Context: an optimization exercise on an open-source flow, tuned for small area, a short achievable clock period and few clock cycles. The choices shown serve that exercise and are no tape-out recipe.
The RTL was checked by simulation tests, not by an equivalence proof against the original design.
The series may have gaps, and a smaller design here may also do less where the tests do not look.

<file path="flow/design.v">
`timescale 1 ns / 100 ps
module mult1_fa(a, b, ci, s, co);
	input a, b, ci;
	output s, co;
	assign s  = a ^ b ^ ci;
	assign co = (a & b) | (a & ci) | (b & ci);
endmodule
module mult1_ha(a, b, s, co);
	input a, b;
	output s, co;
	assign s  = ~(a ^ b);
	assign co = a | b;
endmodule
module mult1(clk, rst, start, ack, multiplicand, multiplier, product, done);
	input clk;
	input rst;
	input start;
	input ack;
	input [31:0] multiplicand;
	input [31:0] multiplier;
	output [63:0] product;
	output done;
reg        idle_q;   
reg        iter_q;   
reg        fin_q;    
reg        done_q;   
reg        first_q;  
reg [2:0]  cnt;
reg [31:0] a_q;      
reg [31:0] b_q;      
reg [31:0] s_n;      
reg [31:0] c_n;      
reg [3:0]  sl_n;     
reg [3:0]  cl_n;     
reg        cy_q;     
assign done    = done_q;
assign product = {a_q, b_q};
wire [31:0] sg = s_n | {32{first_q}};
wire [31:0] cg = c_n | {32{first_q}};
wire [31:0] pp0 = ~(a_q & {32{b_q[0]}});
wire [31:0] pp1 = ~(a_q & {32{b_q[1]}});
wire [31:0] pp2 = ~(a_q & {32{b_q[2]}});
wire [31:0] pp3 = ~(a_q & {32{b_q[3]}});
wire s1, k2, s3, k4, s5, k6, s7, k8, s9, k10, s11, k12, s13, k14, s15, k16, s17, k18, s19, k20, s21, k22, s23, k24, s25, k26, s27, k28, s29, k30, s31, k32, s33, k34, s35, k36, s37, k38, s39, k40, s41, k42, s43, k44, s45, k46, s47, k48, s49, k50, s51, k52, s53, k54, s55, k56, s57, k58, s59, k60, s61, k62, s63, k64, s65, k66, s67, k68, s69, k70, s71, k72, s73, k74, s75, k76, s77, k78, s79, k80, s81, k82, s83, k84, s85, k86, s87, k88, s89, k90, s91, k92, s93, k94, s95, k96, s97, k98, s99, k100, s101, k102, s103, k104, s105, k106, s107, k108, s109, k110, s111, k112, s113, k114, s115, k116, s117, k118, s119, k120, s121, k122, s123, k124, s125, k126, s127, k128, s129, k130, s131, k132, s133, k134, s135, k136, s137, k138, s139, k140, s141, k142, s143, k144, s145, k146, s147, k148, s149, k150, s151, k152, s153, k154, s155, k156, s157, k158, s159, k160, s161, k162, s163, k164, s165, k166, s167, k168, s169, k170, s171, k172, s173, k174, s175, k176, s177, k178, s179, k180, s181, k182, s183, k184, s185, k186, s187, k188, s189, k190, s191, k192, s193, k194, s195, k196, s197, k198, s199, k200, s201, k202, s203, k204, s205, k206, s207, k208, s209, k210, s211, k212, s213, k214, s215, k216, s217, k218, s219, k220, s221, k222, s223, k224, s225, k226, s227, k228, s229, k230, s231, k232, s233, k234, s235, k236, s237, k238, s239, k240, s241, k242, s243, k244, s245, k246, s247, k248, s249, k250, s251, k252, s253, k254, s255, k256;
mult1_ha h2 (.a(sg[2]), .b(cg[2]), .s(s1), .co(k2));
mult1_fa f4 (.a(sg[3]), .b(cg[3]), .ci(pp0[3]), .s(s3), .co(k4));
mult1_ha h6 (.a(pp1[2]), .b(pp2[1]), .s(s5), .co(k6));
mult1_fa f8 (.a(sg[4]), .b(cg[4]), .ci(pp0[4]), .s(s7), .co(k8));
mult1_fa f10 (.a(pp1[3]), .b(pp2[2]), .ci(pp3[1]), .s(s9), .co(k10));
mult1_fa f12 (.a(sg[5]), .b(cg[5]), .ci(pp0[5]), .s(s11), .co(k12));
mult1_fa f14 (.a(pp1[4]), .b(pp2[3]), .ci(pp3[2]), .s(s13), .co(k14));
mult1_fa f16 (.a(sg[6]), .b(cg[6]), .ci(pp0[6]), .s(s15), .co(k16));
mult1_fa f18 (.a(pp1[5]), .b(pp2[4]), .ci(pp3[3]), .s(s17), .co(k18));
mult1_fa f20 (.a(sg[7]), .b(cg[7]), .ci(pp0[7]), .s(s19), .co(k20));
mult1_fa f22 (.a(pp1[6]), .b(pp2[5]), .ci(pp3[4]), .s(s21), .co(k22));
mult1_fa f24 (.a(sg[8]), .b(cg[8]), .ci(pp0[8]), .s(s23), .co(k24));
mult1_fa f26 (.a(pp1[7]), .b(pp2[6]), .ci(pp3[5]), .s(s25), .co(k26));
mult1_fa f28 (.a(sg[9]), .b(cg[9]), .ci(pp0[9]), .s(s27), .co(k28));
mult1_fa f30 (.a(pp1[8]), .b(pp2[7]), .ci(pp3[6]), .s(s29), .co(k30));
mult1_fa f32 (.a(sg[10]), .b(cg[10]), .ci(pp0[10]), .s(s31), .co(k32));
mult1_fa f34 (.a(pp1[9]), .b(pp2[8]), .ci(pp3[7]), .s(s33), .co(k34));
mult1_fa f36 (.a(sg[11]), .b(cg[11]), .ci(pp0[11]), .s(s35), .co(k36));
mult1_fa f38 (.a(pp1[10]), .b(pp2[9]), .ci(pp3[8]), .s(s37), .co(k38));
mult1_fa f40 (.a(sg[12]), .b(cg[12]), .ci(pp0[12]), .s(s39), .co(k40));
mult1_fa f42 (.a(pp1[11]), .b(pp2[10]), .ci(pp3[9]), .s(s41), .co(k42));
mult1_fa f44 (.a(sg[13]), .b(cg[13]), .ci(pp0[13]), .s(s43), .co(k44));
mult1_fa f46 (.a(pp1[12]), .b(pp2[11]), .ci(pp3[10]), .s(s45), .co(k46));
mult1_fa f48 (.a(sg[14]), .b(cg[14]), .ci(pp0[14]), .s(s47), .co(k48));
mult1_fa f50 (.a(pp1[13]), .b(pp2[12]), .ci(pp3[11]), .s(s49), .co(k50));
mult1_fa f52 (.a(sg[15]), .b(cg[15]), .ci(pp0[15]), .s(s51), .co(k52));
mult1_fa f54 (.a(pp1[14]), .b(pp2[13]), .ci(pp3[12]), .s(s53), .co(k54));
mult1_fa f56 (.a(sg[16]), .b(cg[16]), .ci(pp0[16]), .s(s55), .co(k56));
mult1_fa f58 (.a(pp1[15]), .b(pp2[14]), .ci(pp3[13]), .s(s57), .co(k58));
mult1_fa f60 (.a(sg[17]), .b(cg[17]), .ci(pp0[17]), .s(s59), .co(k60));
mult1_fa f62 (.a(pp1[16]), .b(pp2[15]), .ci(pp3[14]), .s(s61), .co(k62));
mult1_fa f64 (.a(sg[18]), .b(cg[18]), .ci(pp0[18]), .s(s63), .co(k64));
mult1_fa f66 (.a(pp1[17]), .b(pp2[16]), .ci(pp3[15]), .s(s65), .co(k66));
mult1_fa f68 (.a(sg[19]), .b(cg[19]), .ci(pp0[19]), .s(s67), .co(k68));
mult1_fa f70 (.a(pp1[18]), .b(pp2[17]), .ci(pp3[16]), .s(s69), .co(k70));
mult1_fa f72 (.a(sg[20]), .b(cg[20]), .ci(pp0[20]), .s(s71), .co(k72));
mult1_fa f74 (.a(pp1[19]), .b(pp2[18]), .ci(pp3[17]), .s(s73), .co(k74));
mult1_fa f76 (.a(sg[21]), .b(cg[21]), .ci(pp0[21]), .s(s75), .co(k76));
mult1_fa f78 (.a(pp1[20]), .b(pp2[19]), .ci(pp3[18]), .s(s77), .co(k78));
mult1_fa f80 (.a(sg[22]), .b(cg[22]), .ci(pp0[22]), .s(s79), .co(k80));
mult1_fa f82 (.a(pp1[21]), .b(pp2[20]), .ci(pp3[19]), .s(s81), .co(k82));
mult1_fa f84 (.a(sg[23]), .b(cg[23]), .ci(pp0[23]), .s(s83), .co(k84));
mult1_fa f86 (.a(pp1[22]), .b(pp2[21]), .ci(pp3[20]), .s(s85), .co(k86));
mult1_fa f88 (.a(sg[24]), .b(cg[24]), .ci(pp0[24]), .s(s87), .co(k88));
mult1_fa f90 (.a(pp1[23]), .b(pp2[22]), .ci(pp3[21]), .s(s89), .co(k90));
mult1_fa f92 (.a(sg[25]), .b(cg[25]), .ci(pp0[25]), .s(s91), .co(k92));
mult1_fa f94 (.a(pp1[24]), .b(pp2[23]), .ci(pp3[22]), .s(s93), .co(k94));
mult1_fa f96 (.a(sg[26]), .b(cg[26]), .ci(pp0[26]), .s(s95), .co(k96));
mult1_fa f98 (.a(pp1[25]), .b(pp2[24]), .ci(pp3[23]), .s(s97), .co(k98));
mult1_fa f100 (.a(sg[27]), .b(cg[27]), .ci(pp0[27]), .s(s99), .co(k100));
mult1_fa f102 (.a(pp1[26]), .b(pp2[25]), .ci(pp3[24]), .s(s101), .co(k102));
mult1_fa f104 (.a(sg[28]), .b(cg[28]), .ci(pp0[28]), .s(s103), .co(k104));
mult1_fa f106 (.a(pp1[27]), .b(pp2[26]), .ci(pp3[25]), .s(s105), .co(k106));
mult1_fa f108 (.a(sg[29]), .b(cg[29]), .ci(pp0[29]), .s(s107), .co(k108));
mult1_fa f110 (.a(pp1[28]), .b(pp2[27]), .ci(pp3[26]), .s(s109), .co(k110));
mult1_fa f112 (.a(sg[30]), .b(cg[30]), .ci(pp0[30]), .s(s111), .co(k112));
mult1_fa f114 (.a(pp1[29]), .b(pp2[28]), .ci(pp3[27]), .s(s113), .co(k114));
mult1_fa f116 (.a(sg[31]), .b(cg[31]), .ci(pp0[31]), .s(s115), .co(k116));
mult1_fa f118 (.a(pp1[30]), .b(pp2[29]), .ci(pp3[28]), .s(s117), .co(k118));
mult1_ha h120 (.a(pp1[31]), .b(pp2[30]), .s(s119), .co(k120));
mult1_ha h122 (.a(sg[1]), .b(cg[1]), .s(s121), .co(k122));
mult1_fa f124 (.a(s1), .b(pp0[2]), .ci(pp1[1]), .s(s123), .co(k124));
mult1_fa f126 (.a(k2), .b(s3), .ci(s5), .s(s125), .co(k126));
mult1_fa f128 (.a(k4), .b(k6), .ci(s7), .s(s127), .co(k128));
mult1_fa f130 (.a(k8), .b(k10), .ci(s11), .s(s129), .co(k130));
mult1_fa f132 (.a(k12), .b(k14), .ci(s15), .s(s131), .co(k132));
mult1_fa f134 (.a(k16), .b(k18), .ci(s19), .s(s133), .co(k134));
mult1_fa f136 (.a(k20), .b(k22), .ci(s23), .s(s135), .co(k136));
mult1_fa f138 (.a(k24), .b(k26), .ci(s27), .s(s137), .co(k138));
mult1_fa f140 (.a(k28), .b(k30), .ci(s31), .s(s139), .co(k140));
mult1_fa f142 (.a(k32), .b(k34), .ci(s35), .s(s141), .co(k142));
mult1_fa f144 (.a(k36), .b(k38), .ci(s39), .s(s143), .co(k144));
mult1_fa f146 (.a(k40), .b(k42), .ci(s43), .s(s145), .co(k146));
mult1_fa f148 (.a(k44), .b(k46), .ci(s47), .s(s147), .co(k148));
mult1_fa f150 (.a(k48), .b(k50), .ci(s51), .s(s149), .co(k150));
mult1_fa f152 (.a(k52), .b(k54), .ci(s55), .s(s151), .co(k152));
mult1_fa f154 (.a(k56), .b(k58), .ci(s59), .s(s153), .co(k154));
mult1_fa f156 (.a(k60), .b(k62), .ci(s63), .s(s155), .co(k156));
mult1_fa f158 (.a(k64), .b(k66), .ci(s67), .s(s157), .co(k158));
mult1_fa f160 (.a(k68), .b(k70), .ci(s71), .s(s159), .co(k160));
mult1_fa f162 (.a(k72), .b(k74), .ci(s75), .s(s161), .co(k162));
mult1_fa f164 (.a(k76), .b(k78), .ci(s79), .s(s163), .co(k164));
mult1_fa f166 (.a(k80), .b(k82), .ci(s83), .s(s165), .co(k166));
mult1_fa f168 (.a(k84), .b(k86), .ci(s87), .s(s167), .co(k168));
mult1_fa f170 (.a(k88), .b(k90), .ci(s91), .s(s169), .co(k170));
mult1_fa f172 (.a(k92), .b(k94), .ci(s95), .s(s171), .co(k172));
mult1_fa f174 (.a(k96), .b(k98), .ci(s99), .s(s173), .co(k174));
mult1_fa f176 (.a(k100), .b(k102), .ci(s103), .s(s175), .co(k176));
mult1_fa f178 (.a(k104), .b(k106), .ci(s107), .s(s177), .co(k178));
mult1_fa f180 (.a(k108), .b(k110), .ci(s111), .s(s179), .co(k180));
mult1_fa f182 (.a(k112), .b(k114), .ci(s115), .s(s181), .co(k182));
mult1_fa f184 (.a(k116), .b(k118), .ci(s119), .s(s183), .co(k184));
mult1_ha h186 (.a(k120), .b(pp2[31]), .s(s185), .co(k186));
mult1_ha h188 (.a(sg[0]), .b(cg[0]), .s(s187), .co(k188));
mult1_fa f190 (.a(s121), .b(pp0[1]), .ci(pp1[0]), .s(s189), .co(k190));
mult1_fa f192 (.a(k122), .b(s123), .ci(pp2[0]), .s(s191), .co(k192));
mult1_fa f194 (.a(k124), .b(s125), .ci(pp3[0]), .s(s193), .co(k194));
mult1_fa f196 (.a(k126), .b(s127), .ci(s9), .s(s195), .co(k196));
mult1_fa f198 (.a(k128), .b(s129), .ci(s13), .s(s197), .co(k198));
mult1_fa f200 (.a(k130), .b(s131), .ci(s17), .s(s199), .co(k200));
mult1_fa f202 (.a(k132), .b(s133), .ci(s21), .s(s201), .co(k202));
mult1_fa f204 (.a(k134), .b(s135), .ci(s25), .s(s203), .co(k204));
mult1_fa f206 (.a(k136), .b(s137), .ci(s29), .s(s205), .co(k206));
mult1_fa f208 (.a(k138), .b(s139), .ci(s33), .s(s207), .co(k208));
mult1_fa f210 (.a(k140), .b(s141), .ci(s37), .s(s209), .co(k210));
mult1_fa f212 (.a(k142), .b(s143), .ci(s41), .s(s211), .co(k212));
mult1_fa f214 (.a(k144), .b(s145), .ci(s45), .s(s213), .co(k214));
mult1_fa f216 (.a(k146), .b(s147), .ci(s49), .s(s215), .co(k216));
mult1_fa f218 (.a(k148), .b(s149), .ci(s53), .s(s217), .co(k218));
mult1_fa f220 (.a(k150), .b(s151), .ci(s57), .s(s219), .co(k220));
mult1_fa f222 (.a(k152), .b(s153), .ci(s61), .s(s221), .co(k222));
mult1_fa f224 (.a(k154), .b(s155), .ci(s65), .s(s223), .co(k224));
mult1_fa f226 (.a(k156), .b(s157), .ci(s69), .s(s225), .co(k226));
mult1_fa f228 (.a(k158), .b(s159), .ci(s73), .s(s227), .co(k228));
mult1_fa f230 (.a(k160), .b(s161), .ci(s77), .s(s229), .co(k230));
mult1_fa f232 (.a(k162), .b(s163), .ci(s81), .s(s231), .co(k232));
mult1_fa f234 (.a(k164), .b(s165), .ci(s85), .s(s233), .co(k234));
mult1_fa f236 (.a(k166), .b(s167), .ci(s89), .s(s235), .co(k236));
mult1_fa f238 (.a(k168), .b(s169), .ci(s93), .s(s237), .co(k238));
mult1_fa f240 (.a(k170), .b(s171), .ci(s97), .s(s239), .co(k240));
mult1_fa f242 (.a(k172), .b(s173), .ci(s101), .s(s241), .co(k242));
mult1_fa f244 (.a(k174), .b(s175), .ci(s105), .s(s243), .co(k244));
mult1_fa f246 (.a(k176), .b(s177), .ci(s109), .s(s245), .co(k246));
mult1_fa f248 (.a(k178), .b(s179), .ci(s113), .s(s247), .co(k248));
mult1_fa f250 (.a(k180), .b(s181), .ci(s117), .s(s249), .co(k250));
mult1_fa f252 (.a(k182), .b(s183), .ci(pp3[29]), .s(s251), .co(k252));
mult1_fa f254 (.a(k184), .b(s185), .ci(pp3[30]), .s(s253), .co(k254));
mult1_ha h256 (.a(k186), .b(pp3[31]), .s(s255), .co(k256));
wire [35:0] st = {k256, k254, k252, k250, k248, k246, k244, k242, k240, k238, k236, k234, k232, k230, k228, k226, k224, k222, k220, k218, k216, k214, k212, k210, k208, k206, k204, k202, k200, k198, k196, k194, k192, k190, k188, s187};
wire [35:0] ct = {1'b1, s255, s253, s251, s249, s247, s245, s243, s241, s239, s237, s235, s233, s231, s229, s227, s225, s223, s221, s219, s217, s215, s213, s211, s209, s207, s205, s203, s201, s199, s197, s195, s193, s191, s189, pp0[0]};
wire [4:0]  lo  = {1'b0, ~sl_n} + {1'b0, ~cl_n} + {4'b0, cy_q};
wire [36:0] sum = {1'b0, ~s_n, ~sl_n} + {1'b0, ~c_n, ~cl_n} + {36'b0, cy_q};
wire a_nz = |multiplicand;
wire b_nz = |multiplier;
always @(posedge clk or posedge rst)
	if (rst) begin
		idle_q  <= 1'b1;
		iter_q  <= 1'b0;
		fin_q   <= 1'b0;
		done_q  <= 1'b0;
		first_q <= 1'b1;
		cnt     <= 3'd0;
	end else begin
		idle_q  <= (idle_q & ~start) | (done_q & ack);
		iter_q  <= (idle_q & start & a_nz & b_nz) | (iter_q & (cnt != 3'd7));
		fin_q   <= iter_q & (cnt == 3'd7);
		done_q  <= fin_q | (idle_q & start & ~(a_nz & b_nz)) | (done_q & ~ack);
		first_q <= idle_q;
		cnt     <= iter_q ? cnt + 3'd1 : 3'd0;
	end
always @(posedge clk) begin
	s_n  <= st[35:4];
	c_n  <= ct[35:4];
	sl_n <= st[3:0];
	cl_n <= ct[3:0];
	cy_q <= lo[4] & ~first_q;
end
always @(posedge clk)
	if (idle_q) begin
		a_q <= multiplicand & {32{b_nz}};
		b_q <= multiplier & {32{a_nz}};
	end else if (iter_q | fin_q) begin
		b_q <= {lo[3:0], b_q[31:4]};
		if (fin_q)
			a_q <= sum[35:4];
	end
endmodule
</file>
<file path="flow/flow/run.sh">
#!/bin/bash
# The standard layout (standard.sh: the ORFS synthesis and flow), with one change:
# the port buffers that ORFS's buffer_ports inserts are the small sky130_fd_sc_hd__buf_1
# instead of the delay-cell buffer it picks by default. Every port still gets a buffer.
set -euo pipefail
export BUFFER_PORTS_ARGS="-buffer_cell sky130_fd_sc_hd__buf_1"
bash standard.sh finish > standard.log 2>&1
</file>
<file path="flow/standard.sh">
#!/bin/bash
# synth_recipe.tcl (not shown) runs the flow's synth.tcl, then flattens the netlist and writes it again
# the make line also repeats each setting of config.mk as NAME=value (left out here)
make -C /OpenROAD-flow-scripts/flow DESIGN_CONFIG=/design/flow/config.mk WORK_HOME=/design/flow/orfs CLKGATE_MAP_FILE= SYNTH_SCRIPT=/design/flow/synth_recipe.tcl "${@:-finish}"
</file>
<file path="flow/config.mk">
export PLATFORM = sky130hd
export DESIGN_NAME = mult1
export DESIGN_NICKNAME = mult1
export VERILOG_FILES = /design/flow/design.v
export SDC_FILE = /design/flow/constraint.sdc
export NUM_CORES = 4
export LEC_CHECK = 0
export CAP_MARGIN = 20
export CORE_MARGIN = 2
export CORE_UTILIZATION = 40
export SETUP_SLACK_MARGIN = 2.0
export SLEW_MARGIN = 20
export SYNTH_HIERARCHICAL = 1
export SYNTH_MINIMUM_KEEP_SIZE = 0
</file>
<file path="flow/constraint.sdc">
create_clock -name core_clock -period 5.0 [get_ports {clk}]
set_input_delay 1.0000 -clock core_clock [delete_from_list [all_inputs] [get_ports {clk}]]
set_output_delay 1.0000 -clock core_clock [all_outputs]
set_load 0.01 [all_outputs]
</file>
Run 1, signal metal coverage by tile:
Bar = 50 um. The die is cut into 33 by 33 equal tiles; dark purple is low, yellow is high, scaled to the fullest tile. Values are wire area over tile area, all layers added.
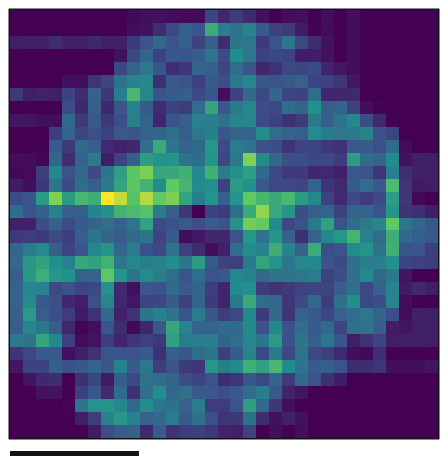
nearly empty tiles = 18%
mean over tiles = 0.15
tiles over half the peak = 9.4%
emptiest ninth of the die = north-east
fullest tile = 0.63
total wire length: 26600 um
routed via count: 7902
WL/cell: 17.6 um
gr usage total: 20.8%

Run 1, nets reached from selected ports:
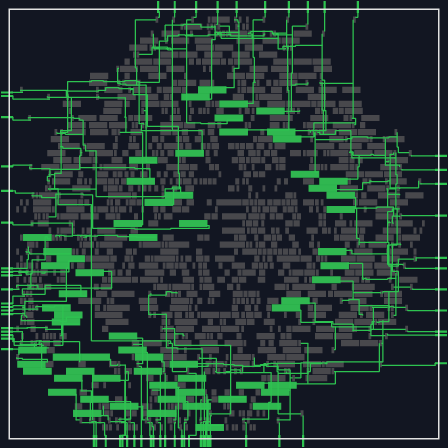
green -> product  # bits 64, direction output, edge 24 south, 19 west, 11 east, 10 north, end cells 64, buffers 65, wire 4080 um
IO Port Bufs: 132
IO Pins: 133

==> flow_metrics.tcl, run 1 <==
set metrics [dict create \
    grt_max_degree 65 \
    dpl.hpwl_um 20000 \
    crit_type "register to register" \
    cp-startpoint "cy_q" \
    hold_path_end "cnt[0]" \
    synth_area_leaders "fa_1, edfxtp_1, dfxtp_1, nand2_1, ha_1" \
    worstPathRequired_ns 5.20 \
    hold_viol_final 0 \
    crit_path_end_kind "register" \
    clock_sink_count 144 \
    worstSkewPairLatency_ns 0.44 \
    synthSimpleGateAreaFrac_pct 16.1 \
    endpoint "a_q[28]" \
    cts_max_level 4 \
    synth_top_area_share_pct 23.6 \
    grt_pass1_vias 8239 \
    synth-seq-cells 144 \
    synth_edf_count 64 \
    place_congestion 0.849 \
    fill_cells 2496 \
    syn_avg_cell_area_um2 9.99 \
    dp_slack_ns 1.92 \
    dr.pass1.iters 5 \
    syn_inst 1045 \
    clk_pin_slew_worst_paths_ns 0.07 \
    path_max_fanout 3 \
    hold_class "register to register" \
    die_w_um 166 \
    r2r_start "cy_q" \
    relSlewSlack_pct 31.7 \
    cts-root-buf "clkbuf_16" \
    grt_pass1_wl_um 43600 \
    tightest_slew_ns 1.02 \
    drt_iter0_markers 521 \
    dpl_cell_area_mm2 0.0112 \
    syn_area_mm2 0.0104 \
    drv_slew 0 \
    status "complete, no violations" \
    dp.cells 1474 \
    ys_seq_area_share_pct 34.2 \
    hp-start "cnt[0]" \
    viasPerCell 5.23 \
    muxShareOfSynthArea_pct 0.288 \
    synth_nets 1279 \
    fin_util_pct 46.2 \
    hold_depth 1 \
    yosys.area.top_type "fa_1" \
    fin_skew_ns 0.0153 \
    r2r_end "a_q[28]" \
]
Testbench counts for the RTL of run 1, summed over its fixed seeds: cycles 5,119.
Run 1, cells coloured by class:
Fill, decap, tap and diode cells in grey.
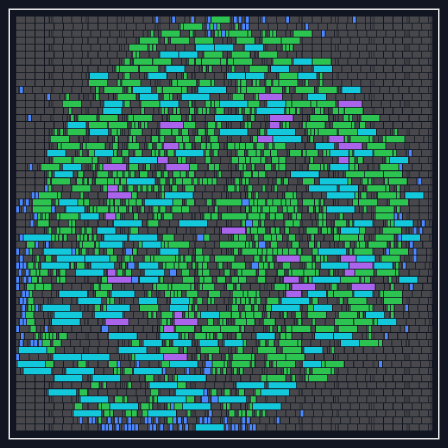
blue -> other buffers and delay cells  # cells 146
purple -> clock drivers and dummy loads  # cells 32
green -> all other logic  # cells 854
cyan -> flops  # cells 144
Final Cell Area: 0.0119 mm2
Core Box Area: 0.0258 mm2

[run 1: cells in the final DEF (no fill, tap or decap), types with 15 or more instances in the layout]
master and instances:
ha_1 43, inv_1 109, o2bb2ai_1 29, fa_1 121, a21oi_1 35, edfxtp_1 64, a21o_1 28, buf_1 132
dfxtp_1 70, o21ai_0 35, or2_2 66, nor2_1 15, xnor2_1 20, nor4_1 16, clkbuf_16 17, nand2_1 209
[run 1: Yosys stat by module, one instance, submodules excluded]
module,cells inside,copies in the design
mult1,889,1
mult1_fa,1,121
mult1_ha,5,7
[run 1: kinds of logic after synthesis]
kind of cell | count (synthesis)
DFF | 144
other | 1
xor gates and xnor gates | 28
buffers and inverters | 159
AOI/OAI and AO/OA | 184
adders and majority gates | 166
and+or+nand+nor | 360
muxes | 3
[run 1: per-layer routing]
layer	part of all wire [%]	vias to the layer above	GRT usage [%]	routed length, um
met2	47	225	33.5	12500
met1	46	3927	28.8	12300
met4	1.5	0	5.76	400
met3	5.4	32	3.75	1430
li1	-	3718	-	-
met5	0	-	0	0
[run 1: area by class of cell]
type | count | area [um2] | share of cell area [%]
Multi-Input combinational cell | 742 | 6310 | 52.9
Sequential cell | 144 | 3570 | 29.9
Timing Repair Buffer | 146 | 601 | 5.03
Clock buffer | 17 | 425 | 3.56
Inverter | 112 | 420 | 3.52
Tap cell | 335 | 419 | 3.51
Clock inverter | 15 | 194 | 1.62
[run 1: worst max-delay path, cell delays in order (launching register included)]
cell      delay [ns]
dfxtp_2         0.33
fa_2            0.39
inv_2           0.06
fa_2            0.20
nor2b_2         0.05
o31a_1          0.28
o31ai_4         0.29
o41ai_4         0.10
o211ai_1        0.29
a21oi_1         0.13
or3_1           0.32
a32o_1          0.25
[run 1: registers in the layout (all words and copies together), names as in the netlist, 3 cells and up]
| name | flops |
|---|---|
| c_n | 31 |
| cnt | 3 |
| s_n | 32 |
| b_q | 32 |
| a_q | 32 |
| sl_n | 4 |
| cl_n | 4 |
[run 1: what timing repair did]
item | CTS | global route
gates resized for setup | 8 | 6
setup endpoints to repair | 6 | 47
pin swaps | 8 | 10
buffers inserted | 4 | 1
Run 1, sequential cells grouped by signal name:
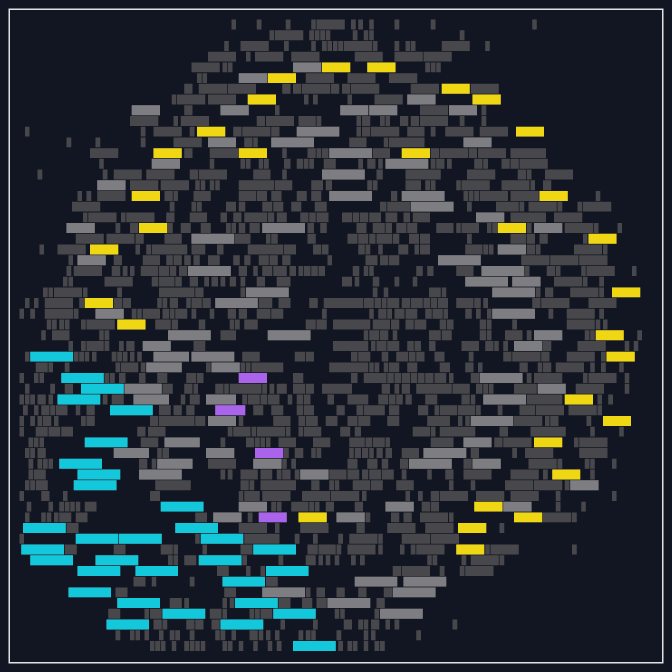

## Run 2: what changed since run 1
--- a/flow/config.mk
+++ b/flow/config.mk
@@ -9,3 +9,3 @@
 export CORE_MARGIN = 2
-export CORE_UTILIZATION = 40
+export CORE_UTILIZATION = 55
 export SETUP_SLACK_MARGIN = 2.0
Run 2, sequential cells grouped by signal name:
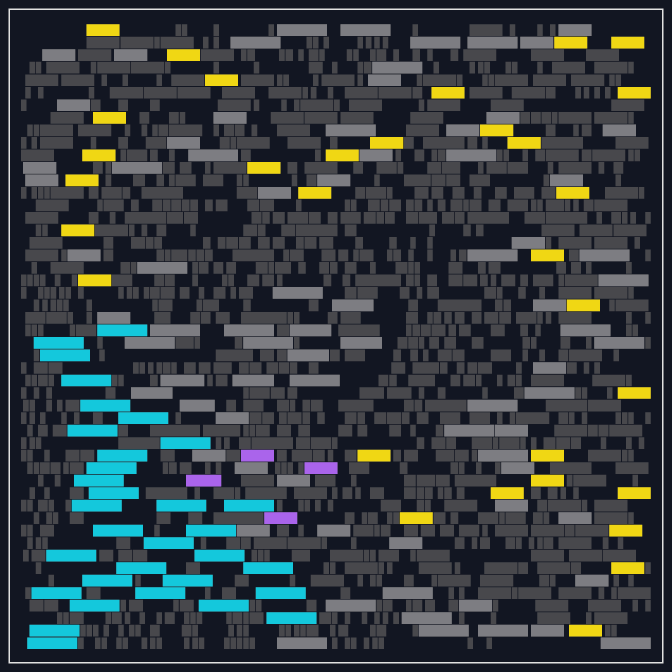
yellow -> c_n  # flops 31, where all over the die
cyan -> b_q  # flops 32, where south-west
purple -> cl_n  # flops 4
sequential standard cell area: 0.00357 mm2
Final Util: 63.7%
fraction of area in registers: 30.1%

Run 2, clock tree after CTS:
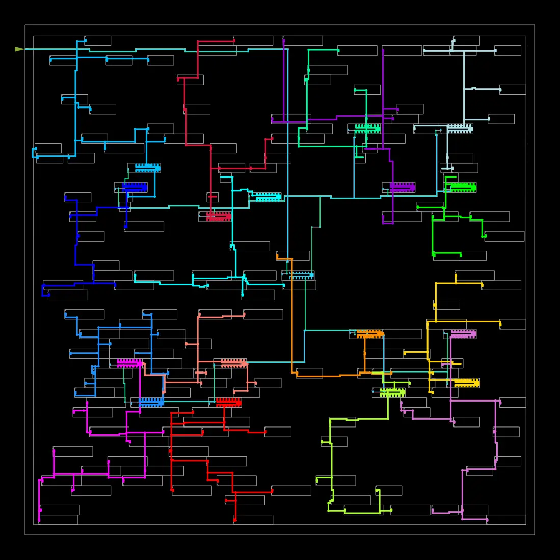
Num CTS Buffers: 17
H-tree depth: 4
Seq Cell Count: 144
clk root buf: clkbuf_16
Num Clock Sinks: 144

==> flow_metrics.tcl, run 2 <==
set metrics [dict create \
    status "complete, no violations" \
    viasPerCell 5.62 \
    cp-startpoint "cy_q" \
    syn_avg_cell_area_um2 9.99 \
    synth_edf_count 64 \
    hold_class "register to register" \
    die_w_um 142 \
    syn_inst 1045 \
    relSlewSlack_pct 33.2 \
    io-pin-count 133 \
    clk_pin_slew_worst_paths_ns 0.07 \
    dp_slack_ns 1.90 \
    r2r_end "a_q[28]" \
    synth_top_area_share_pct 23.6 \
    ys_seq_area_share_pct 34.2 \
    drt_iter0_markers 490 \
    place_congestion 0.873 \
    grt_pass1_vias 8171 \
    grt_pass1_wl_um 43400 \
    tightest_slew_ns 1.00 \
    endpoint "a_q[28]" \
    syn_area_mm2 0.0104 \
    synth_nets 1279 \
]
Run 2, signal metal coverage by tile:
Bar = 50 um. The die is cut into 28 by 28 equal tiles; dark purple is low, yellow is high, scaled to the fullest tile. Values are wire area over tile area, all layers added.
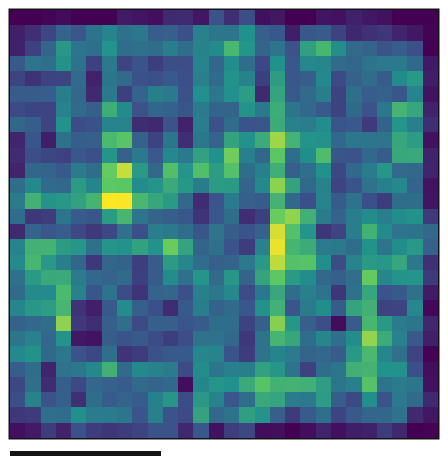
nearly empty tiles = 2.2%
mean over tiles = 0.21
tiles over half the peak = 21%
fullest tile = 0.59
WL/cell: 18.9 um
gr usage total: 28.2%

Run 2, cells coloured by class:
Fill, decap, tap and diode cells in grey.
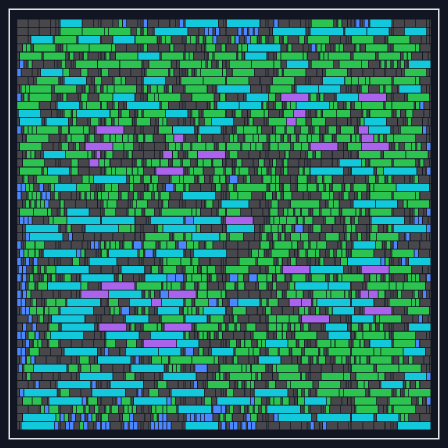
purple -> clock drivers and dummy loads  # cells 32
blue -> other buffers and delay cells  # cells 151
cyan -> flops  # cells 144
green -> all other logic  # cells 854
Core Box Area: 0.0186 mm2
Final Cell Area: 0.0119 mm2
row cnt: 50

run 2: cell counts after synthesis:
No cell type changed its count.
run 2: worst min path at each step:
| stage | from | to | slack (ns) | cells past startpoint |
|---|---|---|---|---|
| after floorplan | idle_q | first_q | 0.35 | 0 |
| after global placement | cnt[0] | cnt[0] | 0.42 | 1 |
| after detailed placement | cnt[0] | cnt[0] | 0.43 | 1 |
| after CTS | cnt[0] | cnt[0] | 0.44 | 1 |
| after global routing | cnt[0] | cnt[0] | 0.46 | 1 |
| final | cnt[0] | cnt[0] | 0.44 | 1 |
run 2: routing by layer:
metal,GRT usage [%],up-vias,wire (um)
li1,-,3730,-
met1,38.7,3967,11900
met2,45.7,222,12900
met3,5.87,36,1330
met4,8.26,0,568
met5,0,-,0
run 2: cell families after synthesis:
group	count (synthesis)	share of synthesized area, %
simple gates	360	16.1
compound gates	184	12.6
fa+ha+maj	166	28.7
buf+inv	159	5.77
flops	144	34.2
xor+xnor	28	2.35
mux	3	0.288
other cells	1	0.0359
run 2: critical path, stage by stage, from the launching register on:
cell      delay, ns
dfxtp_2        0.32
fa_2           0.39
inv_2          0.08
fa_2           0.23
nor2b_2        0.05
o31a_1         0.29
o31ai_4        0.28
o41ai_2        0.12
o211ai_1       0.33
a21oi_2        0.11
or3_1          0.33
a32o_1         0.25
run 2: metrics by stage:
stage                     instance area, um2  instances
after floorplan                        10400       1045
after global placement                 11100       1373
after detailed placement               11100       1373
after CTS                              11800       1411
after global routing                   11900       1415
final                                  11900       1415
run 2: area by class of cell:
cell class | count | area (um2)
Clock buffer | 17 | 425
Clock inverter | 15 | 175
Fill cell | 1639 | 6770
Inverter | 112 | 420
Multi-Input combinational cell | 742 | 6340
Sequential cell | 144 | 3570
Tap cell | 234 | 293
Timing Repair Buffer | 151 | 642
run 2: modules after synthesis, one instance, submodules excluded:
module    times used  cells  flops+latches  area [um2]
mult1              1    889            144        7820
mult1_ha           7      5              0        27.5
mult1_fa         121      1              0        20.0
Run 2, nets reached from selected ports:
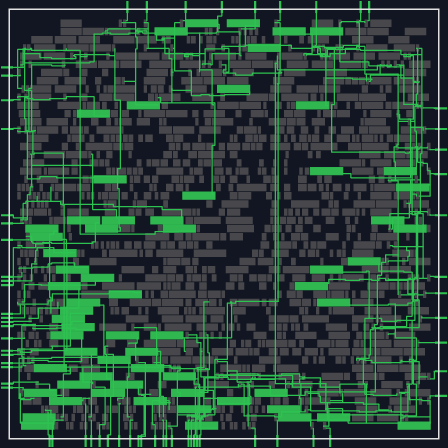

--- run 3 (changed files replaced; the others as in run 2) ---
==> flow/design.v <==
`timescale 1 ns / 100 ps
module mult1_fa(a, b, ci, s, co);
	input a, b, ci;
	output s, co;
	assign s  = a ^ b ^ ci;
	assign co = (a & b) | (a & ci) | (b & ci);
endmodule
module mult1_ha(a, b, s, co);
	input a, b;
	output s, co;
	assign s  = a ^ b;
	assign co = a & b;
endmodule
module mult1_ha1(a, b, s, co);
	input a, b;
	output s, co;
	assign s  = ~(a ^ b);
	assign co = a | b;
endmodule
module mult1_row(a, one, two, neg, r);
	input [31:0] a;
	input one, two, neg;
	output [33:0] r;
	wire [32:0] m = ({1'b0, a} & {33{one}}) | ({a, 1'b0} & {33{two}});
	assign r = {~neg, m ^ {33{neg}}};
endmodule
module mult1_enc(b, one, two, neg);
	input [2:0] b;
	output one, two, neg;
	assign one = b[1] ^ b[0];
	assign two = (b[2] & ~b[1] & ~b[0]) | (~b[2] & b[1] & b[0]);
	assign neg = b[2];
endmodule
module mult1_add(a, b, ci, s, c8);
	input [39:0] a, b;
	input ci;
	output [39:0] s;
	output c8;
	wire [39:0] p0 = a ^ b;
	wire [39:0] g0 = a & b;
	wire gg1 = g0[1] | (p0[1] & g0[0]);
	wire pp1 = p0[1] & p0[0];
	wire gg2 = g0[3] | (p0[3] & g0[2]);
	wire pp2 = p0[3] & p0[2];
	wire gg3 = g0[5] | (p0[5] & g0[4]);
	wire pp3 = p0[5] & p0[4];
	wire gg4 = g0[7] | (p0[7] & g0[6]);
	wire pp4 = p0[7] & p0[6];
	wire gg5 = g0[9] | (p0[9] & g0[8]);
	wire pp5 = p0[9] & p0[8];
	wire gg6 = g0[11] | (p0[11] & g0[10]);
	wire pp6 = p0[11] & p0[10];
	wire gg7 = g0[13] | (p0[13] & g0[12]);
	wire pp7 = p0[13] & p0[12];
	wire gg8 = g0[15] | (p0[15] & g0[14]);
	wire pp8 = p0[15] & p0[14];
	wire gg9 = g0[17] | (p0[17] & g0[16]);
	wire pp9 = p0[17] & p0[16];
	wire gg10 = g0[19] | (p0[19] & g0[18]);
	wire pp10 = p0[19] & p0[18];
	wire gg11 = g0[21] | (p0[21] & g0[20]);
	wire pp11 = p0[21] & p0[20];
	wire gg12 = g0[23] | (p0[23] & g0[22]);
	wire pp12 = p0[23] & p0[22];
	wire gg13 = g0[25] | (p0[25] & g0[24]);
	wire pp13 = p0[25] & p0[24];
	wire gg14 = g0[27] | (p0[27] & g0[26]);
	wire pp14 = p0[27] & p0[26];
	wire gg15 = g0[29] | (p0[29] & g0[28]);
	wire pp15 = p0[29] & p0[28];
	wire gg16 = g0[31] | (p0[31] & g0[30]);
	wire pp16 = p0[31] & p0[30];
	wire gg17 = g0[33] | (p0[33] & g0[32]);
	wire pp17 = p0[33] & p0[32];
	wire gg18 = g0[35] | (p0[35] & g0[34]);
	wire pp18 = p0[35] & p0[34];
	wire gg19 = g0[37] | (p0[37] & g0[36]);
	wire pp19 = p0[37] & p0[36];
	wire gg20 = g0[39] | (p0[39] & g0[38]);
	wire pp20 = p0[39] & p0[38];
	wire gg21 = g0[2] | (p0[2] & gg1);
	wire pp21 = p0[2] & pp1;
	wire gg22 = gg2 | (pp2 & gg1);
	wire pp22 = pp2 & pp1;
	wire gg23 = g0[6] | (p0[6] & gg3);
	wire pp23 = p0[6] & pp3;
	wire gg24 = gg4 | (pp4 & gg3);
	wire pp24 = pp4 & pp3;
	wire gg25 = g0[10] | (p0[10] & gg5);
	wire pp25 = p0[10] & pp5;
	wire gg26 = gg6 | (pp6 & gg5);
	wire pp26 = pp6 & pp5;
	wire gg27 = g0[14] | (p0[14] & gg7);
	wire pp27 = p0[14] & pp7;
	wire gg28 = gg8 | (pp8 & gg7);
	wire pp28 = pp8 & pp7;
	wire gg29 = g0[18] | (p0[18] & gg9);
	wire pp29 = p0[18] & pp9;
	wire gg30 = gg10 | (pp10 & gg9);
	wire pp30 = pp10 & pp9;
	wire gg31 = g0[22] | (p0[22] & gg11);
	wire pp31 = p0[22] & pp11;
	wire gg32 = gg12 | (pp12 & gg11);
	wire pp32 = pp12 & pp11;
	wire gg33 = g0[26] | (p0[26] & gg13);
	wire pp33 = p0[26] & pp13;
	wire gg34 = gg14 | (pp14 & gg13);
	wire pp34 = pp14 & pp13;
	wire gg35 = g0[30] | (p0[30] & gg15);
	wire pp35 = p0[30] & pp15;
	wire gg36 = gg16 | (pp16 & gg15);
	wire pp36 = pp16 & pp15;
	wire gg37 = g0[34] | (p0[34] & gg17);
	wire pp37 = p0[34] & pp17;
	wire gg38 = gg18 | (pp18 & gg17);
	wire pp38 = pp18 & pp17;
	wire gg39 = g0[38] | (p0[38] & gg19);
	wire pp39 = p0[38] & pp19;
	wire gg40 = gg20 | (pp20 & gg19);
	wire pp40 = pp20 & pp19;
	wire gg41 = g0[4] | (p0[4] & gg22);
	wire pp41 = p0[4] & pp22;
	wire gg42 = gg3 | (pp3 & gg22);
	wire pp42 = pp3 & pp22;
	wire gg43 = gg23 | (pp23 & gg22);
	wire pp43 = pp23 & pp22;
	wire gg44 = gg24 | (pp24 & gg22);
	wire pp44 = pp24 & pp22;
	wire gg45 = g0[12] | (p0[12] & gg26);
	wire pp45 = p0[12] & pp26;
	wire gg46 = gg7 | (pp7 & gg26);
	wire pp46 = pp7 & pp26;
	wire gg47 = gg27 | (pp27 & gg26);
	wire pp47 = pp27 & pp26;
	wire gg48 = gg28 | (pp28 & gg26);
	wire pp48 = pp28 & pp26;
	wire gg49 = g0[20] | (p0[20] & gg30);
	wire pp49 = p0[20] & pp30;
	wire gg50 = gg11 | (pp11 & gg30);
	wire pp50 = pp11 & pp30;
	wire gg51 = gg31 | (pp31 & gg30);
	wire pp51 = pp31 & pp30;
	wire gg52 = gg32 | (pp32 & gg30);
	wire pp52 = pp32 & pp30;
	wire gg53 = g0[28] | (p0[28] & gg34);
	wire pp53 = p0[28] & pp34;
	wire gg54 = gg15 | (pp15 & gg34);
	wire pp54 = pp15 & pp34;
	wire gg55 = gg35 | (pp35 & gg34);
	wire pp55 = pp35 & pp34;
	wire gg56 = gg36 | (pp36 & gg34);
	wire pp56 = pp36 & pp34;
	wire gg57 = g0[36] | (p0[36] & gg38);
	wire pp57 = p0[36] & pp38;
	wire gg58 = gg19 | (pp19 & gg38);
	wire pp58 = pp19 & pp38;
	wire gg59 = gg39 | (pp39 & gg38);
	wire pp59 = pp39 & pp38;
	wire gg60 = gg40 | (pp40 & gg38);
	wire pp60 = pp40 & pp38;
	wire gg61 = g0[8] | (p0[8] & gg44);
	wire pp61 = p0[8] & pp44;
	wire gg62 = gg5 | (pp5 & gg44);
	wire pp62 = pp5 & pp44;
	wire gg63 = gg25 | (pp25 & gg44);
	wire pp63 = pp25 & pp44;
	wire gg64 = gg26 | (pp26 & gg44);
	wire pp64 = pp26 & pp44;
	wire gg65 = gg45 | (pp45 & gg44);
	wire pp65 = pp45 & pp44;
	wire gg66 = gg46 | (pp46 & gg44);
	wire pp66 = pp46 & pp44;
	wire gg67 = gg47 | (pp47 & gg44);
	wire pp67 = pp47 & pp44;
	wire gg68 = gg48 | (pp48 & gg44);
	wire pp68 = pp48 & pp44;
	wire gg69 = g0[24] | (p0[24] & gg52);
	wire pp69 = p0[24] & pp52;
	wire gg70 = gg13 | (pp13 & gg52);
	wire pp70 = pp13 & pp52;
	wire gg71 = gg33 | (pp33 & gg52);
	wire pp71 = pp33 & pp52;
	wire gg72 = gg34 | (pp34 & gg52);
	wire pp72 = pp34 & pp52;
	wire gg73 = gg53 | (pp53 & gg52);
	wire pp73 = pp53 & pp52;
	wire gg74 = gg54 | (pp54 & gg52);
	wire pp74 = pp54 & pp52;
	wire gg75 = gg55 | (pp55 & gg52);
	wire pp75 = pp55 & pp52;
	wire gg76 = gg56 | (pp56 & gg52);
	wire pp76 = pp56 & pp52;
	wire gg77 = g0[16] | (p0[16] & gg68);
	wire pp77 = p0[16] & pp68;
	wire gg78 = gg9 | (pp9 & gg68);
	wire pp78 = pp9 & pp68;
	wire gg79 = gg29 | (pp29 & gg68);
	wire pp79 = pp29 & pp68;
	wire gg80 = gg30 | (pp30 & gg68);
	wire pp80 = pp30 & pp68;
	wire gg81 = gg49 | (pp49 & gg68);
	wire pp81 = pp49 & pp68;
	wire gg82 = gg50 | (pp50 & gg68);
	wire pp82 = pp50 & pp68;
	wire gg83 = gg51 | (pp51 & gg68);
	wire pp83 = pp51 & pp68;
	wire gg84 = gg52 | (pp52 & gg68);
	wire pp84 = pp52 & pp68;
	wire gg85 = gg69 | (pp69 & gg68);
	wire pp85 = pp69 & pp68;
	wire gg86 = gg70 | (pp70 & gg68);
	wire pp86 = pp70 & pp68;
	wire gg87 = gg71 | (pp71 & gg68);
	wire pp87 = pp71 & pp68;
	wire gg88 = gg72 | (pp72 & gg68);
	wire pp88 = pp72 & pp68;
	wire gg89 = gg73 | (pp73 & gg68);
	wire pp89 = pp73 & pp68;
	wire gg90 = gg74 | (pp74 & gg68);
	wire pp90 = pp74 & pp68;
	wire gg91 = gg75 | (pp75 & gg68);
	wire pp91 = pp75 & pp68;
	wire gg92 = gg76 | (pp76 & gg68);
	wire pp92 = pp76 & pp68;
	wire gg93 = g0[32] | (p0[32] & gg92);
	wire pp93 = p0[32] & pp92;
	wire gg94 = gg17 | (pp17 & gg92);
	wire pp94 = pp17 & pp92;
	wire gg95 = gg37 | (pp37 & gg92);
	wire pp95 = pp37 & pp92;
	wire gg96 = gg38 | (pp38 & gg92);
	wire pp96 = pp38 & pp92;
	wire gg97 = gg57 | (pp57 & gg92);
	wire pp97 = pp57 & pp92;
	wire gg98 = gg58 | (pp58 & gg92);
	wire pp98 = pp58 & pp92;
	wire gg99 = gg59 | (pp59 & gg92);
	wire pp99 = pp59 & pp92;
	wire gg100 = gg60 | (pp60 & gg92);
	wire pp100 = pp60 & pp92;
	assign s = p0 ^ {(gg99 | (pp99 & ci)), (gg98 | (pp98 & ci)), (gg97 | (pp97 & ci)), (gg96 | (pp96 & ci)), (gg95 | (pp95 & ci)), (gg94 | (pp94 & ci)), (gg93 | (pp93 & ci)), (gg92 | (pp92 & ci)), (gg91 | (pp91 & ci)), (gg90 | (pp90 & ci)), (gg89 | (pp89 & ci)), (gg88 | (pp88 & ci)), (gg87 | (pp87 & ci)), (gg86 | (pp86 & ci)), (gg85 | (pp85 & ci)), (gg84 | (pp84 & ci)), (gg83 | (pp83 & ci)), (gg82 | (pp82 & ci)), (gg81 | (pp81 & ci)), (gg80 | (pp80 & ci)), (gg79 | (pp79 & ci)), (gg78 | (pp78 & ci)), (gg77 | (pp77 & ci)), (gg68 | (pp68 & ci)), (gg67 | (pp67 & ci)), (gg66 | (pp66 & ci)), (gg65 | (pp65 & ci)), (gg64 | (pp64 & ci)), (gg63 | (pp63 & ci)), (gg62 | (pp62 & ci)), (gg61 | (pp61 & ci)), (gg44 | (pp44 & ci)), (gg43 | (pp43 & ci)), (gg42 | (pp42 & ci)), (gg41 | (pp41 & ci)), (gg22 | (pp22 & ci)), (gg21 | (pp21 & ci)), (gg1 | (pp1 & ci)), (g0[0] | (p0[0] & ci)), ci};
	assign c8 = (gg44 | (pp44 & ci));
endmodule
module mult1(clk, rst, start, ack, multiplicand, multiplier, product, done);
	input clk;
	input rst;
	input start;
	input ack;
	input [31:0] multiplicand;
	input [31:0] multiplier;
	output [63:0] product;
	output done;
reg        idle_q;   
reg        iter_q;   
reg        fin_q;    
reg        done_q;   
reg        first_q;  
reg [1:0]  cnt;
reg [31:0] a_q;      
reg [31:0] b_q;      
reg [34:0] s_q;      
reg [33:0] c_q;      
reg [7:0]  sl_q;     
reg [7:0]  cl_q;     
reg        cy_q;     
reg        ng_q;     
assign done    = done_q;
assign product = {a_q, b_q};
wire last = (cnt == 2'd3);
wire [9:0] nb = idle_q ? {multiplier[9:2], 2'b00} : {b_q[17:16] & {2{cnt != 2'd2}}, b_q[15:9], 1'b0};
wire [3:0] one_d, two_d, neg_d;
mult1_enc e1 (.b(nb[3:1]), .one(one_d[0]), .two(two_d[0]), .neg(neg_d[0]));
mult1_enc e2 (.b(nb[5:3]), .one(one_d[1]), .two(two_d[1]), .neg(neg_d[1]));
mult1_enc e3 (.b(nb[7:5]), .one(one_d[2]), .two(two_d[2]), .neg(neg_d[2]));
mult1_enc e4 (.b(nb[9:7]), .one(one_d[3]), .two(two_d[3]), .neg(neg_d[3]));
reg [3:0] one_q, two_q, neg_q;
always @(posedge clk) begin
	one_q <= one_d;
	two_q <= two_d;
	neg_q <= neg_d;
end
wire neg1 = neg_q[0], neg2 = neg_q[1], neg3 = neg_q[2], neg4 = neg_q[3];
wire [33:0] r1, r2, r3, r4;
mult1_row w1 (.a(a_q), .one(one_q[0]), .two(two_q[0]), .neg(neg_q[0]), .r(r1));
mult1_row w2 (.a(a_q), .one(one_q[1]), .two(two_q[1]), .neg(neg_q[1]), .r(r2));
mult1_row w3 (.a(a_q), .one(one_q[2]), .two(two_q[2]), .neg(neg_q[2]), .r(r3));
mult1_row w4 (.a(a_q), .one(one_q[3]), .two(two_q[3]), .neg(neg_q[3]), .r(r4));
reg f0_q, f1_q, nf_q;
always @(posedge clk) begin
	f0_q <= idle_q & multiplier[0];
	f1_q <= idle_q & multiplier[1];
	nf_q <= ~idle_q;
end
wire [34:0] sx = {s_q[34] | ~nf_q, s_q[33:32] & {2{nf_q}}, (a_q & {32{f0_q}}) | (s_q[31:0] & {32{nf_q}})};
wire [33:0] cx = {c_q[33] & nf_q, (a_q & {32{f1_q}}) | (c_q[32:1] & {32{nf_q}}), c_q[0] & nf_q};
wire        n0 = ng_q & nf_q;
wire s1, k2, s3, k4, s5, k6, s7, k8, s9, k10, s11, k12, s13, k14, s15, k16, s17, k18, s19, k20, s21, k22, s23, k24, s25, k26, s27, k28, s29, k30, s31, k32, s33, k34, s35, k36, s37, k38, s39, k40, s41, k42, s43, k44, s45, k46, s47, k48, s49, k50, s51, k52, s53, k54, s55, k56, s57, k58, s59, k60, s61, k62, s63, k64, s65, k66, s67, k68, s69, k70, s71, k72, s73, k74, s75, k76, s77, k78, s79, k80, s81, k82, s83, k84, s85, k86, s87, k88, s89, k90, s91, k92, s93, k94, s95, k96, s97, k98, s99, k100, s101, k102, s103, k104, s105, k106, s107, k108, s109, k110, s111, k112, s113, k114, s115, k116, s117, k118, s119, k120, s121, k122, s123, k124, s125, k126, s127, k128, s129, k130, s131, k132, s133, k134, s135, k136, s137, k138, s139, k140, s141, k142, s143, k144, s145, k146, s147, k148, s149, k150, s151, k152, s153, k154, s155, k156, s157, k158, s159, k160, s161, k162, s163, k164, s165, k166, s167, k168, s169, k170, s171, k172, s173, k174, s175, k176, s177, k178, s179, k180, s181, k182, s183, k184, s185, k186, s187, k188, s189, k190, s191, k192, s193, k194, s195, k196, s197, k198, s199, k200, s201, k202, s203, k204, s205, k206, s207, k208, s209, k210, s211, k212, s213, k214, s215, k216, s217, k218, s219, k220, s221, k222, s223, k224, s225, k226, s227, k228, s229, k230, s231, k232, s233, k234, s235, k236, s237, k238, s239, k240, s241, k242, s243, k244, s245, k246, s247, k248, s249, k250, s251, k252, s253, k254, s255, k256, s257, k258, s259, k260, s261, k262, s263, k264, s265, k266, s267, k268, s269, k270, s271, k272, s273, k274, s275, k276, s277, k278, s279;
mult1_ha h2 (.a(neg2), .b(sx[4]), .s(s1), .co(k2));
mult1_ha h4 (.a(sx[5]), .b(cx[5]), .s(s3), .co(k4));
mult1_fa f6 (.a(neg3), .b(sx[6]), .ci(cx[6]), .s(s5), .co(k6));
mult1_ha h8 (.a(r1[4]), .b(r2[2]), .s(s7), .co(k8));
mult1_fa f10 (.a(sx[7]), .b(cx[7]), .ci(r1[5]), .s(s9), .co(k10));
mult1_ha h12 (.a(r2[3]), .b(r3[1]), .s(s11), .co(k12));
mult1_fa f14 (.a(sx[8]), .b(cx[8]), .ci(r1[6]), .s(s13), .co(k14));
mult1_fa f16 (.a(r2[4]), .b(r3[2]), .ci(r4[0]), .s(s15), .co(k16));
mult1_fa f18 (.a(sx[9]), .b(cx[9]), .ci(r1[7]), .s(s17), .co(k18));
mult1_fa f20 (.a(r2[5]), .b(r3[3]), .ci(r4[1]), .s(s19), .co(k20));
mult1_fa f22 (.a(sx[10]), .b(cx[10]), .ci(r1[8]), .s(s21), .co(k22));
mult1_fa f24 (.a(r2[6]), .b(r3[4]), .ci(r4[2]), .s(s23), .co(k24));
mult1_fa f26 (.a(sx[11]), .b(cx[11]), .ci(r1[9]), .s(s25), .co(k26));
mult1_fa f28 (.a(r2[7]), .b(r3[5]), .ci(r4[3]), .s(s27), .co(k28));
mult1_fa f30 (.a(sx[12]), .b(cx[12]), .ci(r1[10]), .s(s29), .co(k30));
mult1_fa f32 (.a(r2[8]), .b(r3[6]), .ci(r4[4]), .s(s31), .co(k32));
mult1_fa f34 (.a(sx[13]), .b(cx[13]), .ci(r1[11]), .s(s33), .co(k34));
mult1_fa f36 (.a(r2[9]), .b(r3[7]), .ci(r4[5]), .s(s35), .co(k36));
mult1_fa f38 (.a(sx[14]), .b(cx[14]), .ci(r1[12]), .s(s37), .co(k38));
mult1_fa f40 (.a(r2[10]), .b(r3[8]), .ci(r4[6]), .s(s39), .co(k40));
mult1_fa f42 (.a(sx[15]), .b(cx[15]), .ci(r1[13]), .s(s41), .co(k42));
mult1_fa f44 (.a(r2[11]), .b(r3[9]), .ci(r4[7]), .s(s43), .co(k44));
mult1_fa f46 (.a(sx[16]), .b(cx[16]), .ci(r1[14]), .s(s45), .co(k46));
mult1_fa f48 (.a(r2[12]), .b(r3[10]), .ci(r4[8]), .s(s47), .co(k48));
mult1_fa f50 (.a(sx[17]), .b(cx[17]), .ci(r1[15]), .s(s49), .co(k50));
mult1_fa f52 (.a(r2[13]), .b(r3[11]), .ci(r4[9]), .s(s51), .co(k52));
mult1_fa f54 (.a(sx[18]), .b(cx[18]), .ci(r1[16]), .s(s53), .co(k54));
mult1_fa f56 (.a(r2[14]), .b(r3[12]), .ci(r4[10]), .s(s55), .co(k56));
mult1_fa f58 (.a(sx[19]), .b(cx[19]), .ci(r1[17]), .s(s57), .co(k58));
mult1_fa f60 (.a(r2[15]), .b(r3[13]), .ci(r4[11]), .s(s59), .co(k60));
mult1_fa f62 (.a(sx[20]), .b(cx[20]), .ci(r1[18]), .s(s61), .co(k62));
mult1_fa f64 (.a(r2[16]), .b(r3[14]), .ci(r4[12]), .s(s63), .co(k64));
mult1_fa f66 (.a(sx[21]), .b(cx[21]), .ci(r1[19]), .s(s65), .co(k66));
mult1_fa f68 (.a(r2[17]), .b(r3[15]), .ci(r4[13]), .s(s67), .co(k68));
mult1_fa f70 (.a(sx[22]), .b(cx[22]), .ci(r1[20]), .s(s69), .co(k70));
mult1_fa f72 (.a(r2[18]), .b(r3[16]), .ci(r4[14]), .s(s71), .co(k72));
mult1_fa f74 (.a(sx[23]), .b(cx[23]), .ci(r1[21]), .s(s73), .co(k74));
mult1_fa f76 (.a(r2[19]), .b(r3[17]), .ci(r4[15]), .s(s75), .co(k76));
mult1_fa f78 (.a(sx[24]), .b(cx[24]), .ci(r1[22]), .s(s77), .co(k78));
mult1_fa f80 (.a(r2[20]), .b(r3[18]), .ci(r4[16]), .s(s79), .co(k80));
mult1_fa f82 (.a(sx[25]), .b(cx[25]), .ci(r1[23]), .s(s81), .co(k82));
mult1_fa f84 (.a(r2[21]), .b(r3[19]), .ci(r4[17]), .s(s83), .co(k84));
mult1_fa f86 (.a(sx[26]), .b(cx[26]), .ci(r1[24]), .s(s85), .co(k86));
mult1_fa f88 (.a(r2[22]), .b(r3[20]), .ci(r4[18]), .s(s87), .co(k88));
mult1_fa f90 (.a(sx[27]), .b(cx[27]), .ci(r1[25]), .s(s89), .co(k90));
mult1_fa f92 (.a(r2[23]), .b(r3[21]), .ci(r4[19]), .s(s91), .co(k92));
mult1_fa f94 (.a(sx[28]), .b(cx[28]), .ci(r1[26]), .s(s93), .co(k94));
mult1_fa f96 (.a(r2[24]), .b(r3[22]), .ci(r4[20]), .s(s95), .co(k96));
mult1_fa f98 (.a(sx[29]), .b(cx[29]), .ci(r1[27]), .s(s97), .co(k98));
mult1_fa f100 (.a(r2[25]), .b(r3[23]), .ci(r4[21]), .s(s99), .co(k100));
mult1_fa f102 (.a(sx[30]), .b(cx[30]), .ci(r1[28]), .s(s101), .co(k102));
mult1_fa f104 (.a(r2[26]), .b(r3[24]), .ci(r4[22]), .s(s103), .co(k104));
mult1_fa f106 (.a(sx[31]), .b(cx[31]), .ci(r1[29]), .s(s105), .co(k106));
mult1_fa f108 (.a(r2[27]), .b(r3[25]), .ci(r4[23]), .s(s107), .co(k108));
mult1_fa f110 (.a(sx[32]), .b(cx[32]), .ci(r1[30]), .s(s109), .co(k110));
mult1_fa f112 (.a(r2[28]), .b(r3[26]), .ci(r4[24]), .s(s111), .co(k112));
mult1_fa f114 (.a(sx[33]), .b(cx[33]), .ci(r1[31]), .s(s113), .co(k114));
mult1_fa f116 (.a(r2[29]), .b(r3[27]), .ci(r4[25]), .s(s115), .co(k116));
mult1_fa f118 (.a(sx[34]), .b(r1[32]), .ci(r2[30]), .s(s117), .co(k118));
mult1_ha1 g120 (.a(r3[28]), .b(r4[26]), .s(s119), .co(k120));
mult1_fa f122 (.a(r1[33]), .b(r2[31]), .ci(r3[29]), .s(s121), .co(k122));
mult1_ha h124 (.a(r2[32]), .b(r3[30]), .s(s123), .co(k124));
mult1_ha h126 (.a(neg1), .b(sx[2]), .s(s125), .co(k126));
mult1_ha h128 (.a(sx[3]), .b(cx[3]), .s(s127), .co(k128));
mult1_fa f130 (.a(cx[4]), .b(r1[2]), .ci(r2[0]), .s(s129), .co(k130));
mult1_fa f132 (.a(r1[3]), .b(r2[1]), .ci(k2), .s(s131), .co(k132));
mult1_fa f134 (.a(r3[0]), .b(k4), .ci(s5), .s(s133), .co(k134));
mult1_fa f136 (.a(k6), .b(k8), .ci(s11), .s(s135), .co(k136));
mult1_fa f138 (.a(k12), .b(k10), .ci(s13), .s(s137), .co(k138));
mult1_fa f140 (.a(k14), .b(s17), .ci(k16), .s(s139), .co(k140));
mult1_fa f142 (.a(k18), .b(s21), .ci(k20), .s(s141), .co(k142));
mult1_fa f144 (.a(k22), .b(s25), .ci(k24), .s(s143), .co(k144));
mult1_fa f146 (.a(k26), .b(s29), .ci(k28), .s(s145), .co(k146));
mult1_fa f148 (.a(k30), .b(s33), .ci(k32), .s(s147), .co(k148));
mult1_fa f150 (.a(k34), .b(s37), .ci(k36), .s(s149), .co(k150));
mult1_fa f152 (.a(k38), .b(s41), .ci(k40), .s(s151), .co(k152));
mult1_fa f154 (.a(k42), .b(s45), .ci(k44), .s(s153), .co(k154));
mult1_fa f156 (.a(k46), .b(s49), .ci(k48), .s(s155), .co(k156));
mult1_fa f158 (.a(k50), .b(s53), .ci(k52), .s(s157), .co(k158));
mult1_fa f160 (.a(k54), .b(s57), .ci(k56), .s(s159), .co(k160));
mult1_fa f162 (.a(k58), .b(s61), .ci(k60), .s(s161), .co(k162));
mult1_fa f164 (.a(k62), .b(s65), .ci(k64), .s(s163), .co(k164));
mult1_fa f166 (.a(k66), .b(s69), .ci(k68), .s(s165), .co(k166));
mult1_fa f168 (.a(k70), .b(s73), .ci(k72), .s(s167), .co(k168));
mult1_fa f170 (.a(k74), .b(s77), .ci(k76), .s(s169), .co(k170));
mult1_fa f172 (.a(k78), .b(s81), .ci(k80), .s(s171), .co(k172));
mult1_fa f174 (.a(k82), .b(s85), .ci(k84), .s(s173), .co(k174));
mult1_fa f176 (.a(k86), .b(s89), .ci(k88), .s(s175), .co(k176));
mult1_fa f178 (.a(k90), .b(s93), .ci(k92), .s(s177), .co(k178));
mult1_fa f180 (.a(k94), .b(s97), .ci(k96), .s(s179), .co(k180));
mult1_fa f182 (.a(k98), .b(s101), .ci(k100), .s(s181), .co(k182));
mult1_fa f184 (.a(k102), .b(s105), .ci(k104), .s(s183), .co(k184));
mult1_fa f186 (.a(k106), .b(s109), .ci(k108), .s(s185), .co(k186));
mult1_fa f188 (.a(k110), .b(s113), .ci(k112), .s(s187), .co(k188));
mult1_fa f190 (.a(k114), .b(s117), .ci(s119), .s(s189), .co(k190));
mult1_fa f192 (.a(r4[27]), .b(k118), .ci(k120), .s(s191), .co(k192));
mult1_fa f194 (.a(r4[28]), .b(s123), .ci(k122), .s(s193), .co(k194));
mult1_fa f196 (.a(r2[33]), .b(r3[31]), .ci(r4[29]), .s(s195), .co(k196));
mult1_ha h198 (.a(r3[32]), .b(r4[30]), .s(s197), .co(k198));
mult1_ha h200 (.a(n0), .b(sx[0]), .s(s199), .co(k200));
mult1_ha h202 (.a(sx[1]), .b(cx[1]), .s(s201), .co(k202));
mult1_fa f204 (.a(cx[2]), .b(r1[0]), .ci(s125), .s(s203), .co(k204));
mult1_fa f206 (.a(r1[1]), .b(k126), .ci(s127), .s(s205), .co(k206));
mult1_fa f208 (.a(k128), .b(s1), .ci(s129), .s(s207), .co(k208));
mult1_fa f210 (.a(s3), .b(k130), .ci(s131), .s(s209), .co(k210));
mult1_fa f212 (.a(s7), .b(k132), .ci(s133), .s(s211), .co(k212));
mult1_fa f214 (.a(s9), .b(k134), .ci(s135), .s(s213), .co(k214));
mult1_fa f216 (.a(s15), .b(k136), .ci(s137), .s(s215), .co(k216));
mult1_fa f218 (.a(s19), .b(k138), .ci(s139), .s(s217), .co(k218));
mult1_fa f220 (.a(s23), .b(k140), .ci(s141), .s(s219), .co(k220));
mult1_fa f222 (.a(s27), .b(k142), .ci(s143), .s(s221), .co(k222));
mult1_fa f224 (.a(s31), .b(k144), .ci(s145), .s(s223), .co(k224));
mult1_fa f226 (.a(s35), .b(k146), .ci(s147), .s(s225), .co(k226));
mult1_fa f228 (.a(s39), .b(k148), .ci(s149), .s(s227), .co(k228));
mult1_fa f230 (.a(s43), .b(k150), .ci(s151), .s(s229), .co(k230));
mult1_fa f232 (.a(s47), .b(k152), .ci(s153), .s(s231), .co(k232));
mult1_fa f234 (.a(s51), .b(k154), .ci(s155), .s(s233), .co(k234));
mult1_fa f236 (.a(s55), .b(k156), .ci(s157), .s(s235), .co(k236));
mult1_fa f238 (.a(s59), .b(k158), .ci(s159), .s(s237), .co(k238));
mult1_fa f240 (.a(s63), .b(k160), .ci(s161), .s(s239), .co(k240));
mult1_fa f242 (.a(s67), .b(k162), .ci(s163), .s(s241), .co(k242));
mult1_fa f244 (.a(s71), .b(k164), .ci(s165), .s(s243), .co(k244));
mult1_fa f246 (.a(s75), .b(k166), .ci(s167), .s(s245), .co(k246));
mult1_fa f248 (.a(s79), .b(k168), .ci(s169), .s(s247), .co(k248));
mult1_fa f250 (.a(s83), .b(k170), .ci(s171), .s(s249), .co(k250));
mult1_fa f252 (.a(s87), .b(k172), .ci(s173), .s(s251), .co(k252));
mult1_fa f254 (.a(s91), .b(k174), .ci(s175), .s(s253), .co(k254));
mult1_fa f256 (.a(s95), .b(k176), .ci(s177), .s(s255), .co(k256));
mult1_fa f258 (.a(s99), .b(k178), .ci(s179), .s(s257), .co(k258));
mult1_fa f260 (.a(s103), .b(k180), .ci(s181), .s(s259), .co(k260));
mult1_fa f262 (.a(s107), .b(k182), .ci(s183), .s(s261), .co(k262));
mult1_fa f264 (.a(s111), .b(k184), .ci(s185), .s(s263), .co(k264));
mult1_fa f266 (.a(s115), .b(k186), .ci(s187), .s(s265), .co(k266));
mult1_fa f268 (.a(k116), .b(k188), .ci(s189), .s(s267), .co(k268));
mult1_fa f270 (.a(s121), .b(k190), .ci(s191), .s(s269), .co(k270));
mult1_ha1 g272 (.a(s193), .b(k192), .s(s271), .co(k272));
mult1_fa f274 (.a(k124), .b(s195), .ci(k194), .s(s273), .co(k274));
mult1_ha1 g276 (.a(s197), .b(k196), .s(s275), .co(k276));
mult1_fa f278 (.a(r3[33]), .b(r4[31]), .ci(k198), .s(s277), .co(k278));
assign s279 = ~r4[32];
wire [42:0] st = {1'b0, r4[32], k278, k276, k274, k272, k270, k268, k266, k264, k262, k260, k258, k256, k254, k252, k250, k248, k246, k244, k242, k240, k238, k236, k234, k232, k230, k228, k226, k224, k222, k220, k218, k216, k214, k212, k210, k208, k206, k204, k202, k200, s199};
wire [42:0] ct = {1'b0, r4[33], s279, s277, s275, s273, s271, s269, s267, s265, s263, s261, s259, s257, s255, s253, s251, s249, s247, s245, s243, s241, s239, s237, s235, s233, s231, s229, s227, s225, s223, s221, s219, s217, s215, s213, s211, s209, s207, s205, s203, s201, cx[0]};
wire [39:0] sum;
wire        lo8;
mult1_add ad (.a({s_q[31:0], sl_q}), .b({c_q[31:0], cl_q}), .ci(cy_q), .s(sum), .c8(lo8));
wire [8:0]  lo  = {lo8, sum[7:0]};
wire a_nz = |multiplicand;
wire b_nz = |multiplier;
always @(posedge clk or posedge rst)
	if (rst) begin
		idle_q  <= 1'b1;
		iter_q  <= 1'b0;
		fin_q   <= 1'b0;
		done_q  <= 1'b0;
		first_q <= 1'b1;
		cnt     <= 2'd0;
	end else begin
		idle_q  <= (idle_q & ~start) | (done_q & ack);
		iter_q  <= (idle_q & start & a_nz & b_nz) | (iter_q & ~last);
		fin_q   <= iter_q & last;
		done_q  <= fin_q | (idle_q & start & ~(a_nz & b_nz)) | (done_q & ~ack);
		first_q <= idle_q;
		cnt     <= iter_q ? cnt + 2'd1 : 2'd0;
	end
always @(posedge clk) begin
	s_q  <= st[42:8];
	c_q  <= ct[41:8];
	sl_q <= st[7:0];
	cl_q <= ct[7:0];
	cy_q <= lo[8] & ~first_q;
	ng_q <= neg4;
end
always @(posedge clk)
	if (idle_q) begin
		a_q <= multiplicand & {32{b_nz}};
		b_q <= multiplier & {32{a_nz}};
	end else if (iter_q | fin_q) begin
		b_q <= {lo[7:0], b_q[31:8]};
		if (fin_q)
			a_q <= sum[39:8];
	end
endmodule
Run 3, nets reached from selected ports:
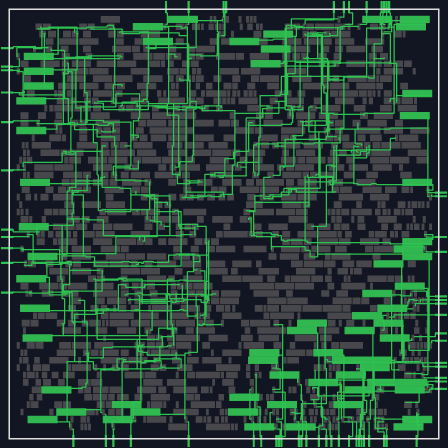
green -> product  # bits 64, direction output, edge 26 south, 15 east, 12 north, 11 west, end cells 64, buffers 64, wire 6140 um

Run 3, sequential cells grouped by signal name:
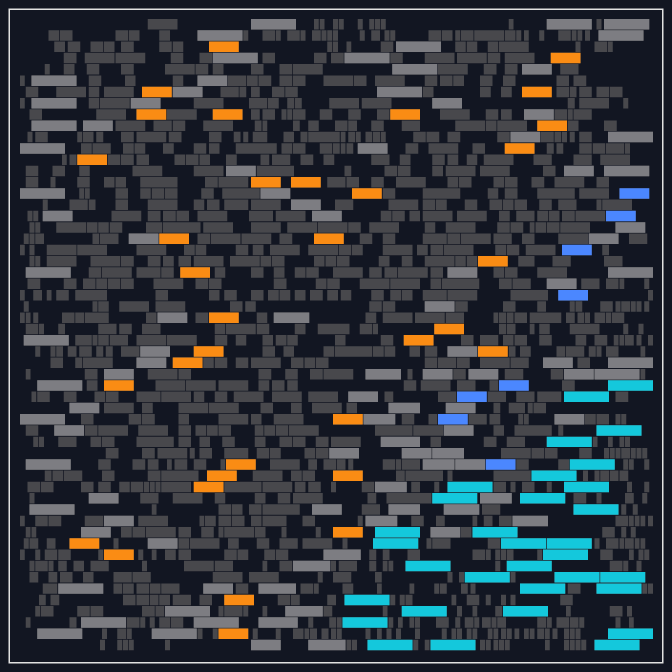
fraction of area in registers: 29.2%
Final Util: 61.0%
sequential standard cell area: 0.00415 mm2

Run 3, clock tree after CTS:
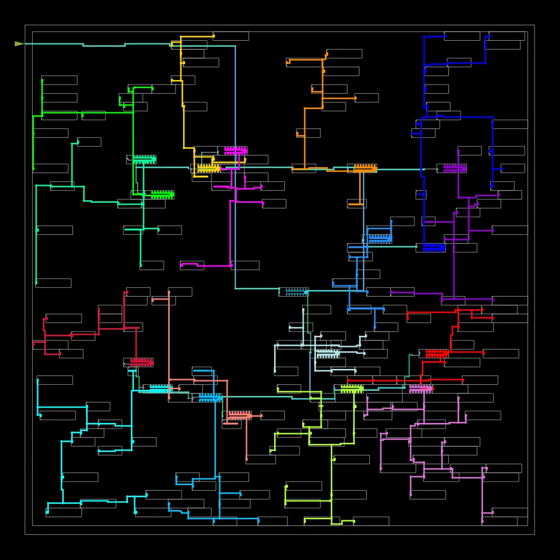
Num Clock Sinks: 172
Seq Cell Count: 172

Run 3, cells coloured by class:
Fill, decap, tap and diode cells in grey.
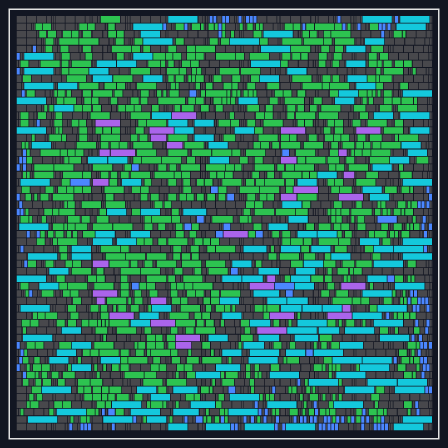
cyan -> flops  # cells 172
blue -> other buffers and delay cells  # cells 153
green -> all other logic  # cells 895
purple -> clock drivers and dummy loads  # cells 32
Core Box Area: 0.0233 mm2
Final Cell Area: 0.0142 mm2

==> flow_metrics.tcl, run 3 <==
set metrics [dict create \
    status "complete, no violations" \
    cts_resized 5 \
    place_congestion 0.875 \
    io-pin-count 133 \
    post_cts_buffers 1 \
    dpl_cell_area_mm2 0.0135 \
    fill_cells 2042 \
    dr.pass1.iters 5 \
    relSlewSlack_pct 33.0 \
    fin_skew_ns 0.0170 \
    grt_max_degree 53 \
    ys_seq_area_share_pct 32.0 \
    synth-seq-cells 172 \
    final_cell_count_no_fill 1571 \
    totalWireLength_um 36200 \
    wire_per_inst_um 23.1 \
    drt_iter0_markers 703 \
    crit_path_end_kind "register" \
    hp-start "cnt[0]" \
    r2r_start "two_q[2]" \
    cts-root-buf "clkbuf_16" \
    cts_max_level 4 \
    final_common_cell "xnor2_1" \
    grt_pass1_wl_um 56200 \
    numPortBuffers 132 \
    dpl.hpwl_um 25400 \
    synth_edf_count 64 \
    drv_slew 0 \
    r2r_end "c_q[16]" \
    worstPathRequired_ns 5.32 \
    worstSkewPairLatency_ns 0.44 \
    hold_path_end "cnt[0]" \
    viasPerCell 6.12 \
    cts_buffers 17 \
    dp.cells 1536 \
    synth_nets 1395 \
    path_max_fanout 32 \
    yosys.area.top_type "fa_1" \
    syn_area_mm2 0.0129 \
    die_w_um 157 \
    syn_inst 1146 \
    vias 9622 \
    tightest_slew_ns 1.01 \
    syn_avg_cell_area_um2 11.2 \
    grt_pass1_vias 9720 \
    fp-row-count 56 \
    layout_common_cells "xnor2_1, buf_1, fa_1" \
]
Testbench counts for the RTL of run 3, summed over its fixed seeds: cycles 3,299.
==> run 3: cell types whose count changed after synthesis, moves of 29 or more <==
cell | before | now
a22o_1 | 1 | 64
nand2_1 | 209 | 103
or2_2 | 66 | 1
inv_1 | 111 | 29
a22oi_1 | 1 | 124
dfxtp_1 | 72 | 101
xnor2_1 | 20 | 153
==> run 3: final cells by class <==
type	instances	area [um2]	share of cell area, %
Clock buffer	17	425	3.00
Multi-Input combinational cell	866	8210	57.8
Timing Repair Buffer	153	691	4.86
Clock inverter	15	218	1.53
Tap cell	319	399	2.81
Sequential cell	172	4150	29.2
Inverter	29	109	0.767
==> run 3: Yosys stat by module, one instance, submodules excluded <==
module | cell area (um2) | copies in the design | flops+latches | cells
mult1 | 5990 | 1 | 172 | 469
mult1_ha1 | 27.5 | 3 | 0 | 5
mult1_row | 609 | 4 | 0 | 77
mult1_ha | 12.5 | 10 | 0 | 1
mult1_fa | 20.0 | 126 | 0 | 1
mult1_add | 1580 | 1 | 0 | 198
mult1_enc | 38.8 | 4 | 0 | 5
==> run 3: worst max-delay path: stages (launching register included) <==
cell     delay, ns
dfxtp_2       0.93
a22oi_1       0.19
xnor2_1       0.19
fa_1          0.48
fa_1          0.55
fa_1          0.41
==> run 3: per-layer routing <==
layer	wire (um)	vias up	track usage, %
met5	0	-	0
met2	17400	381	50.3
met1	15800	4845	41.8
met3	2410	42	5.45
li1	-	4354	-
met4	564	0	7.53
==> run 3: kinds of logic after synthesis <==
logic type | count (synthesis) | synth area share [%]
fa+ha+maj | 181 | 25.0
compound gates | 336 | 20.5
xor+xnor | 169 | 11.5
flops | 172 | 32.0
buf+inv | 108 | 4.67
simple gates | 180 | 6.40
==> run 3: worst max path at each step <==
stage | from | end | slack [ns]
2_1_floorplan | sl_q[0] | a_q[30] | 2.41
3_3_place_gp | multiplier[2] | a_q[15] | 1.72
3_5_place_dp | multiplier[2] | a_q[29] | 1.74
4_1_cts | sl_q[0] | a_q[23] | 2.01
5_1_grt | sl_q[0] | a_q[30] | 2.01
6_report | two_q[2] | c_q[16] | 2.10
Run 3, signal metal coverage by tile:
Bar = 50 um. The die is cut into 31 by 31 equal tiles; dark purple is low, yellow is high, scaled to the fullest tile. Values are wire area over tile area, all layers added.
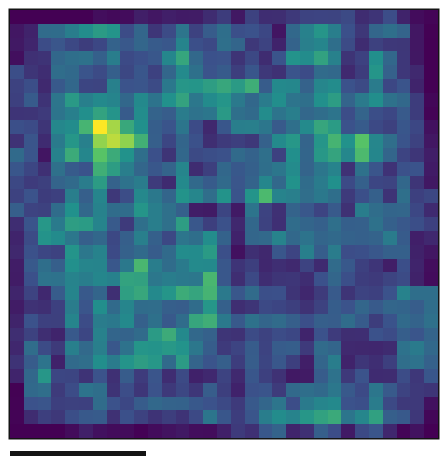

## Run 4: what changed since run 3
--- a/flow/config.mk
+++ b/flow/config.mk
@@ -10,3 +10,3 @@
 export CORE_UTILIZATION = 55
-export SETUP_SLACK_MARGIN = 2.0
+export SETUP_SLACK_MARGIN = 2.5
 export SLEW_MARGIN = 20
Run 4, signal metal coverage by tile:
Bar = 50 um. The die is cut into 31 by 31 equal tiles; dark purple is low, yellow is high, scaled to the fullest tile. Values are wire area over tile area, all layers added.
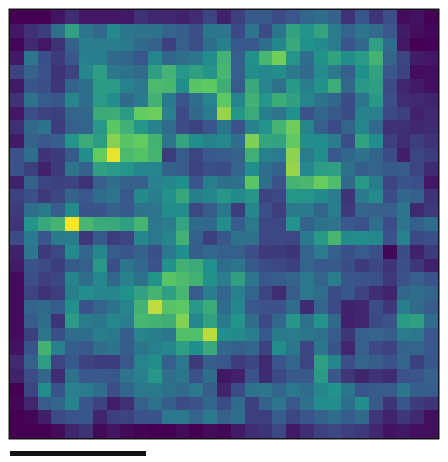
routed via count: 10600
gr usage total: 34.1%
WL/cell: 24.4 um
total wire length: 41900 um

Run 4, sequential cells grouped by signal name:
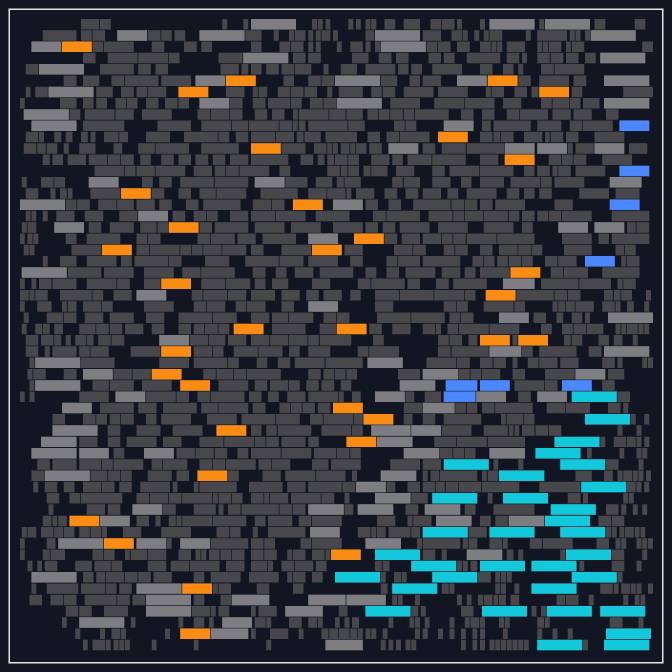
fraction of area in registers: 25.1%

==> flow_metrics.tcl, run 4 <==
set metrics [dict create \
    grt_pass1_vias 10500 \
    worstPathRequired_ns 5.20 \
    syn_avg_cell_area_um2 11.2 \
    ys_seq_area_share_pct 32.0 \
    cp-startpoint "cl_q[5]" \
    dpl.hpwl_um 25900 \
    r2r_end "a_q[29]" \
    dp_slack_ns 1.72 \
    top_regs "c_q (34), s_q (34)" \
    hold_class "register to register" \
    dr.pass1.iters 7 \
    critical_path.cell_chain "ha_4, a21oi_1, o21ai_2, a31oi_2, o31ai_4, buf_6, a32oi_4, o31ai_4, buf_4, buf_12, a31oi_4, xnor2_1, o2bb2ai_1" \
    worstSkewPairLatency_ns 0.45 \
    layout_common_cells "buf_1, xnor2_1, nand2_1" \
    syn_inst 1146 \
    cp_top_family "compound AO/OA/AOI/OAI gates" \
    wl_met2_um 20600 \
    core-area_mm2 0.0233 \
    cts-root-buf "clkbuf_16" \
    path_max_fanout 5 \
    cpMostUsedCell "o31ai_4" \
    status "complete, no violations" \
    synth-seq-cells 172 \
    synth_edf_count 64 \
    max_stage_delay_ns 0.38 \
    critPathBufInv 3 \
    crit_path_end_kind "register" \
]
Run 4, nets reached from selected ports:
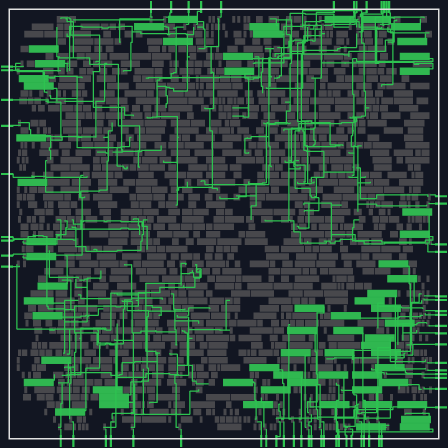
green -> product  # bits 64, direction output, edge 25 south, 17 east, 13 north, 9 west, end cells 64, buffers 106, wire 5340 um

Run 4, clock tree after CTS:
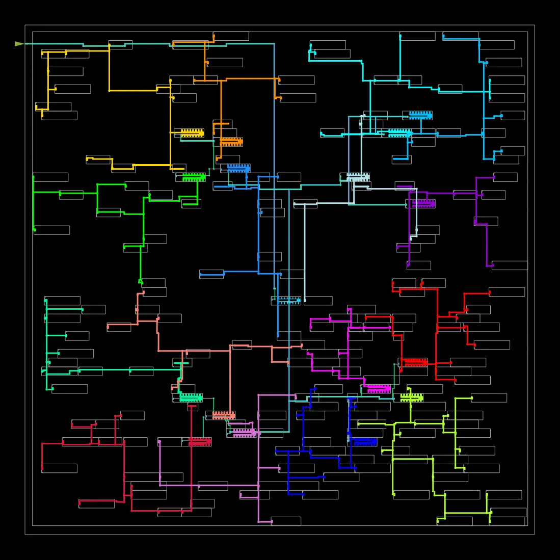

-- run 4: changes by cell type in the layout (fill, tap and decap cells not counted), sizes merged --
cell / previous run / this run
clkinv: 8 / 9
diode: 0 / 1
buf: 153 / 295
clkbuf: 17 / 18
bufinv: 1 / 0
-- run 4: through the flow --
stage | cells | util (%) | cell area, um2
2_1_floorplan | 1146 | - | 12900
3_3_place_gp | 1539 | 57.9 | 13500
3_5_place_dp | 1539 | 57.9 | 13500
4_1_cts | 1688 | 67.5 | 15700
5_1_grt | 1714 | 71.6 | 16700
6_report | 1715 | 71.6 | 16700
-- run 4: cell families (layout without fill, tap and decap cells) --
logic type,Yosys count,in the layout,share of synthesized area (%)
xor gates and xnor gates,169,169,11.5
other,0,1,0
DFF,172,172,32.0
buffers and inverters,108,357,4.67
and+or+nand+nor,180,180,6.40
AOI/OAI and AO/OA,336,336,20.5
adders and majority gates,181,181,25.0
-- run 4: worst min-delay path by stage --
stage          startpoint  endpoint  cells after the start
6_report           cnt[0]    cnt[0]                      1
5_1_grt               rst    cnt[0]                      2
4_1_cts            cnt[0]    cnt[0]                      1
3_5_place_dp       cnt[0]    cnt[0]                      1
3_3_place_gp       cnt[0]    cnt[0]                      1
2_1_floorplan    neg_q[3]      ng_q                      0
-- run 4: per-layer routing --
metal,GRT usage (%),vias to the layer above
met5,0,-
met1,45.0,5372
met3,6.91,90
met2,56.7,477
met4,11.4,0
li1,-,4657
-- run 4: final cells by class --
type / count / share of cell area (%)
clock inverter: 15 / 1.27
timing repair buffer: 296 / 13.2
multi-input combinational: 866 / 54.8
sequential: 172 / 25.1
tap: 319 / 2.40
inverter: 29 / 0.668
antenna: 1 / 0.0150
clock buffer: 17 / 2.55
-- run 4: repair_timing --
action                                  in CTS  in global routing
endpoints found under the setup margin     130                 84
gates cloned                                 1                  2
pin swaps                                   54                114
hold buffers                                 0                  0
resized for setup                          112                167
buffers inserted                           116                 24
Run 4, cells coloured by class:
Fill, decap, tap and diode cells in grey.
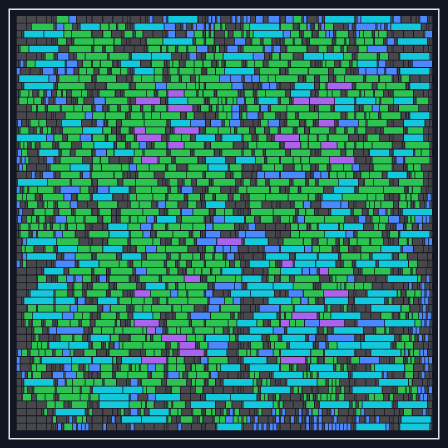

## Run 5: what changed since run 4
--- a/flow/config.mk
+++ b/flow/config.mk
@@ -9,4 +9,4 @@
 export CORE_MARGIN = 2
-export CORE_UTILIZATION = 55
-export SETUP_SLACK_MARGIN = 2.5
+export CORE_UTILIZATION = 65
+export SETUP_SLACK_MARGIN = 1.7
 export SLEW_MARGIN = 20
Run 5, cells coloured by class:
Fill, decap, tap and diode cells in grey.
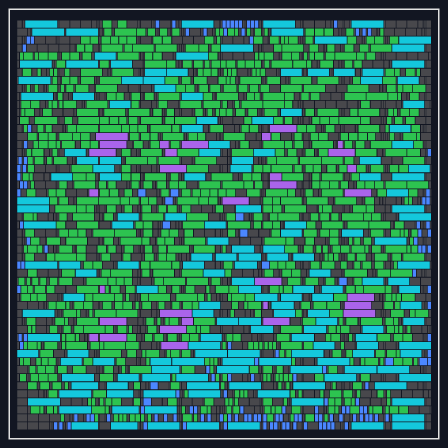
fraction of area in registers: 29.7%
row cnt: 51
Final Util: 71.7%
Core Box Area: 0.0195 mm2
Final Cell Area: 0.0139 mm2

Run 5, clock tree after CTS:
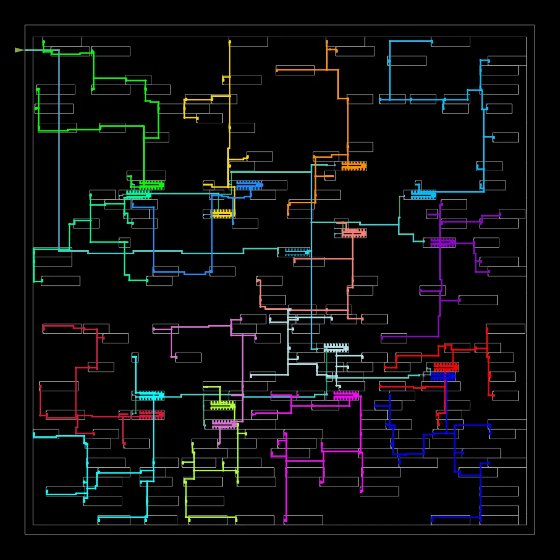

Run 5, nets reached from selected ports:
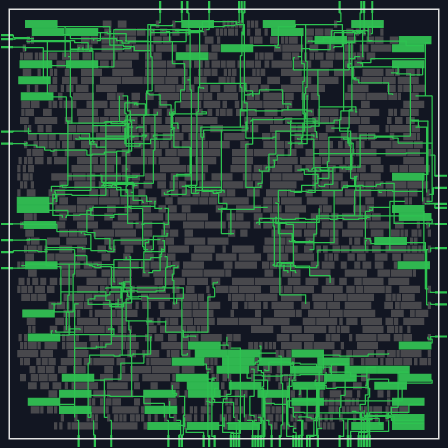
green -> product  # bits 64, direction output, edge 35 south, 11 north, 9 east, 9 west, end cells 64, buffers 64, wire 5780 um

Run 5, sequential cells grouped by signal name:
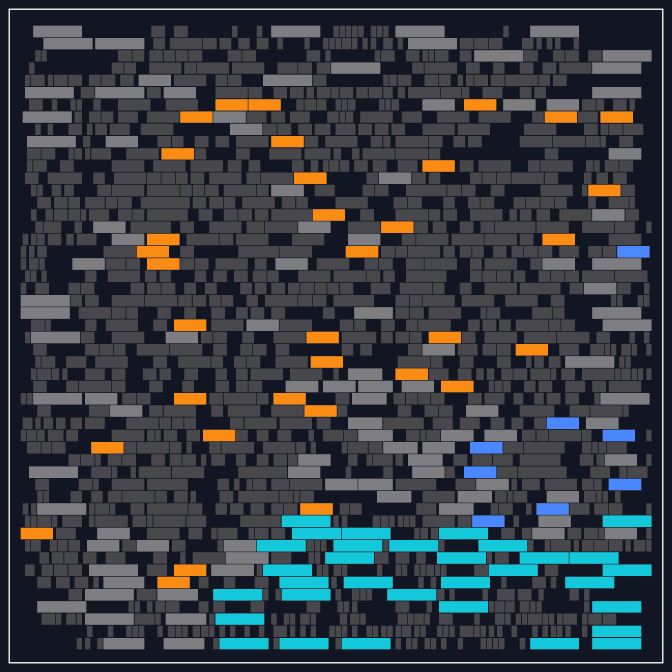
cyan -> b_q  # flops 32
orange -> c_q  # flops 34
blue -> cl_q  # flops 8
not coloured = 98
sequential standard cell area: 0.00414 mm2

==> flow_metrics.tcl, run 5 <==
set metrics [dict create \
    status "complete, no violations" \
    dp.cells 1476 \
    synth-seq-cells 172 \
    synth_top_family_by_area "adder cells" \
    synth_compound_area_share_pct 20.5 \
    hp-start "cnt[0]" \
    drt_iter0_markers 855 \
    worstPathRequired_ns 5.15 \
    groute.usage.overall_pct 35.2 \
    place_congestion 0.937 \
    cpMaxStageDelayCell "o31ai_4" \
    max_stage_delay_ns 0.53 \
    crit_path_end_kind "register" \
    viasPerCell 6.55 \
    synthSimpleGateAreaFrac_pct 6.40 \
    relSlewSlack_pct 22.7 \
    io-pin-count 133 \
    dpl.hpwl_um 24400 \
    die_w_um 145 \
    grt_pass1_vias 9738 \
    worstSkewPairLatency_ns 0.43 \
    grt_max_degree 69 \
    totalWireLength_um 35800 \
    top_regs "c_q (34), s_q (34)" \
    vias 9865 \
    syn_inst 1146 \
    fin_skew_ns 0.0122 \
    grt_pass1_wl_um 54800 \
    cts_hold_buffers 0 \
    path_max_fanout 9 \
    final_common_cell "xnor2_1" \
    critPathBufInv 0 \
    fill_cells 1456 \
    cp-startpoint "sl_q[0]" \
    cp_top_family "compound AO/OA/AOI/OAI gates" \
    cpMostUsedCell "o31ai_4" \
    yosys.area.top_type "fa_1" \
    diodes 0 \
    multiInputGateArea_mm2 0.00818 \
    syn_avg_cell_area_um2 11.2 \
    muxShareOfSynthArea_pct 0 \
    crit_type "register to register" \
    final_cell_count_no_fill 1507 \
    yosys.area_share.xor_xnor_pct 11.5 \
    hold_class "register to register" \
    synth_top_area_share_pct 19.7 \
]
[run 5: timing repair]
item	CTS	global route
endpoints found under the setup margin	0	8
resized for setup	0	2
hold endpoints to repair	0	0
[run 5: layer usage]
layer | track usage, % | up-vias | share of wire (%)
li1 | - | 4341 | -
met1 | 47.8 | 4969 | 40
met2 | 57.1 | 502 | 49
met3 | 8.39 | 53 | 9.1
met4 | 9.35 | 0 | 2.0
met5 | 0 | - | 0
[run 5: final cells by class]
type	count	area share [%]
multi-input cells	866	58.6
flip-flops and latches	172	29.7
repair buffers	144	4.20
clock buffers	17	3.05
well taps	265	2.38
clock inverters	14	1.31
inverters	29	0.780
[run 5: path summary, 6_finish.rpt]
| check | slack [ns] | to | cells past startpoint |
|---|---|---|---|
| worst max-delay path | 1.82 | a_q[30] | 10 |
| worst min-delay path | 0.46 | cnt[0] | 1 |
| worst max register to register | 1.82 | a_q[30] | 10 |
| worst min register to register | 0.46 | cnt[0] | 1 |
| max in group asynchronous | 4.25 | first_q | 2 |
| min in group asynchronous | 0.47 | cnt[1] | 2 |
[run 5: kinds of logic after synthesis]
family | count (synthesis)
buffers and inverters | 108
xor gates and xnor gates | 169
DFF | 172
AOI/OAI and AO/OA | 336
and+or+nand+nor | 180
adders and majority gates | 181
[run 5: through the flow]
stage                     cell area, um2  setup WS, ns
after global routing               13900          1.71
after global placement             13300          1.78
after CTS                          13900          1.80
after floorplan                    12900          2.41
after detailed placement           13300          1.84
final                              13900          1.82
[run 5: Yosys stat by module (local to each module, per instance)]
| module | cell area [um2] | cells |
|---|---|---|
| mult1_fa | 20.0 | 1 |
| mult1_enc | 38.8 | 5 |
| mult1 | 5990 | 469 |
| mult1_ha1 | 27.5 | 5 |
| mult1_add | 1580 | 198 |
| mult1_ha | 12.5 | 1 |
| mult1_row | 609 | 77 |
Run 5, signal metal coverage by tile:
Bar = 50 um. The die is cut into 29 by 29 equal tiles; dark purple is low, yellow is high, scaled to the fullest tile. Values are wire area over tile area, all layers added.
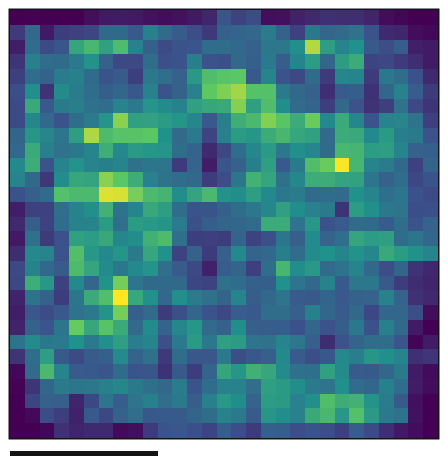

## Run 6: what changed since run 5
--- a/flow/config.mk
+++ b/flow/config.mk
@@ -10,3 +10,3 @@
 export CORE_UTILIZATION = 65
-export SETUP_SLACK_MARGIN = 1.7
+export SETUP_SLACK_MARGIN = 2.1
 export SLEW_MARGIN = 20
Run 6, signal metal coverage by tile:
Bar = 50 um. The die is cut into 29 by 29 equal tiles; dark purple is low, yellow is high, scaled to the fullest tile. Values are wire area over tile area, all layers added.
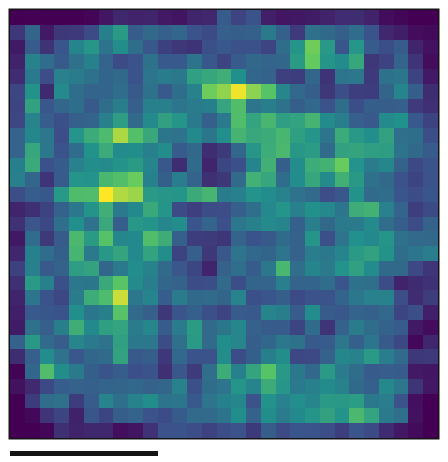
densest ninth of the die = west
mean over tiles = 0.28
fullest tile = 0.80
routed via count: 9769
gr usage total: 35.3%
total wire length: 35800 um
WL/cell: 23.7 um

Run 6, nets reached from selected ports:
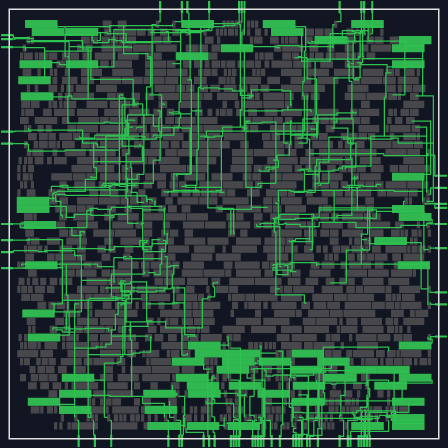

Run 6, cells coloured by class:
Fill, decap, tap and diode cells in grey.
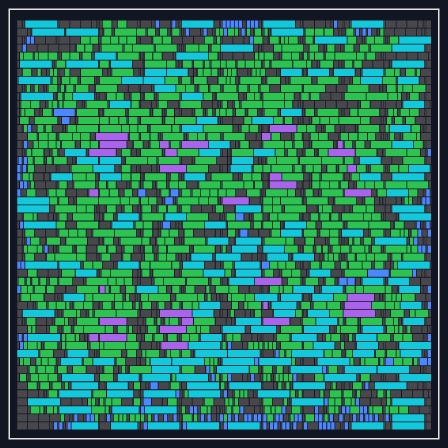
Final Cell Area: 0.0141 mm2
Final Util: 72.3%
fraction of area in registers: 29.6%

Run 6, sequential cells grouped by signal name:
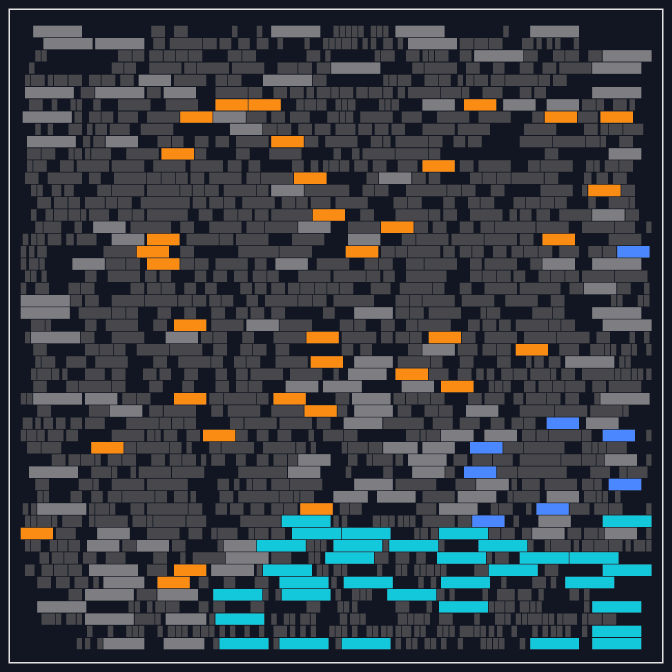
sequential standard cell area: 0.00417 mm2

==> flow_metrics.tcl, run 6 <==
set metrics [dict create \
    grt_max_degree 69 \
    dr.pass1.iters 5 \
    r2r_end "c_q[4]" \
    hold_depth 1 \
    clock_sink_count 172 \
    numPortBuffers 132 \
    cts_buffers 17 \
    layout_setup_ws_ns 2.15 \
    io-pin-count 133 \
    syn_inst 1146 \
    worstPathRequired_ns 5.30 \
    fill_cells 1443 \
    dpl_cell_area_mm2 0.0133 \
    hold_class "register to register" \
    synth-seq-cells 172 \
    reg2reg_depth 5 \
    syn_avg_cell_area_um2 11.2 \
    synth_area_leaders "fa_1, dfxtp_1, edfxtp_1, xnor2_1, a22oi_1" \
    worstSkewPairLatency_ns 0.43 \
    status "complete, no violations" \
    diodes 0 \
    die_w_um 145 \
    rrSetupSlack_ns 2.15 \
    place_congestion 0.937 \
    synth_edf_count 64 \
    grt_pass1_wl_um 54900 \
    layout_common_cells "xnor2_1, buf_1, fa_1" \
]
==> run 6: changes by cell type in the layout (fill, tap and decap cells not counted), moves of 2 or more <==
cell / previous run / this run
o21ai_1: 4 / 7
dfxtp_4: 1 / 12
a31oi_2: 1 / 3
buf_12: 0 / 2
a31oi_1: 4 / 2
dfxtp_2: 11 / 2
dfxtp_1: 89 / 87
o21ai_0: 16 / 13
buf_4: 12 / 14
==> run 6: how the worst max path moves through the flow <==
| stage | from | end | slack, ns | depth (start not counted) |
|---|---|---|---|---|
| floorplan | sl_q[0] | a_q[30] | 2.41 | 10 |
| global placement | one_q[0] | c_q[20] | 1.78 | 5 |
| detailed placement | one_q[1] | c_q[26] | 1.84 | 6 |
| CTS | sl_q[0] | a_q[30] | 2.09 | 11 |
| global route | sl_q[0] | a_q[30] | 2.04 | 12 |
| finish | neg_q[3] | c_q[4] | 2.15 | 5 |
==> run 6: final cells by class <==
type	count	area, um2	share of cell area [%]
tap	265	332	2.36
sequential	172	4170	29.6
inverter	29	109	0.774
clock buffer	17	425	3.02
timing repair buffer	148	641	4.55
multi-input combinational	866	8210	58.4
clock inverter	14	183	1.30
==> run 6: cell families after synthesis <==
logic type	count (synthesis)	share of synthesized area, %
XOR/XNOR	169	11.5
AO/OA/AOI/OAI	336	20.5
buffers and inverters	108	4.67
AND/OR/NAND/NOR	180	6.40
flip-flops	172	32.0
adder cells (fa/ha/maj)	181	25.0
==> run 6: routing by layer <==
metal | up-vias | part of all wire, % | global-route usage (%)
li1 | 4345 | - | -
met1 | 4853 | 40 | 48.0
met2 | 511 | 49 | 57.1
met3 | 60 | 9.3 | 8.39
met4 | 0 | 2.1 | 9.45
met5 | - | 0 | 0
==> run 6: through the flow <==
step,std cells,hold slack [ns]
after detailed placement,1476,0.449
after CTS,1508,0.460
after floorplan,1146,0.326
final,1511,0.457
after global placement,1476,0.446
after global routing,1511,0.474
==> run 6: worst max-delay path: stages, from the launching register on <==
cell	delay, ns
dfxtp_2	0.67
buf_4	0.49
xnor2_1	0.17
fa_1	0.41
fa_1	0.54
fa_1	0.43
==> run 6: repair_timing <==
action / CTS / global route
buffers inserted: 1 / 3
gates resized for setup: 9 / 13
pin swaps: 2 / 5
endpoints found under the setup margin: 67 / 32
Run 6, clock tree after CTS:
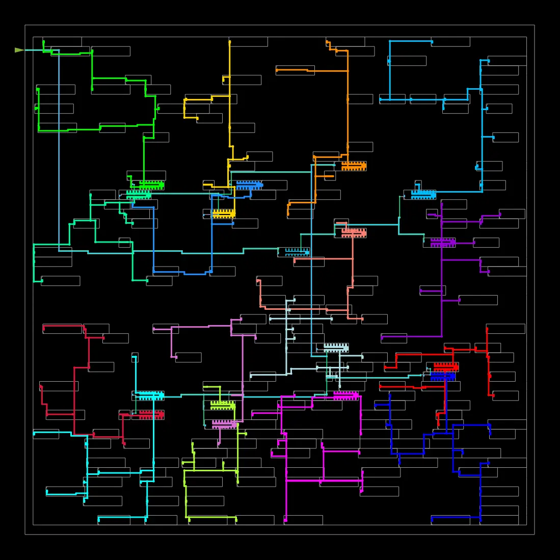

## Run 7: what changed since run 6
--- a/flow/config.mk
+++ b/flow/config.mk
@@ -9,4 +9,4 @@
 export CORE_MARGIN = 2
-export CORE_UTILIZATION = 65
-export SETUP_SLACK_MARGIN = 2.1
+export CORE_UTILIZATION = 75
+export SETUP_SLACK_MARGIN = 2.0
 export SLEW_MARGIN = 20
Run 7, clock tree after CTS:
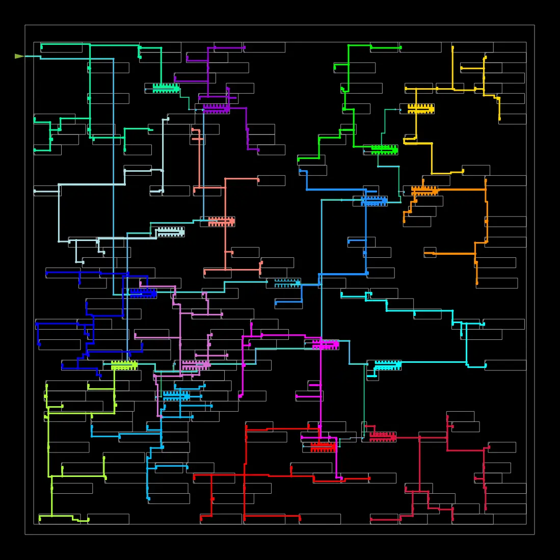

Run 7, cells coloured by class:
Fill, decap, tap and diode cells in grey.
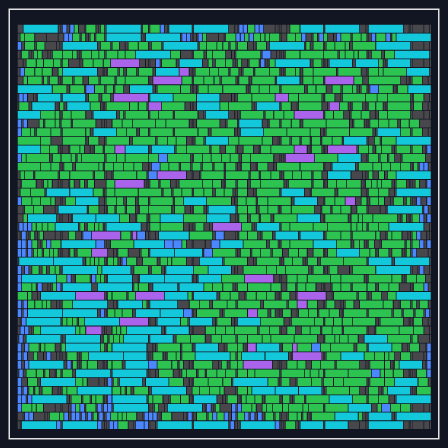
cyan -> flops  # cells 172
blue -> other buffers and delay cells  # cells 152
green -> all other logic  # cells 895
purple -> clock drivers and dummy loads  # cells 32
Core Box Area: 0.0167 mm2
row cnt: 47
fraction of area in registers: 29.7%

Run 7, signal metal coverage by tile:
Bar = 50 um. The die is cut into 27 by 27 equal tiles; dark purple is low, yellow is high, scaled to the fullest tile. Values are wire area over tile area, all layers added.
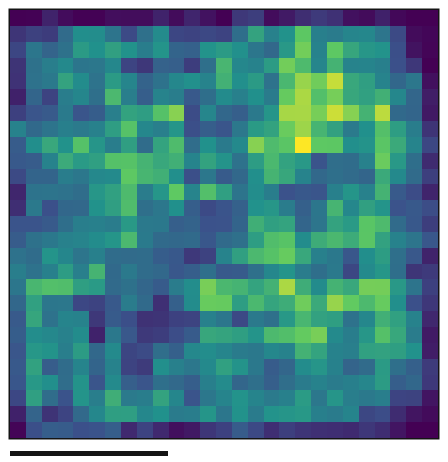
mean over tiles = 0.34
nearly empty tiles = 1.8%
fullest tile = 0.83
tiles over half the peak = 31%
WL/cell: 24.5 um
routed via count: 10200
gr usage total: 40.4%

Run 7, nets reached from selected ports:
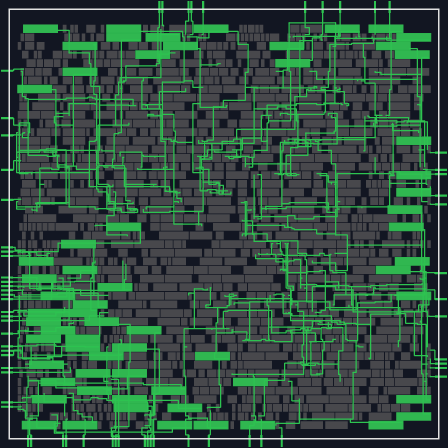
green -> product  # bits 64, direction output, edge 25 west, 17 south, 12 east, 10 north, end cells 64, buffers 64, wire 5630 um

==> flow_metrics.tcl, run 7 <==
set metrics [dict create \
    layout_setup_ws_ns 2.05 \
    muxShareOfSynthArea_pct 0 \
    dpl_cell_area_mm2 0.0133 \
    place_congestion 0.954 \
    cts_max_level 4 \
    fill_cells 992 \
    cts_hold_buffers 0 \
    multiInputGateArea_mm2 0.00821 \
    fin_skew_ns 0.00978 \
    totalWireLength_um 36100 \
    fin_area_mm2 0.0140 \
    hold_viol_final 0 \
    die_w_um 135 \
    viasPerCell 6.92 \
    clock_sink_count 172 \
    top_regs "c_q (34), s_q (34)" \
    dp_slack_ns 1.79 \
    grt_pass1_wl_um 55800 \
    grt_pass1_vias 10100 \
    syn_area_mm2 0.0129 \
    seqCellArea_mm2 0.00415 \
    final_common_cell "xnor2_1" \
    grt_max_degree 70 \
    synth-seq-cells 172 \
    status "complete, no violations" \
    cts_buffers 17 \
    synth_area_leaders "fa_1, dfxtp_1, edfxtp_1, xnor2_1, a22oi_1" \
    crit_type "register to register" \
    clk_pin_slew_worst_paths_ns 0.07 \
    fin_util_pct 83.7 \
    crit_path_end_kind "register" \
    layout_common_cells "xnor2_1, buf_1, fa_1" \
    path_max_fanout 32 \
    synthSimpleGateAreaFrac_pct 6.40 \
    yosys.area.top_type "fa_1" \
    synth_top_area_share_pct 19.7 \
    synth_nets 1395 \
    cts-root-buf "clkbuf_16" \
    worstPathRequired_ns 5.31 \
    tightest_slew_ns 1.00 \
    worstSkewPairLatency_ns 0.44 \
    yosys.area_share.xor_xnor_pct 11.5 \
    numPortBuffers 132 \
    ys_seq_area_share_pct 32.0 \
    yosys.area_share.adder_pct 25.0 \
    syn_inst 1146 \
    dr.pass1.iters 7 \
    synth_edf_count 64 \
    diodes 0 \
    dpl.hpwl_um 24200 \
]
[run 7: cell counts after synthesis]
Identical to the previous run, type by type.
[run 7: through the flow]
stage | hold slack [ns] | cells
2_1_floorplan | 0.326 | 1146
3_3_place_gp | 0.441 | 1434
3_5_place_dp | 0.474 | 1434
4_1_cts | 0.470 | 1469
5_1_grt | 0.491 | 1471
6_report | 0.471 | 1471
[run 7: kinds of logic (layout without fill, tap and decap cells)]
kind of cell	after synthesis	count (layout)
AOI/OAI and AO/OA	336	336
adders and majority gates	181	181
and+or+nand+nor	180	180
DFF	172	172
xor gates and xnor gates	169	169
buffers and inverters	108	213
[run 7: final timing paths]
check | startpoint | endpoint | slack, ns | cells past startpoint
hold reg to reg | cnt[0] | cnt[0] | 0.47 | 1
setup / recovery | two_q[0] | c_q[13] | 2.05 | 5
setup reg to reg | two_q[0] | c_q[13] | 2.05 | 5
min in group asynchronous | rst | cnt[1] | 0.48 | 2
max in group asynchronous | rst | first_q | 4.23 | 2
hold / removal | cnt[0] | cnt[0] | 0.47 | 1
[run 7: layout make-up]
| cell class | count | area share, % |
|---|---|---|
| flip-flops and latches | 172 | 29.7 |
| inverters | 29 | 0.779 |
| clock inverters | 11 | 0.887 |
| multi-input cells | 866 | 58.7 |
| clock buffers | 21 | 3.30 |
| well taps | 220 | 1.97 |
| repair buffers | 152 | 4.62 |
[run 7: per-layer routing]
layer / GRT usage [%] / vias up / part of all wire [%]
li1: - / 4351 / -
met1: 55.6 / 4925 / 38
met2: 61.8 / 774 / 46
met3: 9.12 / 130 / 12
met4: 18.6 / 0 / 4.3
met5: 0 / - / 0
[run 7: critical path, cell delays in order (launching register included)]
cell and delay (ns):
dfxtp_2 0.84, a22oi_1 0.22, xnor2_1 0.26, fa_1 0.49, fa_1 0.57, fa_1 0.41
[run 7: repair_timing]
action	CTS	global route
setup endpoints to repair	68	36
pin swaps	2	4
setup buffers	3	2
gates resized for setup	7	11
gates cloned	0	0
[run 7: modules after synthesis, one instance, submodules excluded]
module	copies in the design	area [um2]	flops+latches	cells inside
mult1	1	5990	172	469
mult1_row	4	609	0	77
mult1_ha1	3	27.5	0	5
mult1_ha	10	12.5	0	1
mult1_enc	4	38.8	0	5
mult1_add	1	1580	0	198
mult1_fa	126	20.0	0	1
Run 7, sequential cells grouped by signal name:
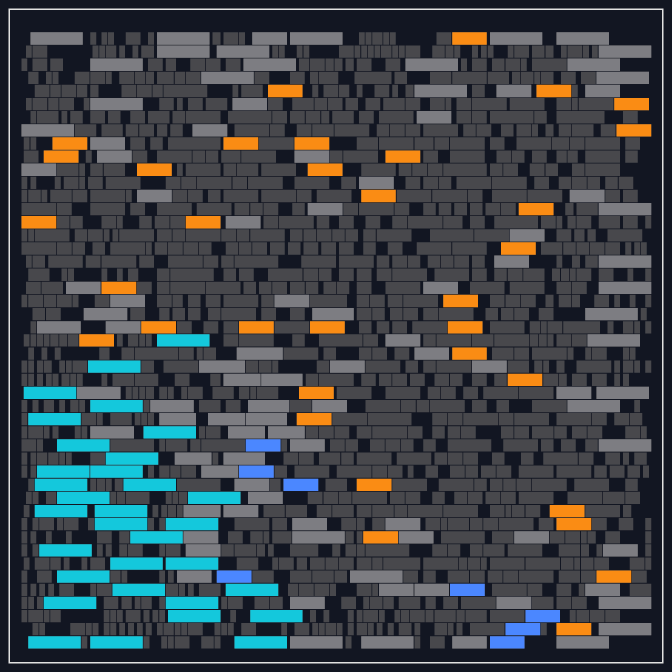

## Run 8: what changed since run 7
--- a/flow/config.mk
+++ b/flow/config.mk
@@ -9,3 +9,4 @@
 export CORE_MARGIN = 2
-export CORE_UTILIZATION = 75
+export CORE_UTILIZATION = 65
+export CTS_BUF_LIST = sky130_fd_sc_hd__clkbuf_4 sky130_fd_sc_hd__clkbuf_8
 export SETUP_SLACK_MARGIN = 2.0
Run 8, sequential cells grouped by signal name:
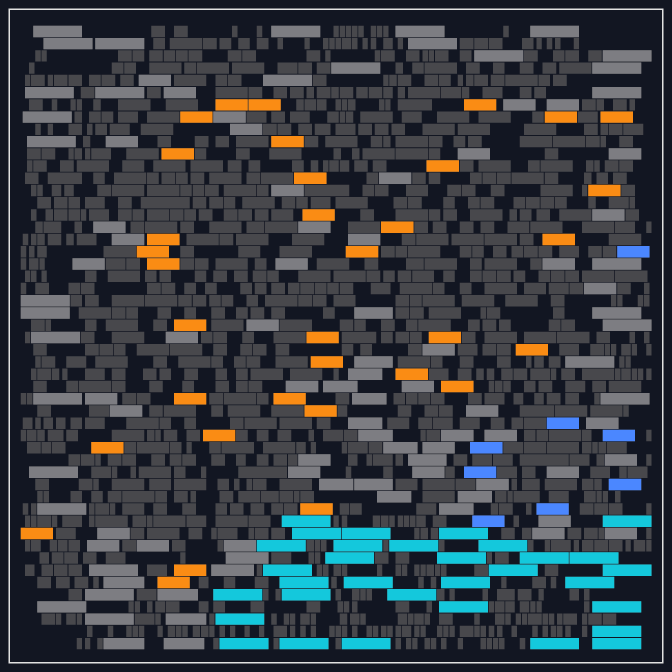
blue -> cl_q  # flops 8
orange -> c_q  # flops 34
cyan -> b_q  # flops 32
not coloured = 98
Final Util: 71.1%
sequential standard cell area: 0.00415 mm2
fraction of area in registers: 30.0%

Run 8, signal metal coverage by tile:
Bar = 50 um. The die is cut into 29 by 29 equal tiles; dark purple is low, yellow is high, scaled to the fullest tile. Values are wire area over tile area, all layers added.
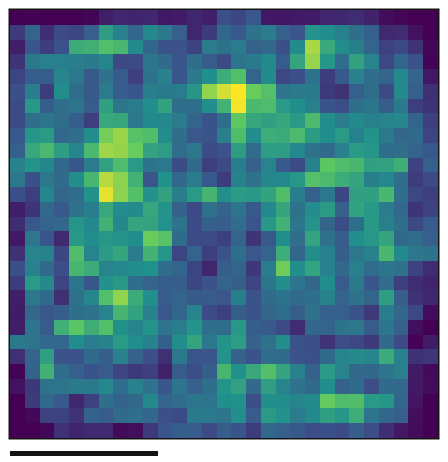
total wire length: 35500 um
WL/cell: 23.6 um

Run 8, nets reached from selected ports:
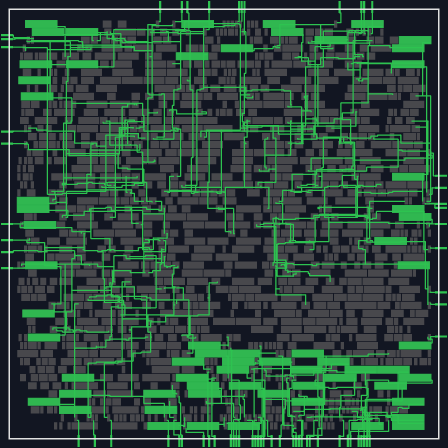
green -> product  # bits 64, direction output, edge 35 south, 11 north, 9 east, 9 west, end cells 64, buffers 64, wire 5760 um

Run 8, cells coloured by class:
Fill, decap, tap and diode cells in grey.
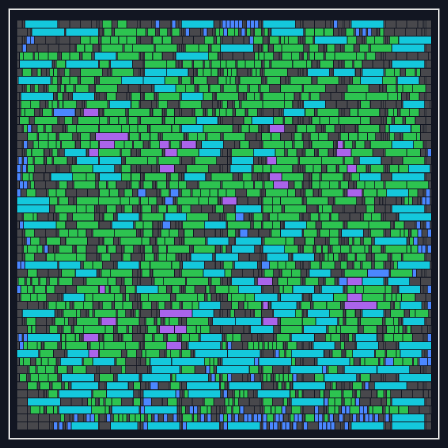
cyan -> flops  # cells 172
green -> all other logic  # cells 895
blue -> other buffers and delay cells  # cells 146
purple -> clock drivers and dummy loads  # cells 31
Core Box Area: 0.0195 mm2
row cnt: 51
Final Cell Area: 0.0138 mm2

==> flow_metrics.tcl, run 8 <==
set metrics [dict create \
    viasPerCell 6.48 \
    cts-root-buf "clkbuf_8" \
    syn_inst 1146 \
    hold_viol_final 0 \
    crit_path_end_kind "register" \
    yosys.area.top_type "fa_1" \
    muxShareOfSynthArea_pct 0 \
    synth_compound_area_share_pct 20.5 \
    worstSetupPathDepth 12 \
    grt_pass1_wl_um 54500 \
    yosys.area_share.adder_pct 25.0 \
    synth_edf_count 64 \
    crit_type "register to register" \
    cts_hold_buffers 0 \
    status "complete, no violations" \
    synth_top_area_share_pct 19.7 \
    groute.usage.overall_pct 35.0 \
    grt_max_degree 69 \
    diodes 0 \
    synth_top_family_by_area "adder cells" \
    place_congestion 0.937 \
    critPathBufInv 2 \
    dr.pass1.iters 5 \
    dp.cells 1476 \
    drt_iter0_markers 975 \
    critical_path.cell_chain "ha_1, a211oi_2, o21bai_2, a21oi_4, o31ai_4, buf_12, a32oi_4, o31ai_4, buf_12, a41oi_1, xnor2_1, o2bb2ai_1" \
    drv_slew 0 \
    synth_nets 1395 \
    numPortBuffers 132 \
    worstSkewPairLatency_ns 0.47 \
    endpoint "a_q[30]" \
    final_common_cell "xnor2_1" \
    cts_buffers 17 \
    fin_skew_ns 0.0127 \
    cts_max_level 4 \
    synthSimpleGateAreaFrac_pct 6.40 \
    layout_common_cells "xnor2_1, buf_1, fa_1" \
    r2r_start "sl_q[0]" \
    cpMaxStageDelayCell "ha_1" \
    ys_seq_area_share_pct 32.0 \
    multiInputGateArea_mm2 0.00820 \
    hold_class "input port to async pin" \
    fill_cells 1480 \
    vias 9784 \
    dpl.hpwl_um 24400 \
    worstPathRequired_ns 5.20 \
    tightest_slew_ns 1.00 \
    yosys.area_share.xor_xnor_pct 11.5 \
    r2r_end "a_q[30]" \
    cp-startpoint "sl_q[0]" \
    synth-seq-cells 172 \
    cp_top_family "compound AO/OA/AOI/OAI gates" \
]
[run 8: cell types whose count changed in the layout (fill, tap and decap cells not counted), moves of 2 or more]
cell / change
clkbuf_16: -17
clkbuf_8: +15
buf_4: -8
clkinv_2: +3
a21oi_1: +2
a21oi_2: -2
buf_12: +2
bufinv_16: +2
clkbuf_1: -2
clkinv_4: -2
dfxtp_2: +2
[run 8: stage by stage]
step	hold slack (ns)	cell area, um2	setup slack, ns
final	0.423	13800	2.07
after global routing	0.435	13800	1.91
after detailed placement	0.449	13300	1.84
after global placement	0.446	13300	1.78
after floorplan	0.326	12900	2.41
after CTS	0.406	13800	2.02
[run 8: routing by layer]
metal	vias to the layer above	share of wire, %	GRT usage (%)
li1	4332	-	-
met1	4902	41	48.2
met2	489	48	55.6
met3	61	8.5	7.93
met4	0	2.6	10.7
met5	-	0	0
[run 8: timing repair]
action / 4_1_cts / 5_1_grt
gates resized for setup: 4 / 8
pin swaps: 1 / 4
buffers inserted: 1 / 1
cloned: 0 / 0
endpoints found under the setup margin: 41 / 22
[run 8: cell families after synthesis]
| group | after synthesis |
|---|---|
| XOR/XNOR | 169 |
| flip-flops | 172 |
| buffers and inverters | 108 |
| AO/OA/AOI/OAI | 336 |
| adder cells (fa/ha/maj) | 181 |
| AND/OR/NAND/NOR | 180 |
[run 8: worst reg2reg max path: stages, from the launching register on]
cell	delay, ns
dfxtp_1	0.34
ha_1	0.35
a211oi_2	0.31
o21bai_2	0.13
a21oi_4	0.23
o31ai_4	0.11
buf_12	0.16
a32oi_4	0.35
o31ai_4	0.10
buf_12	0.17
a41oi_1	0.23
xnor2_1	0.09
o2bb2ai_1	0.12
[run 8: per-module statistics from Yosys, one instance, submodules excluded, excerpt]
module / cells / times used / cell area [um2]
mult1_ha: 1 / 10 / 12.5
mult1_fa: 1 / 126 / 20.0
mult1_row: 77 / 4 / 609
mult1_ha1: 5 / 3 / 27.5
mult1_add: 198 / 1 / 1580
mult1: 469 / 1 / 5990
[run 8: area by class of cell]
cell class / instances / share of cell area [%]
multi-input combinational: 866 / 59.3
sequential: 172 / 30.0
timing repair buffer: 146 / 4.52
tap: 265 / 2.40
clock buffer: 17 / 1.69
clock inverter: 14 / 1.32
inverter: 29 / 0.787
Run 8, clock tree after CTS:
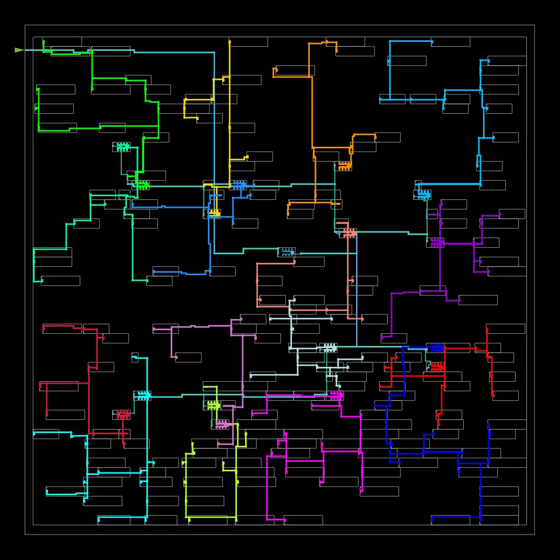

## Run 9: what changed since run 8
--- a/flow/config.mk
+++ b/flow/config.mk
@@ -11,3 +11,3 @@
 export CTS_BUF_LIST = sky130_fd_sc_hd__clkbuf_4 sky130_fd_sc_hd__clkbuf_8
-export SETUP_SLACK_MARGIN = 2.0
+export SETUP_SLACK_MARGIN = 2.2
 export SLEW_MARGIN = 20
Run 9, clock tree after CTS:
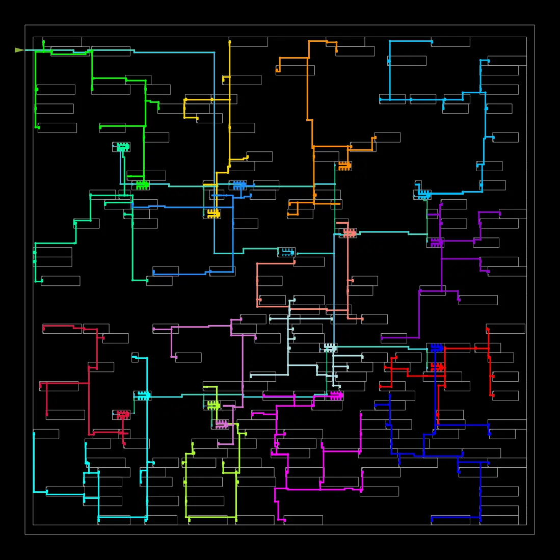
clk root buf: clkbuf_8

Run 9, nets reached from selected ports:
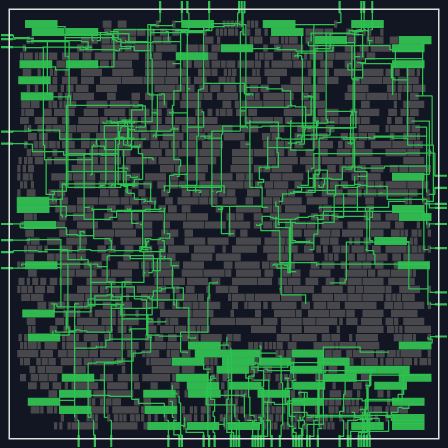
green -> product  # bits 64, direction output, edge 35 south, 11 north, 9 east, 9 west, end cells 64, buffers 64, wire 5760 um

==> flow_metrics.tcl, run 9 <==
set metrics [dict create \
    status "complete, no violations" \
    dpl.hpwl_um 24400 \
    drv_slew 0 \
    syn_avg_cell_area_um2 11.2 \
    vias 9834 \
    clock_sink_count 172 \
    worstSkewPairLatency_ns 0.47 \
    yosys.area.top_type "fa_1" \
    io-pin-count 133 \
    fin_skew_ns 0.0155 \
    synth_area_leaders "fa_1, dfxtp_1, edfxtp_1, xnor2_1, a22oi_1" \
    synth_nets 1395 \
    ys_seq_area_share_pct 32.0 \
    worstPathRequired_ns 5.19 \
    path_max_fanout 9 \
    grt_max_degree 69 \
    cts_hold_buffers 0 \
    place_congestion 0.937 \
    crit_path_end_kind "register" \
    diodes 0 \
    dp.cells 1476 \
    layout_setup_ws_ns 2.24 \
    dr.pass1.iters 5 \
    grt_pass1_vias 9645 \
    layout_common_cells "xnor2_1, buf_1, fa_1" \
    syn_area_mm2 0.0129 \
    wire_per_inst_um 23.5 \
    numPortBuffers 132 \
    drt_iter0_markers 971 \
    fill_cells 1453 \
    crit_type "register to register" \
    cts_max_level 4 \
    final_common_cell "xnor2_1" \
    fp-row-count 51 \
]
Run 9, cells coloured by class:
Fill, decap, tap and diode cells in grey.
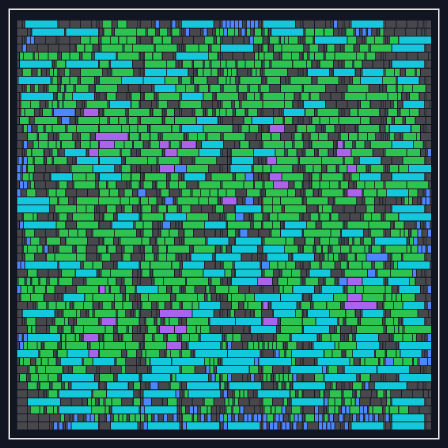
green -> all other logic  # cells 895
cyan -> flops  # cells 172
blue -> other buffers and delay cells  # cells 150
purple -> clock drivers and dummy loads  # cells 31
Final Cell Area: 0.0140 mm2
Final Util: 71.9%
fraction of area in registers: 29.9%

Run 9, signal metal coverage by tile:
Bar = 50 um. The die is cut into 29 by 29 equal tiles; dark purple is low, yellow is high, scaled to the fullest tile. Values are wire area over tile area, all layers added.
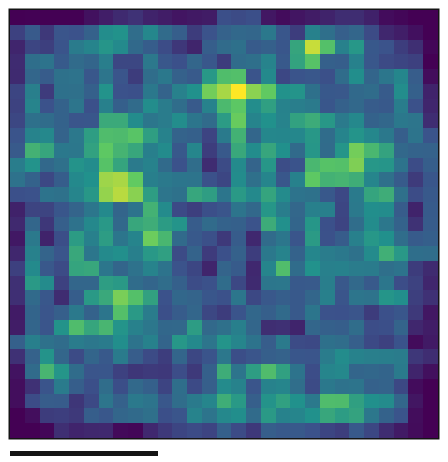
fullest tile = 0.80
densest ninth of the die = west
mean over tiles = 0.28
tiles over half the peak = 17%
nearly empty tiles = 2.4%
gr usage total: 35.1%
total wire length: 35600 um

==> run 9: changes by cell type in the layout (fill, tap and decap cells not counted), sizes merged <==
cell,previous run,this run
buf,146,150
==> run 9: Yosys stat by module, one instance, submodules excluded <==
module / area (um2) / flops+latches / copies in the design / cells inside
mult1: 5990 / 172 / 1 / 469
mult1_add: 1580 / 0 / 1 / 198
mult1_enc: 38.8 / 0 / 4 / 5
mult1_fa: 20.0 / 0 / 126 / 1
mult1_ha: 12.5 / 0 / 10 / 1
mult1_ha1: 27.5 / 0 / 3 / 5
mult1_row: 609 / 0 / 4 / 77
==> run 9: repair_timing <==
action	in CTS	in global routing
setup endpoints to repair	76	48
pin swaps	6	4
resized for setup	19	21
setup buffers	3	3
==> run 9: final timing paths <==
path,startpoint,end,slack (ns),depth (start not counted)
max in group asynchronous,rst,first_q,4.29,2
setup reg to reg,s_q[7],a_q[30],2.24,10
setup / recovery,s_q[7],a_q[30],2.24,10
hold / removal,rst,cnt[1],0.43,2
min in group core_clock,cnt[0],cnt[0],0.46,1
hold reg to reg,cnt[0],cnt[0],0.46,1
==> run 9: kinds of logic after synthesis <==
group	synth area share, %
fa+ha+maj	25.0
compound gates	20.5
simple gates	6.40
xor+xnor	11.5
buf+inv	4.67
flops	32.0
==> run 9: final cells by class <==
cell class / count / area (um2) / area share [%]
well taps: 265 / 332 / 2.37
flip-flops and latches: 172 / 4180 / 29.9
repair buffers: 150 / 659 / 4.71
multi-input cells: 866 / 8300 / 59.3
inverters: 29 / 109 / 0.778
clock inverters: 14 / 183 / 1.31
clock buffers: 17 / 234 / 1.67
==> run 9: routing by layer <==
| layer | vias to the layer above | wire, um | global-route usage (%) | share of wire, % |
|---|---|---|---|---|
| li1 | 4342 | - | - | - |
| met1 | 4947 | 14300 | 48.1 | 40 |
| met2 | 486 | 17400 | 55.9 | 49 |
| met3 | 59 | 3070 | 8.09 | 8.6 |
| met4 | 0 | 830 | 10.7 | 2.3 |
| met5 | - | 0 | 0 | 0 |
==> run 9: critical path, cell delays in order (launching register included) <==
cell       delay (ns)
dfxtp_1          0.33
ha_1             0.33
nand2_1          0.10
nor2_1           0.41
and3_1           0.31
a32oi_4          0.17
o31ai_4          0.25
buf_12           0.16
a41oi_2          0.12
xnor2_1          0.15
o2bb2ai_1        0.13

==> static timing again, ports no longer ideal <==
No port has a modelled driver above. Below, the same layouts with a new extraction and two added sets of constraints. Step 1 (the two cells are an assumption about what drives the block):
set clk [get_ports {clk}]
set_driving_cell -lib_cell sky130_fd_sc_hd__clkbuf_16 $clk
set_driving_cell -lib_cell sky130_fd_sc_hd__buf_2 [delete_from_list [all_inputs] $clk]
Step 2 moves the port delays by t, midway between the first and last clock arrival at a register: inputs arrive t later, outputs are due t later. That takes back most of the time a late clock gives input paths. a / b / c = no drivers / after step 1 / after step 2; a / b = the first two.
run | t, ns | slack for setup (ns) | worst data-port slew with drivers (ns)
run 1 | 0.487 | 2.045 / 2.045 / 2.045 | 0.04
run 2 | 0.473 | 1.973 / 1.973 / 1.973 | 0.05
run 3 | 0.488 | 2.098 / 2.098 / 1.738 | 0.05
run 4 | 0.494 | 2.260 / 2.260 / 2.104 | 0.06
run 5 | 0.470 | 1.821 / 1.821 / 1.821 | 0.04
run 6 | 0.473 | 2.147 / 2.147 / 2.005 | 0.04
run 7 | 0.481 | 2.053 / 2.053 / 1.833 | 0.04
run 8 | 0.504 | 2.070 / 2.070 / 2.008 | 0.04
run 9 | 0.502 | 2.236 / 2.236 / 1.950 | 0.04
After both steps every run listed still meets setup and hold. For run 3, which loses most, drivers alone change the setup slack by 0.000 ns; drivers and shift together by -0.360 ns.
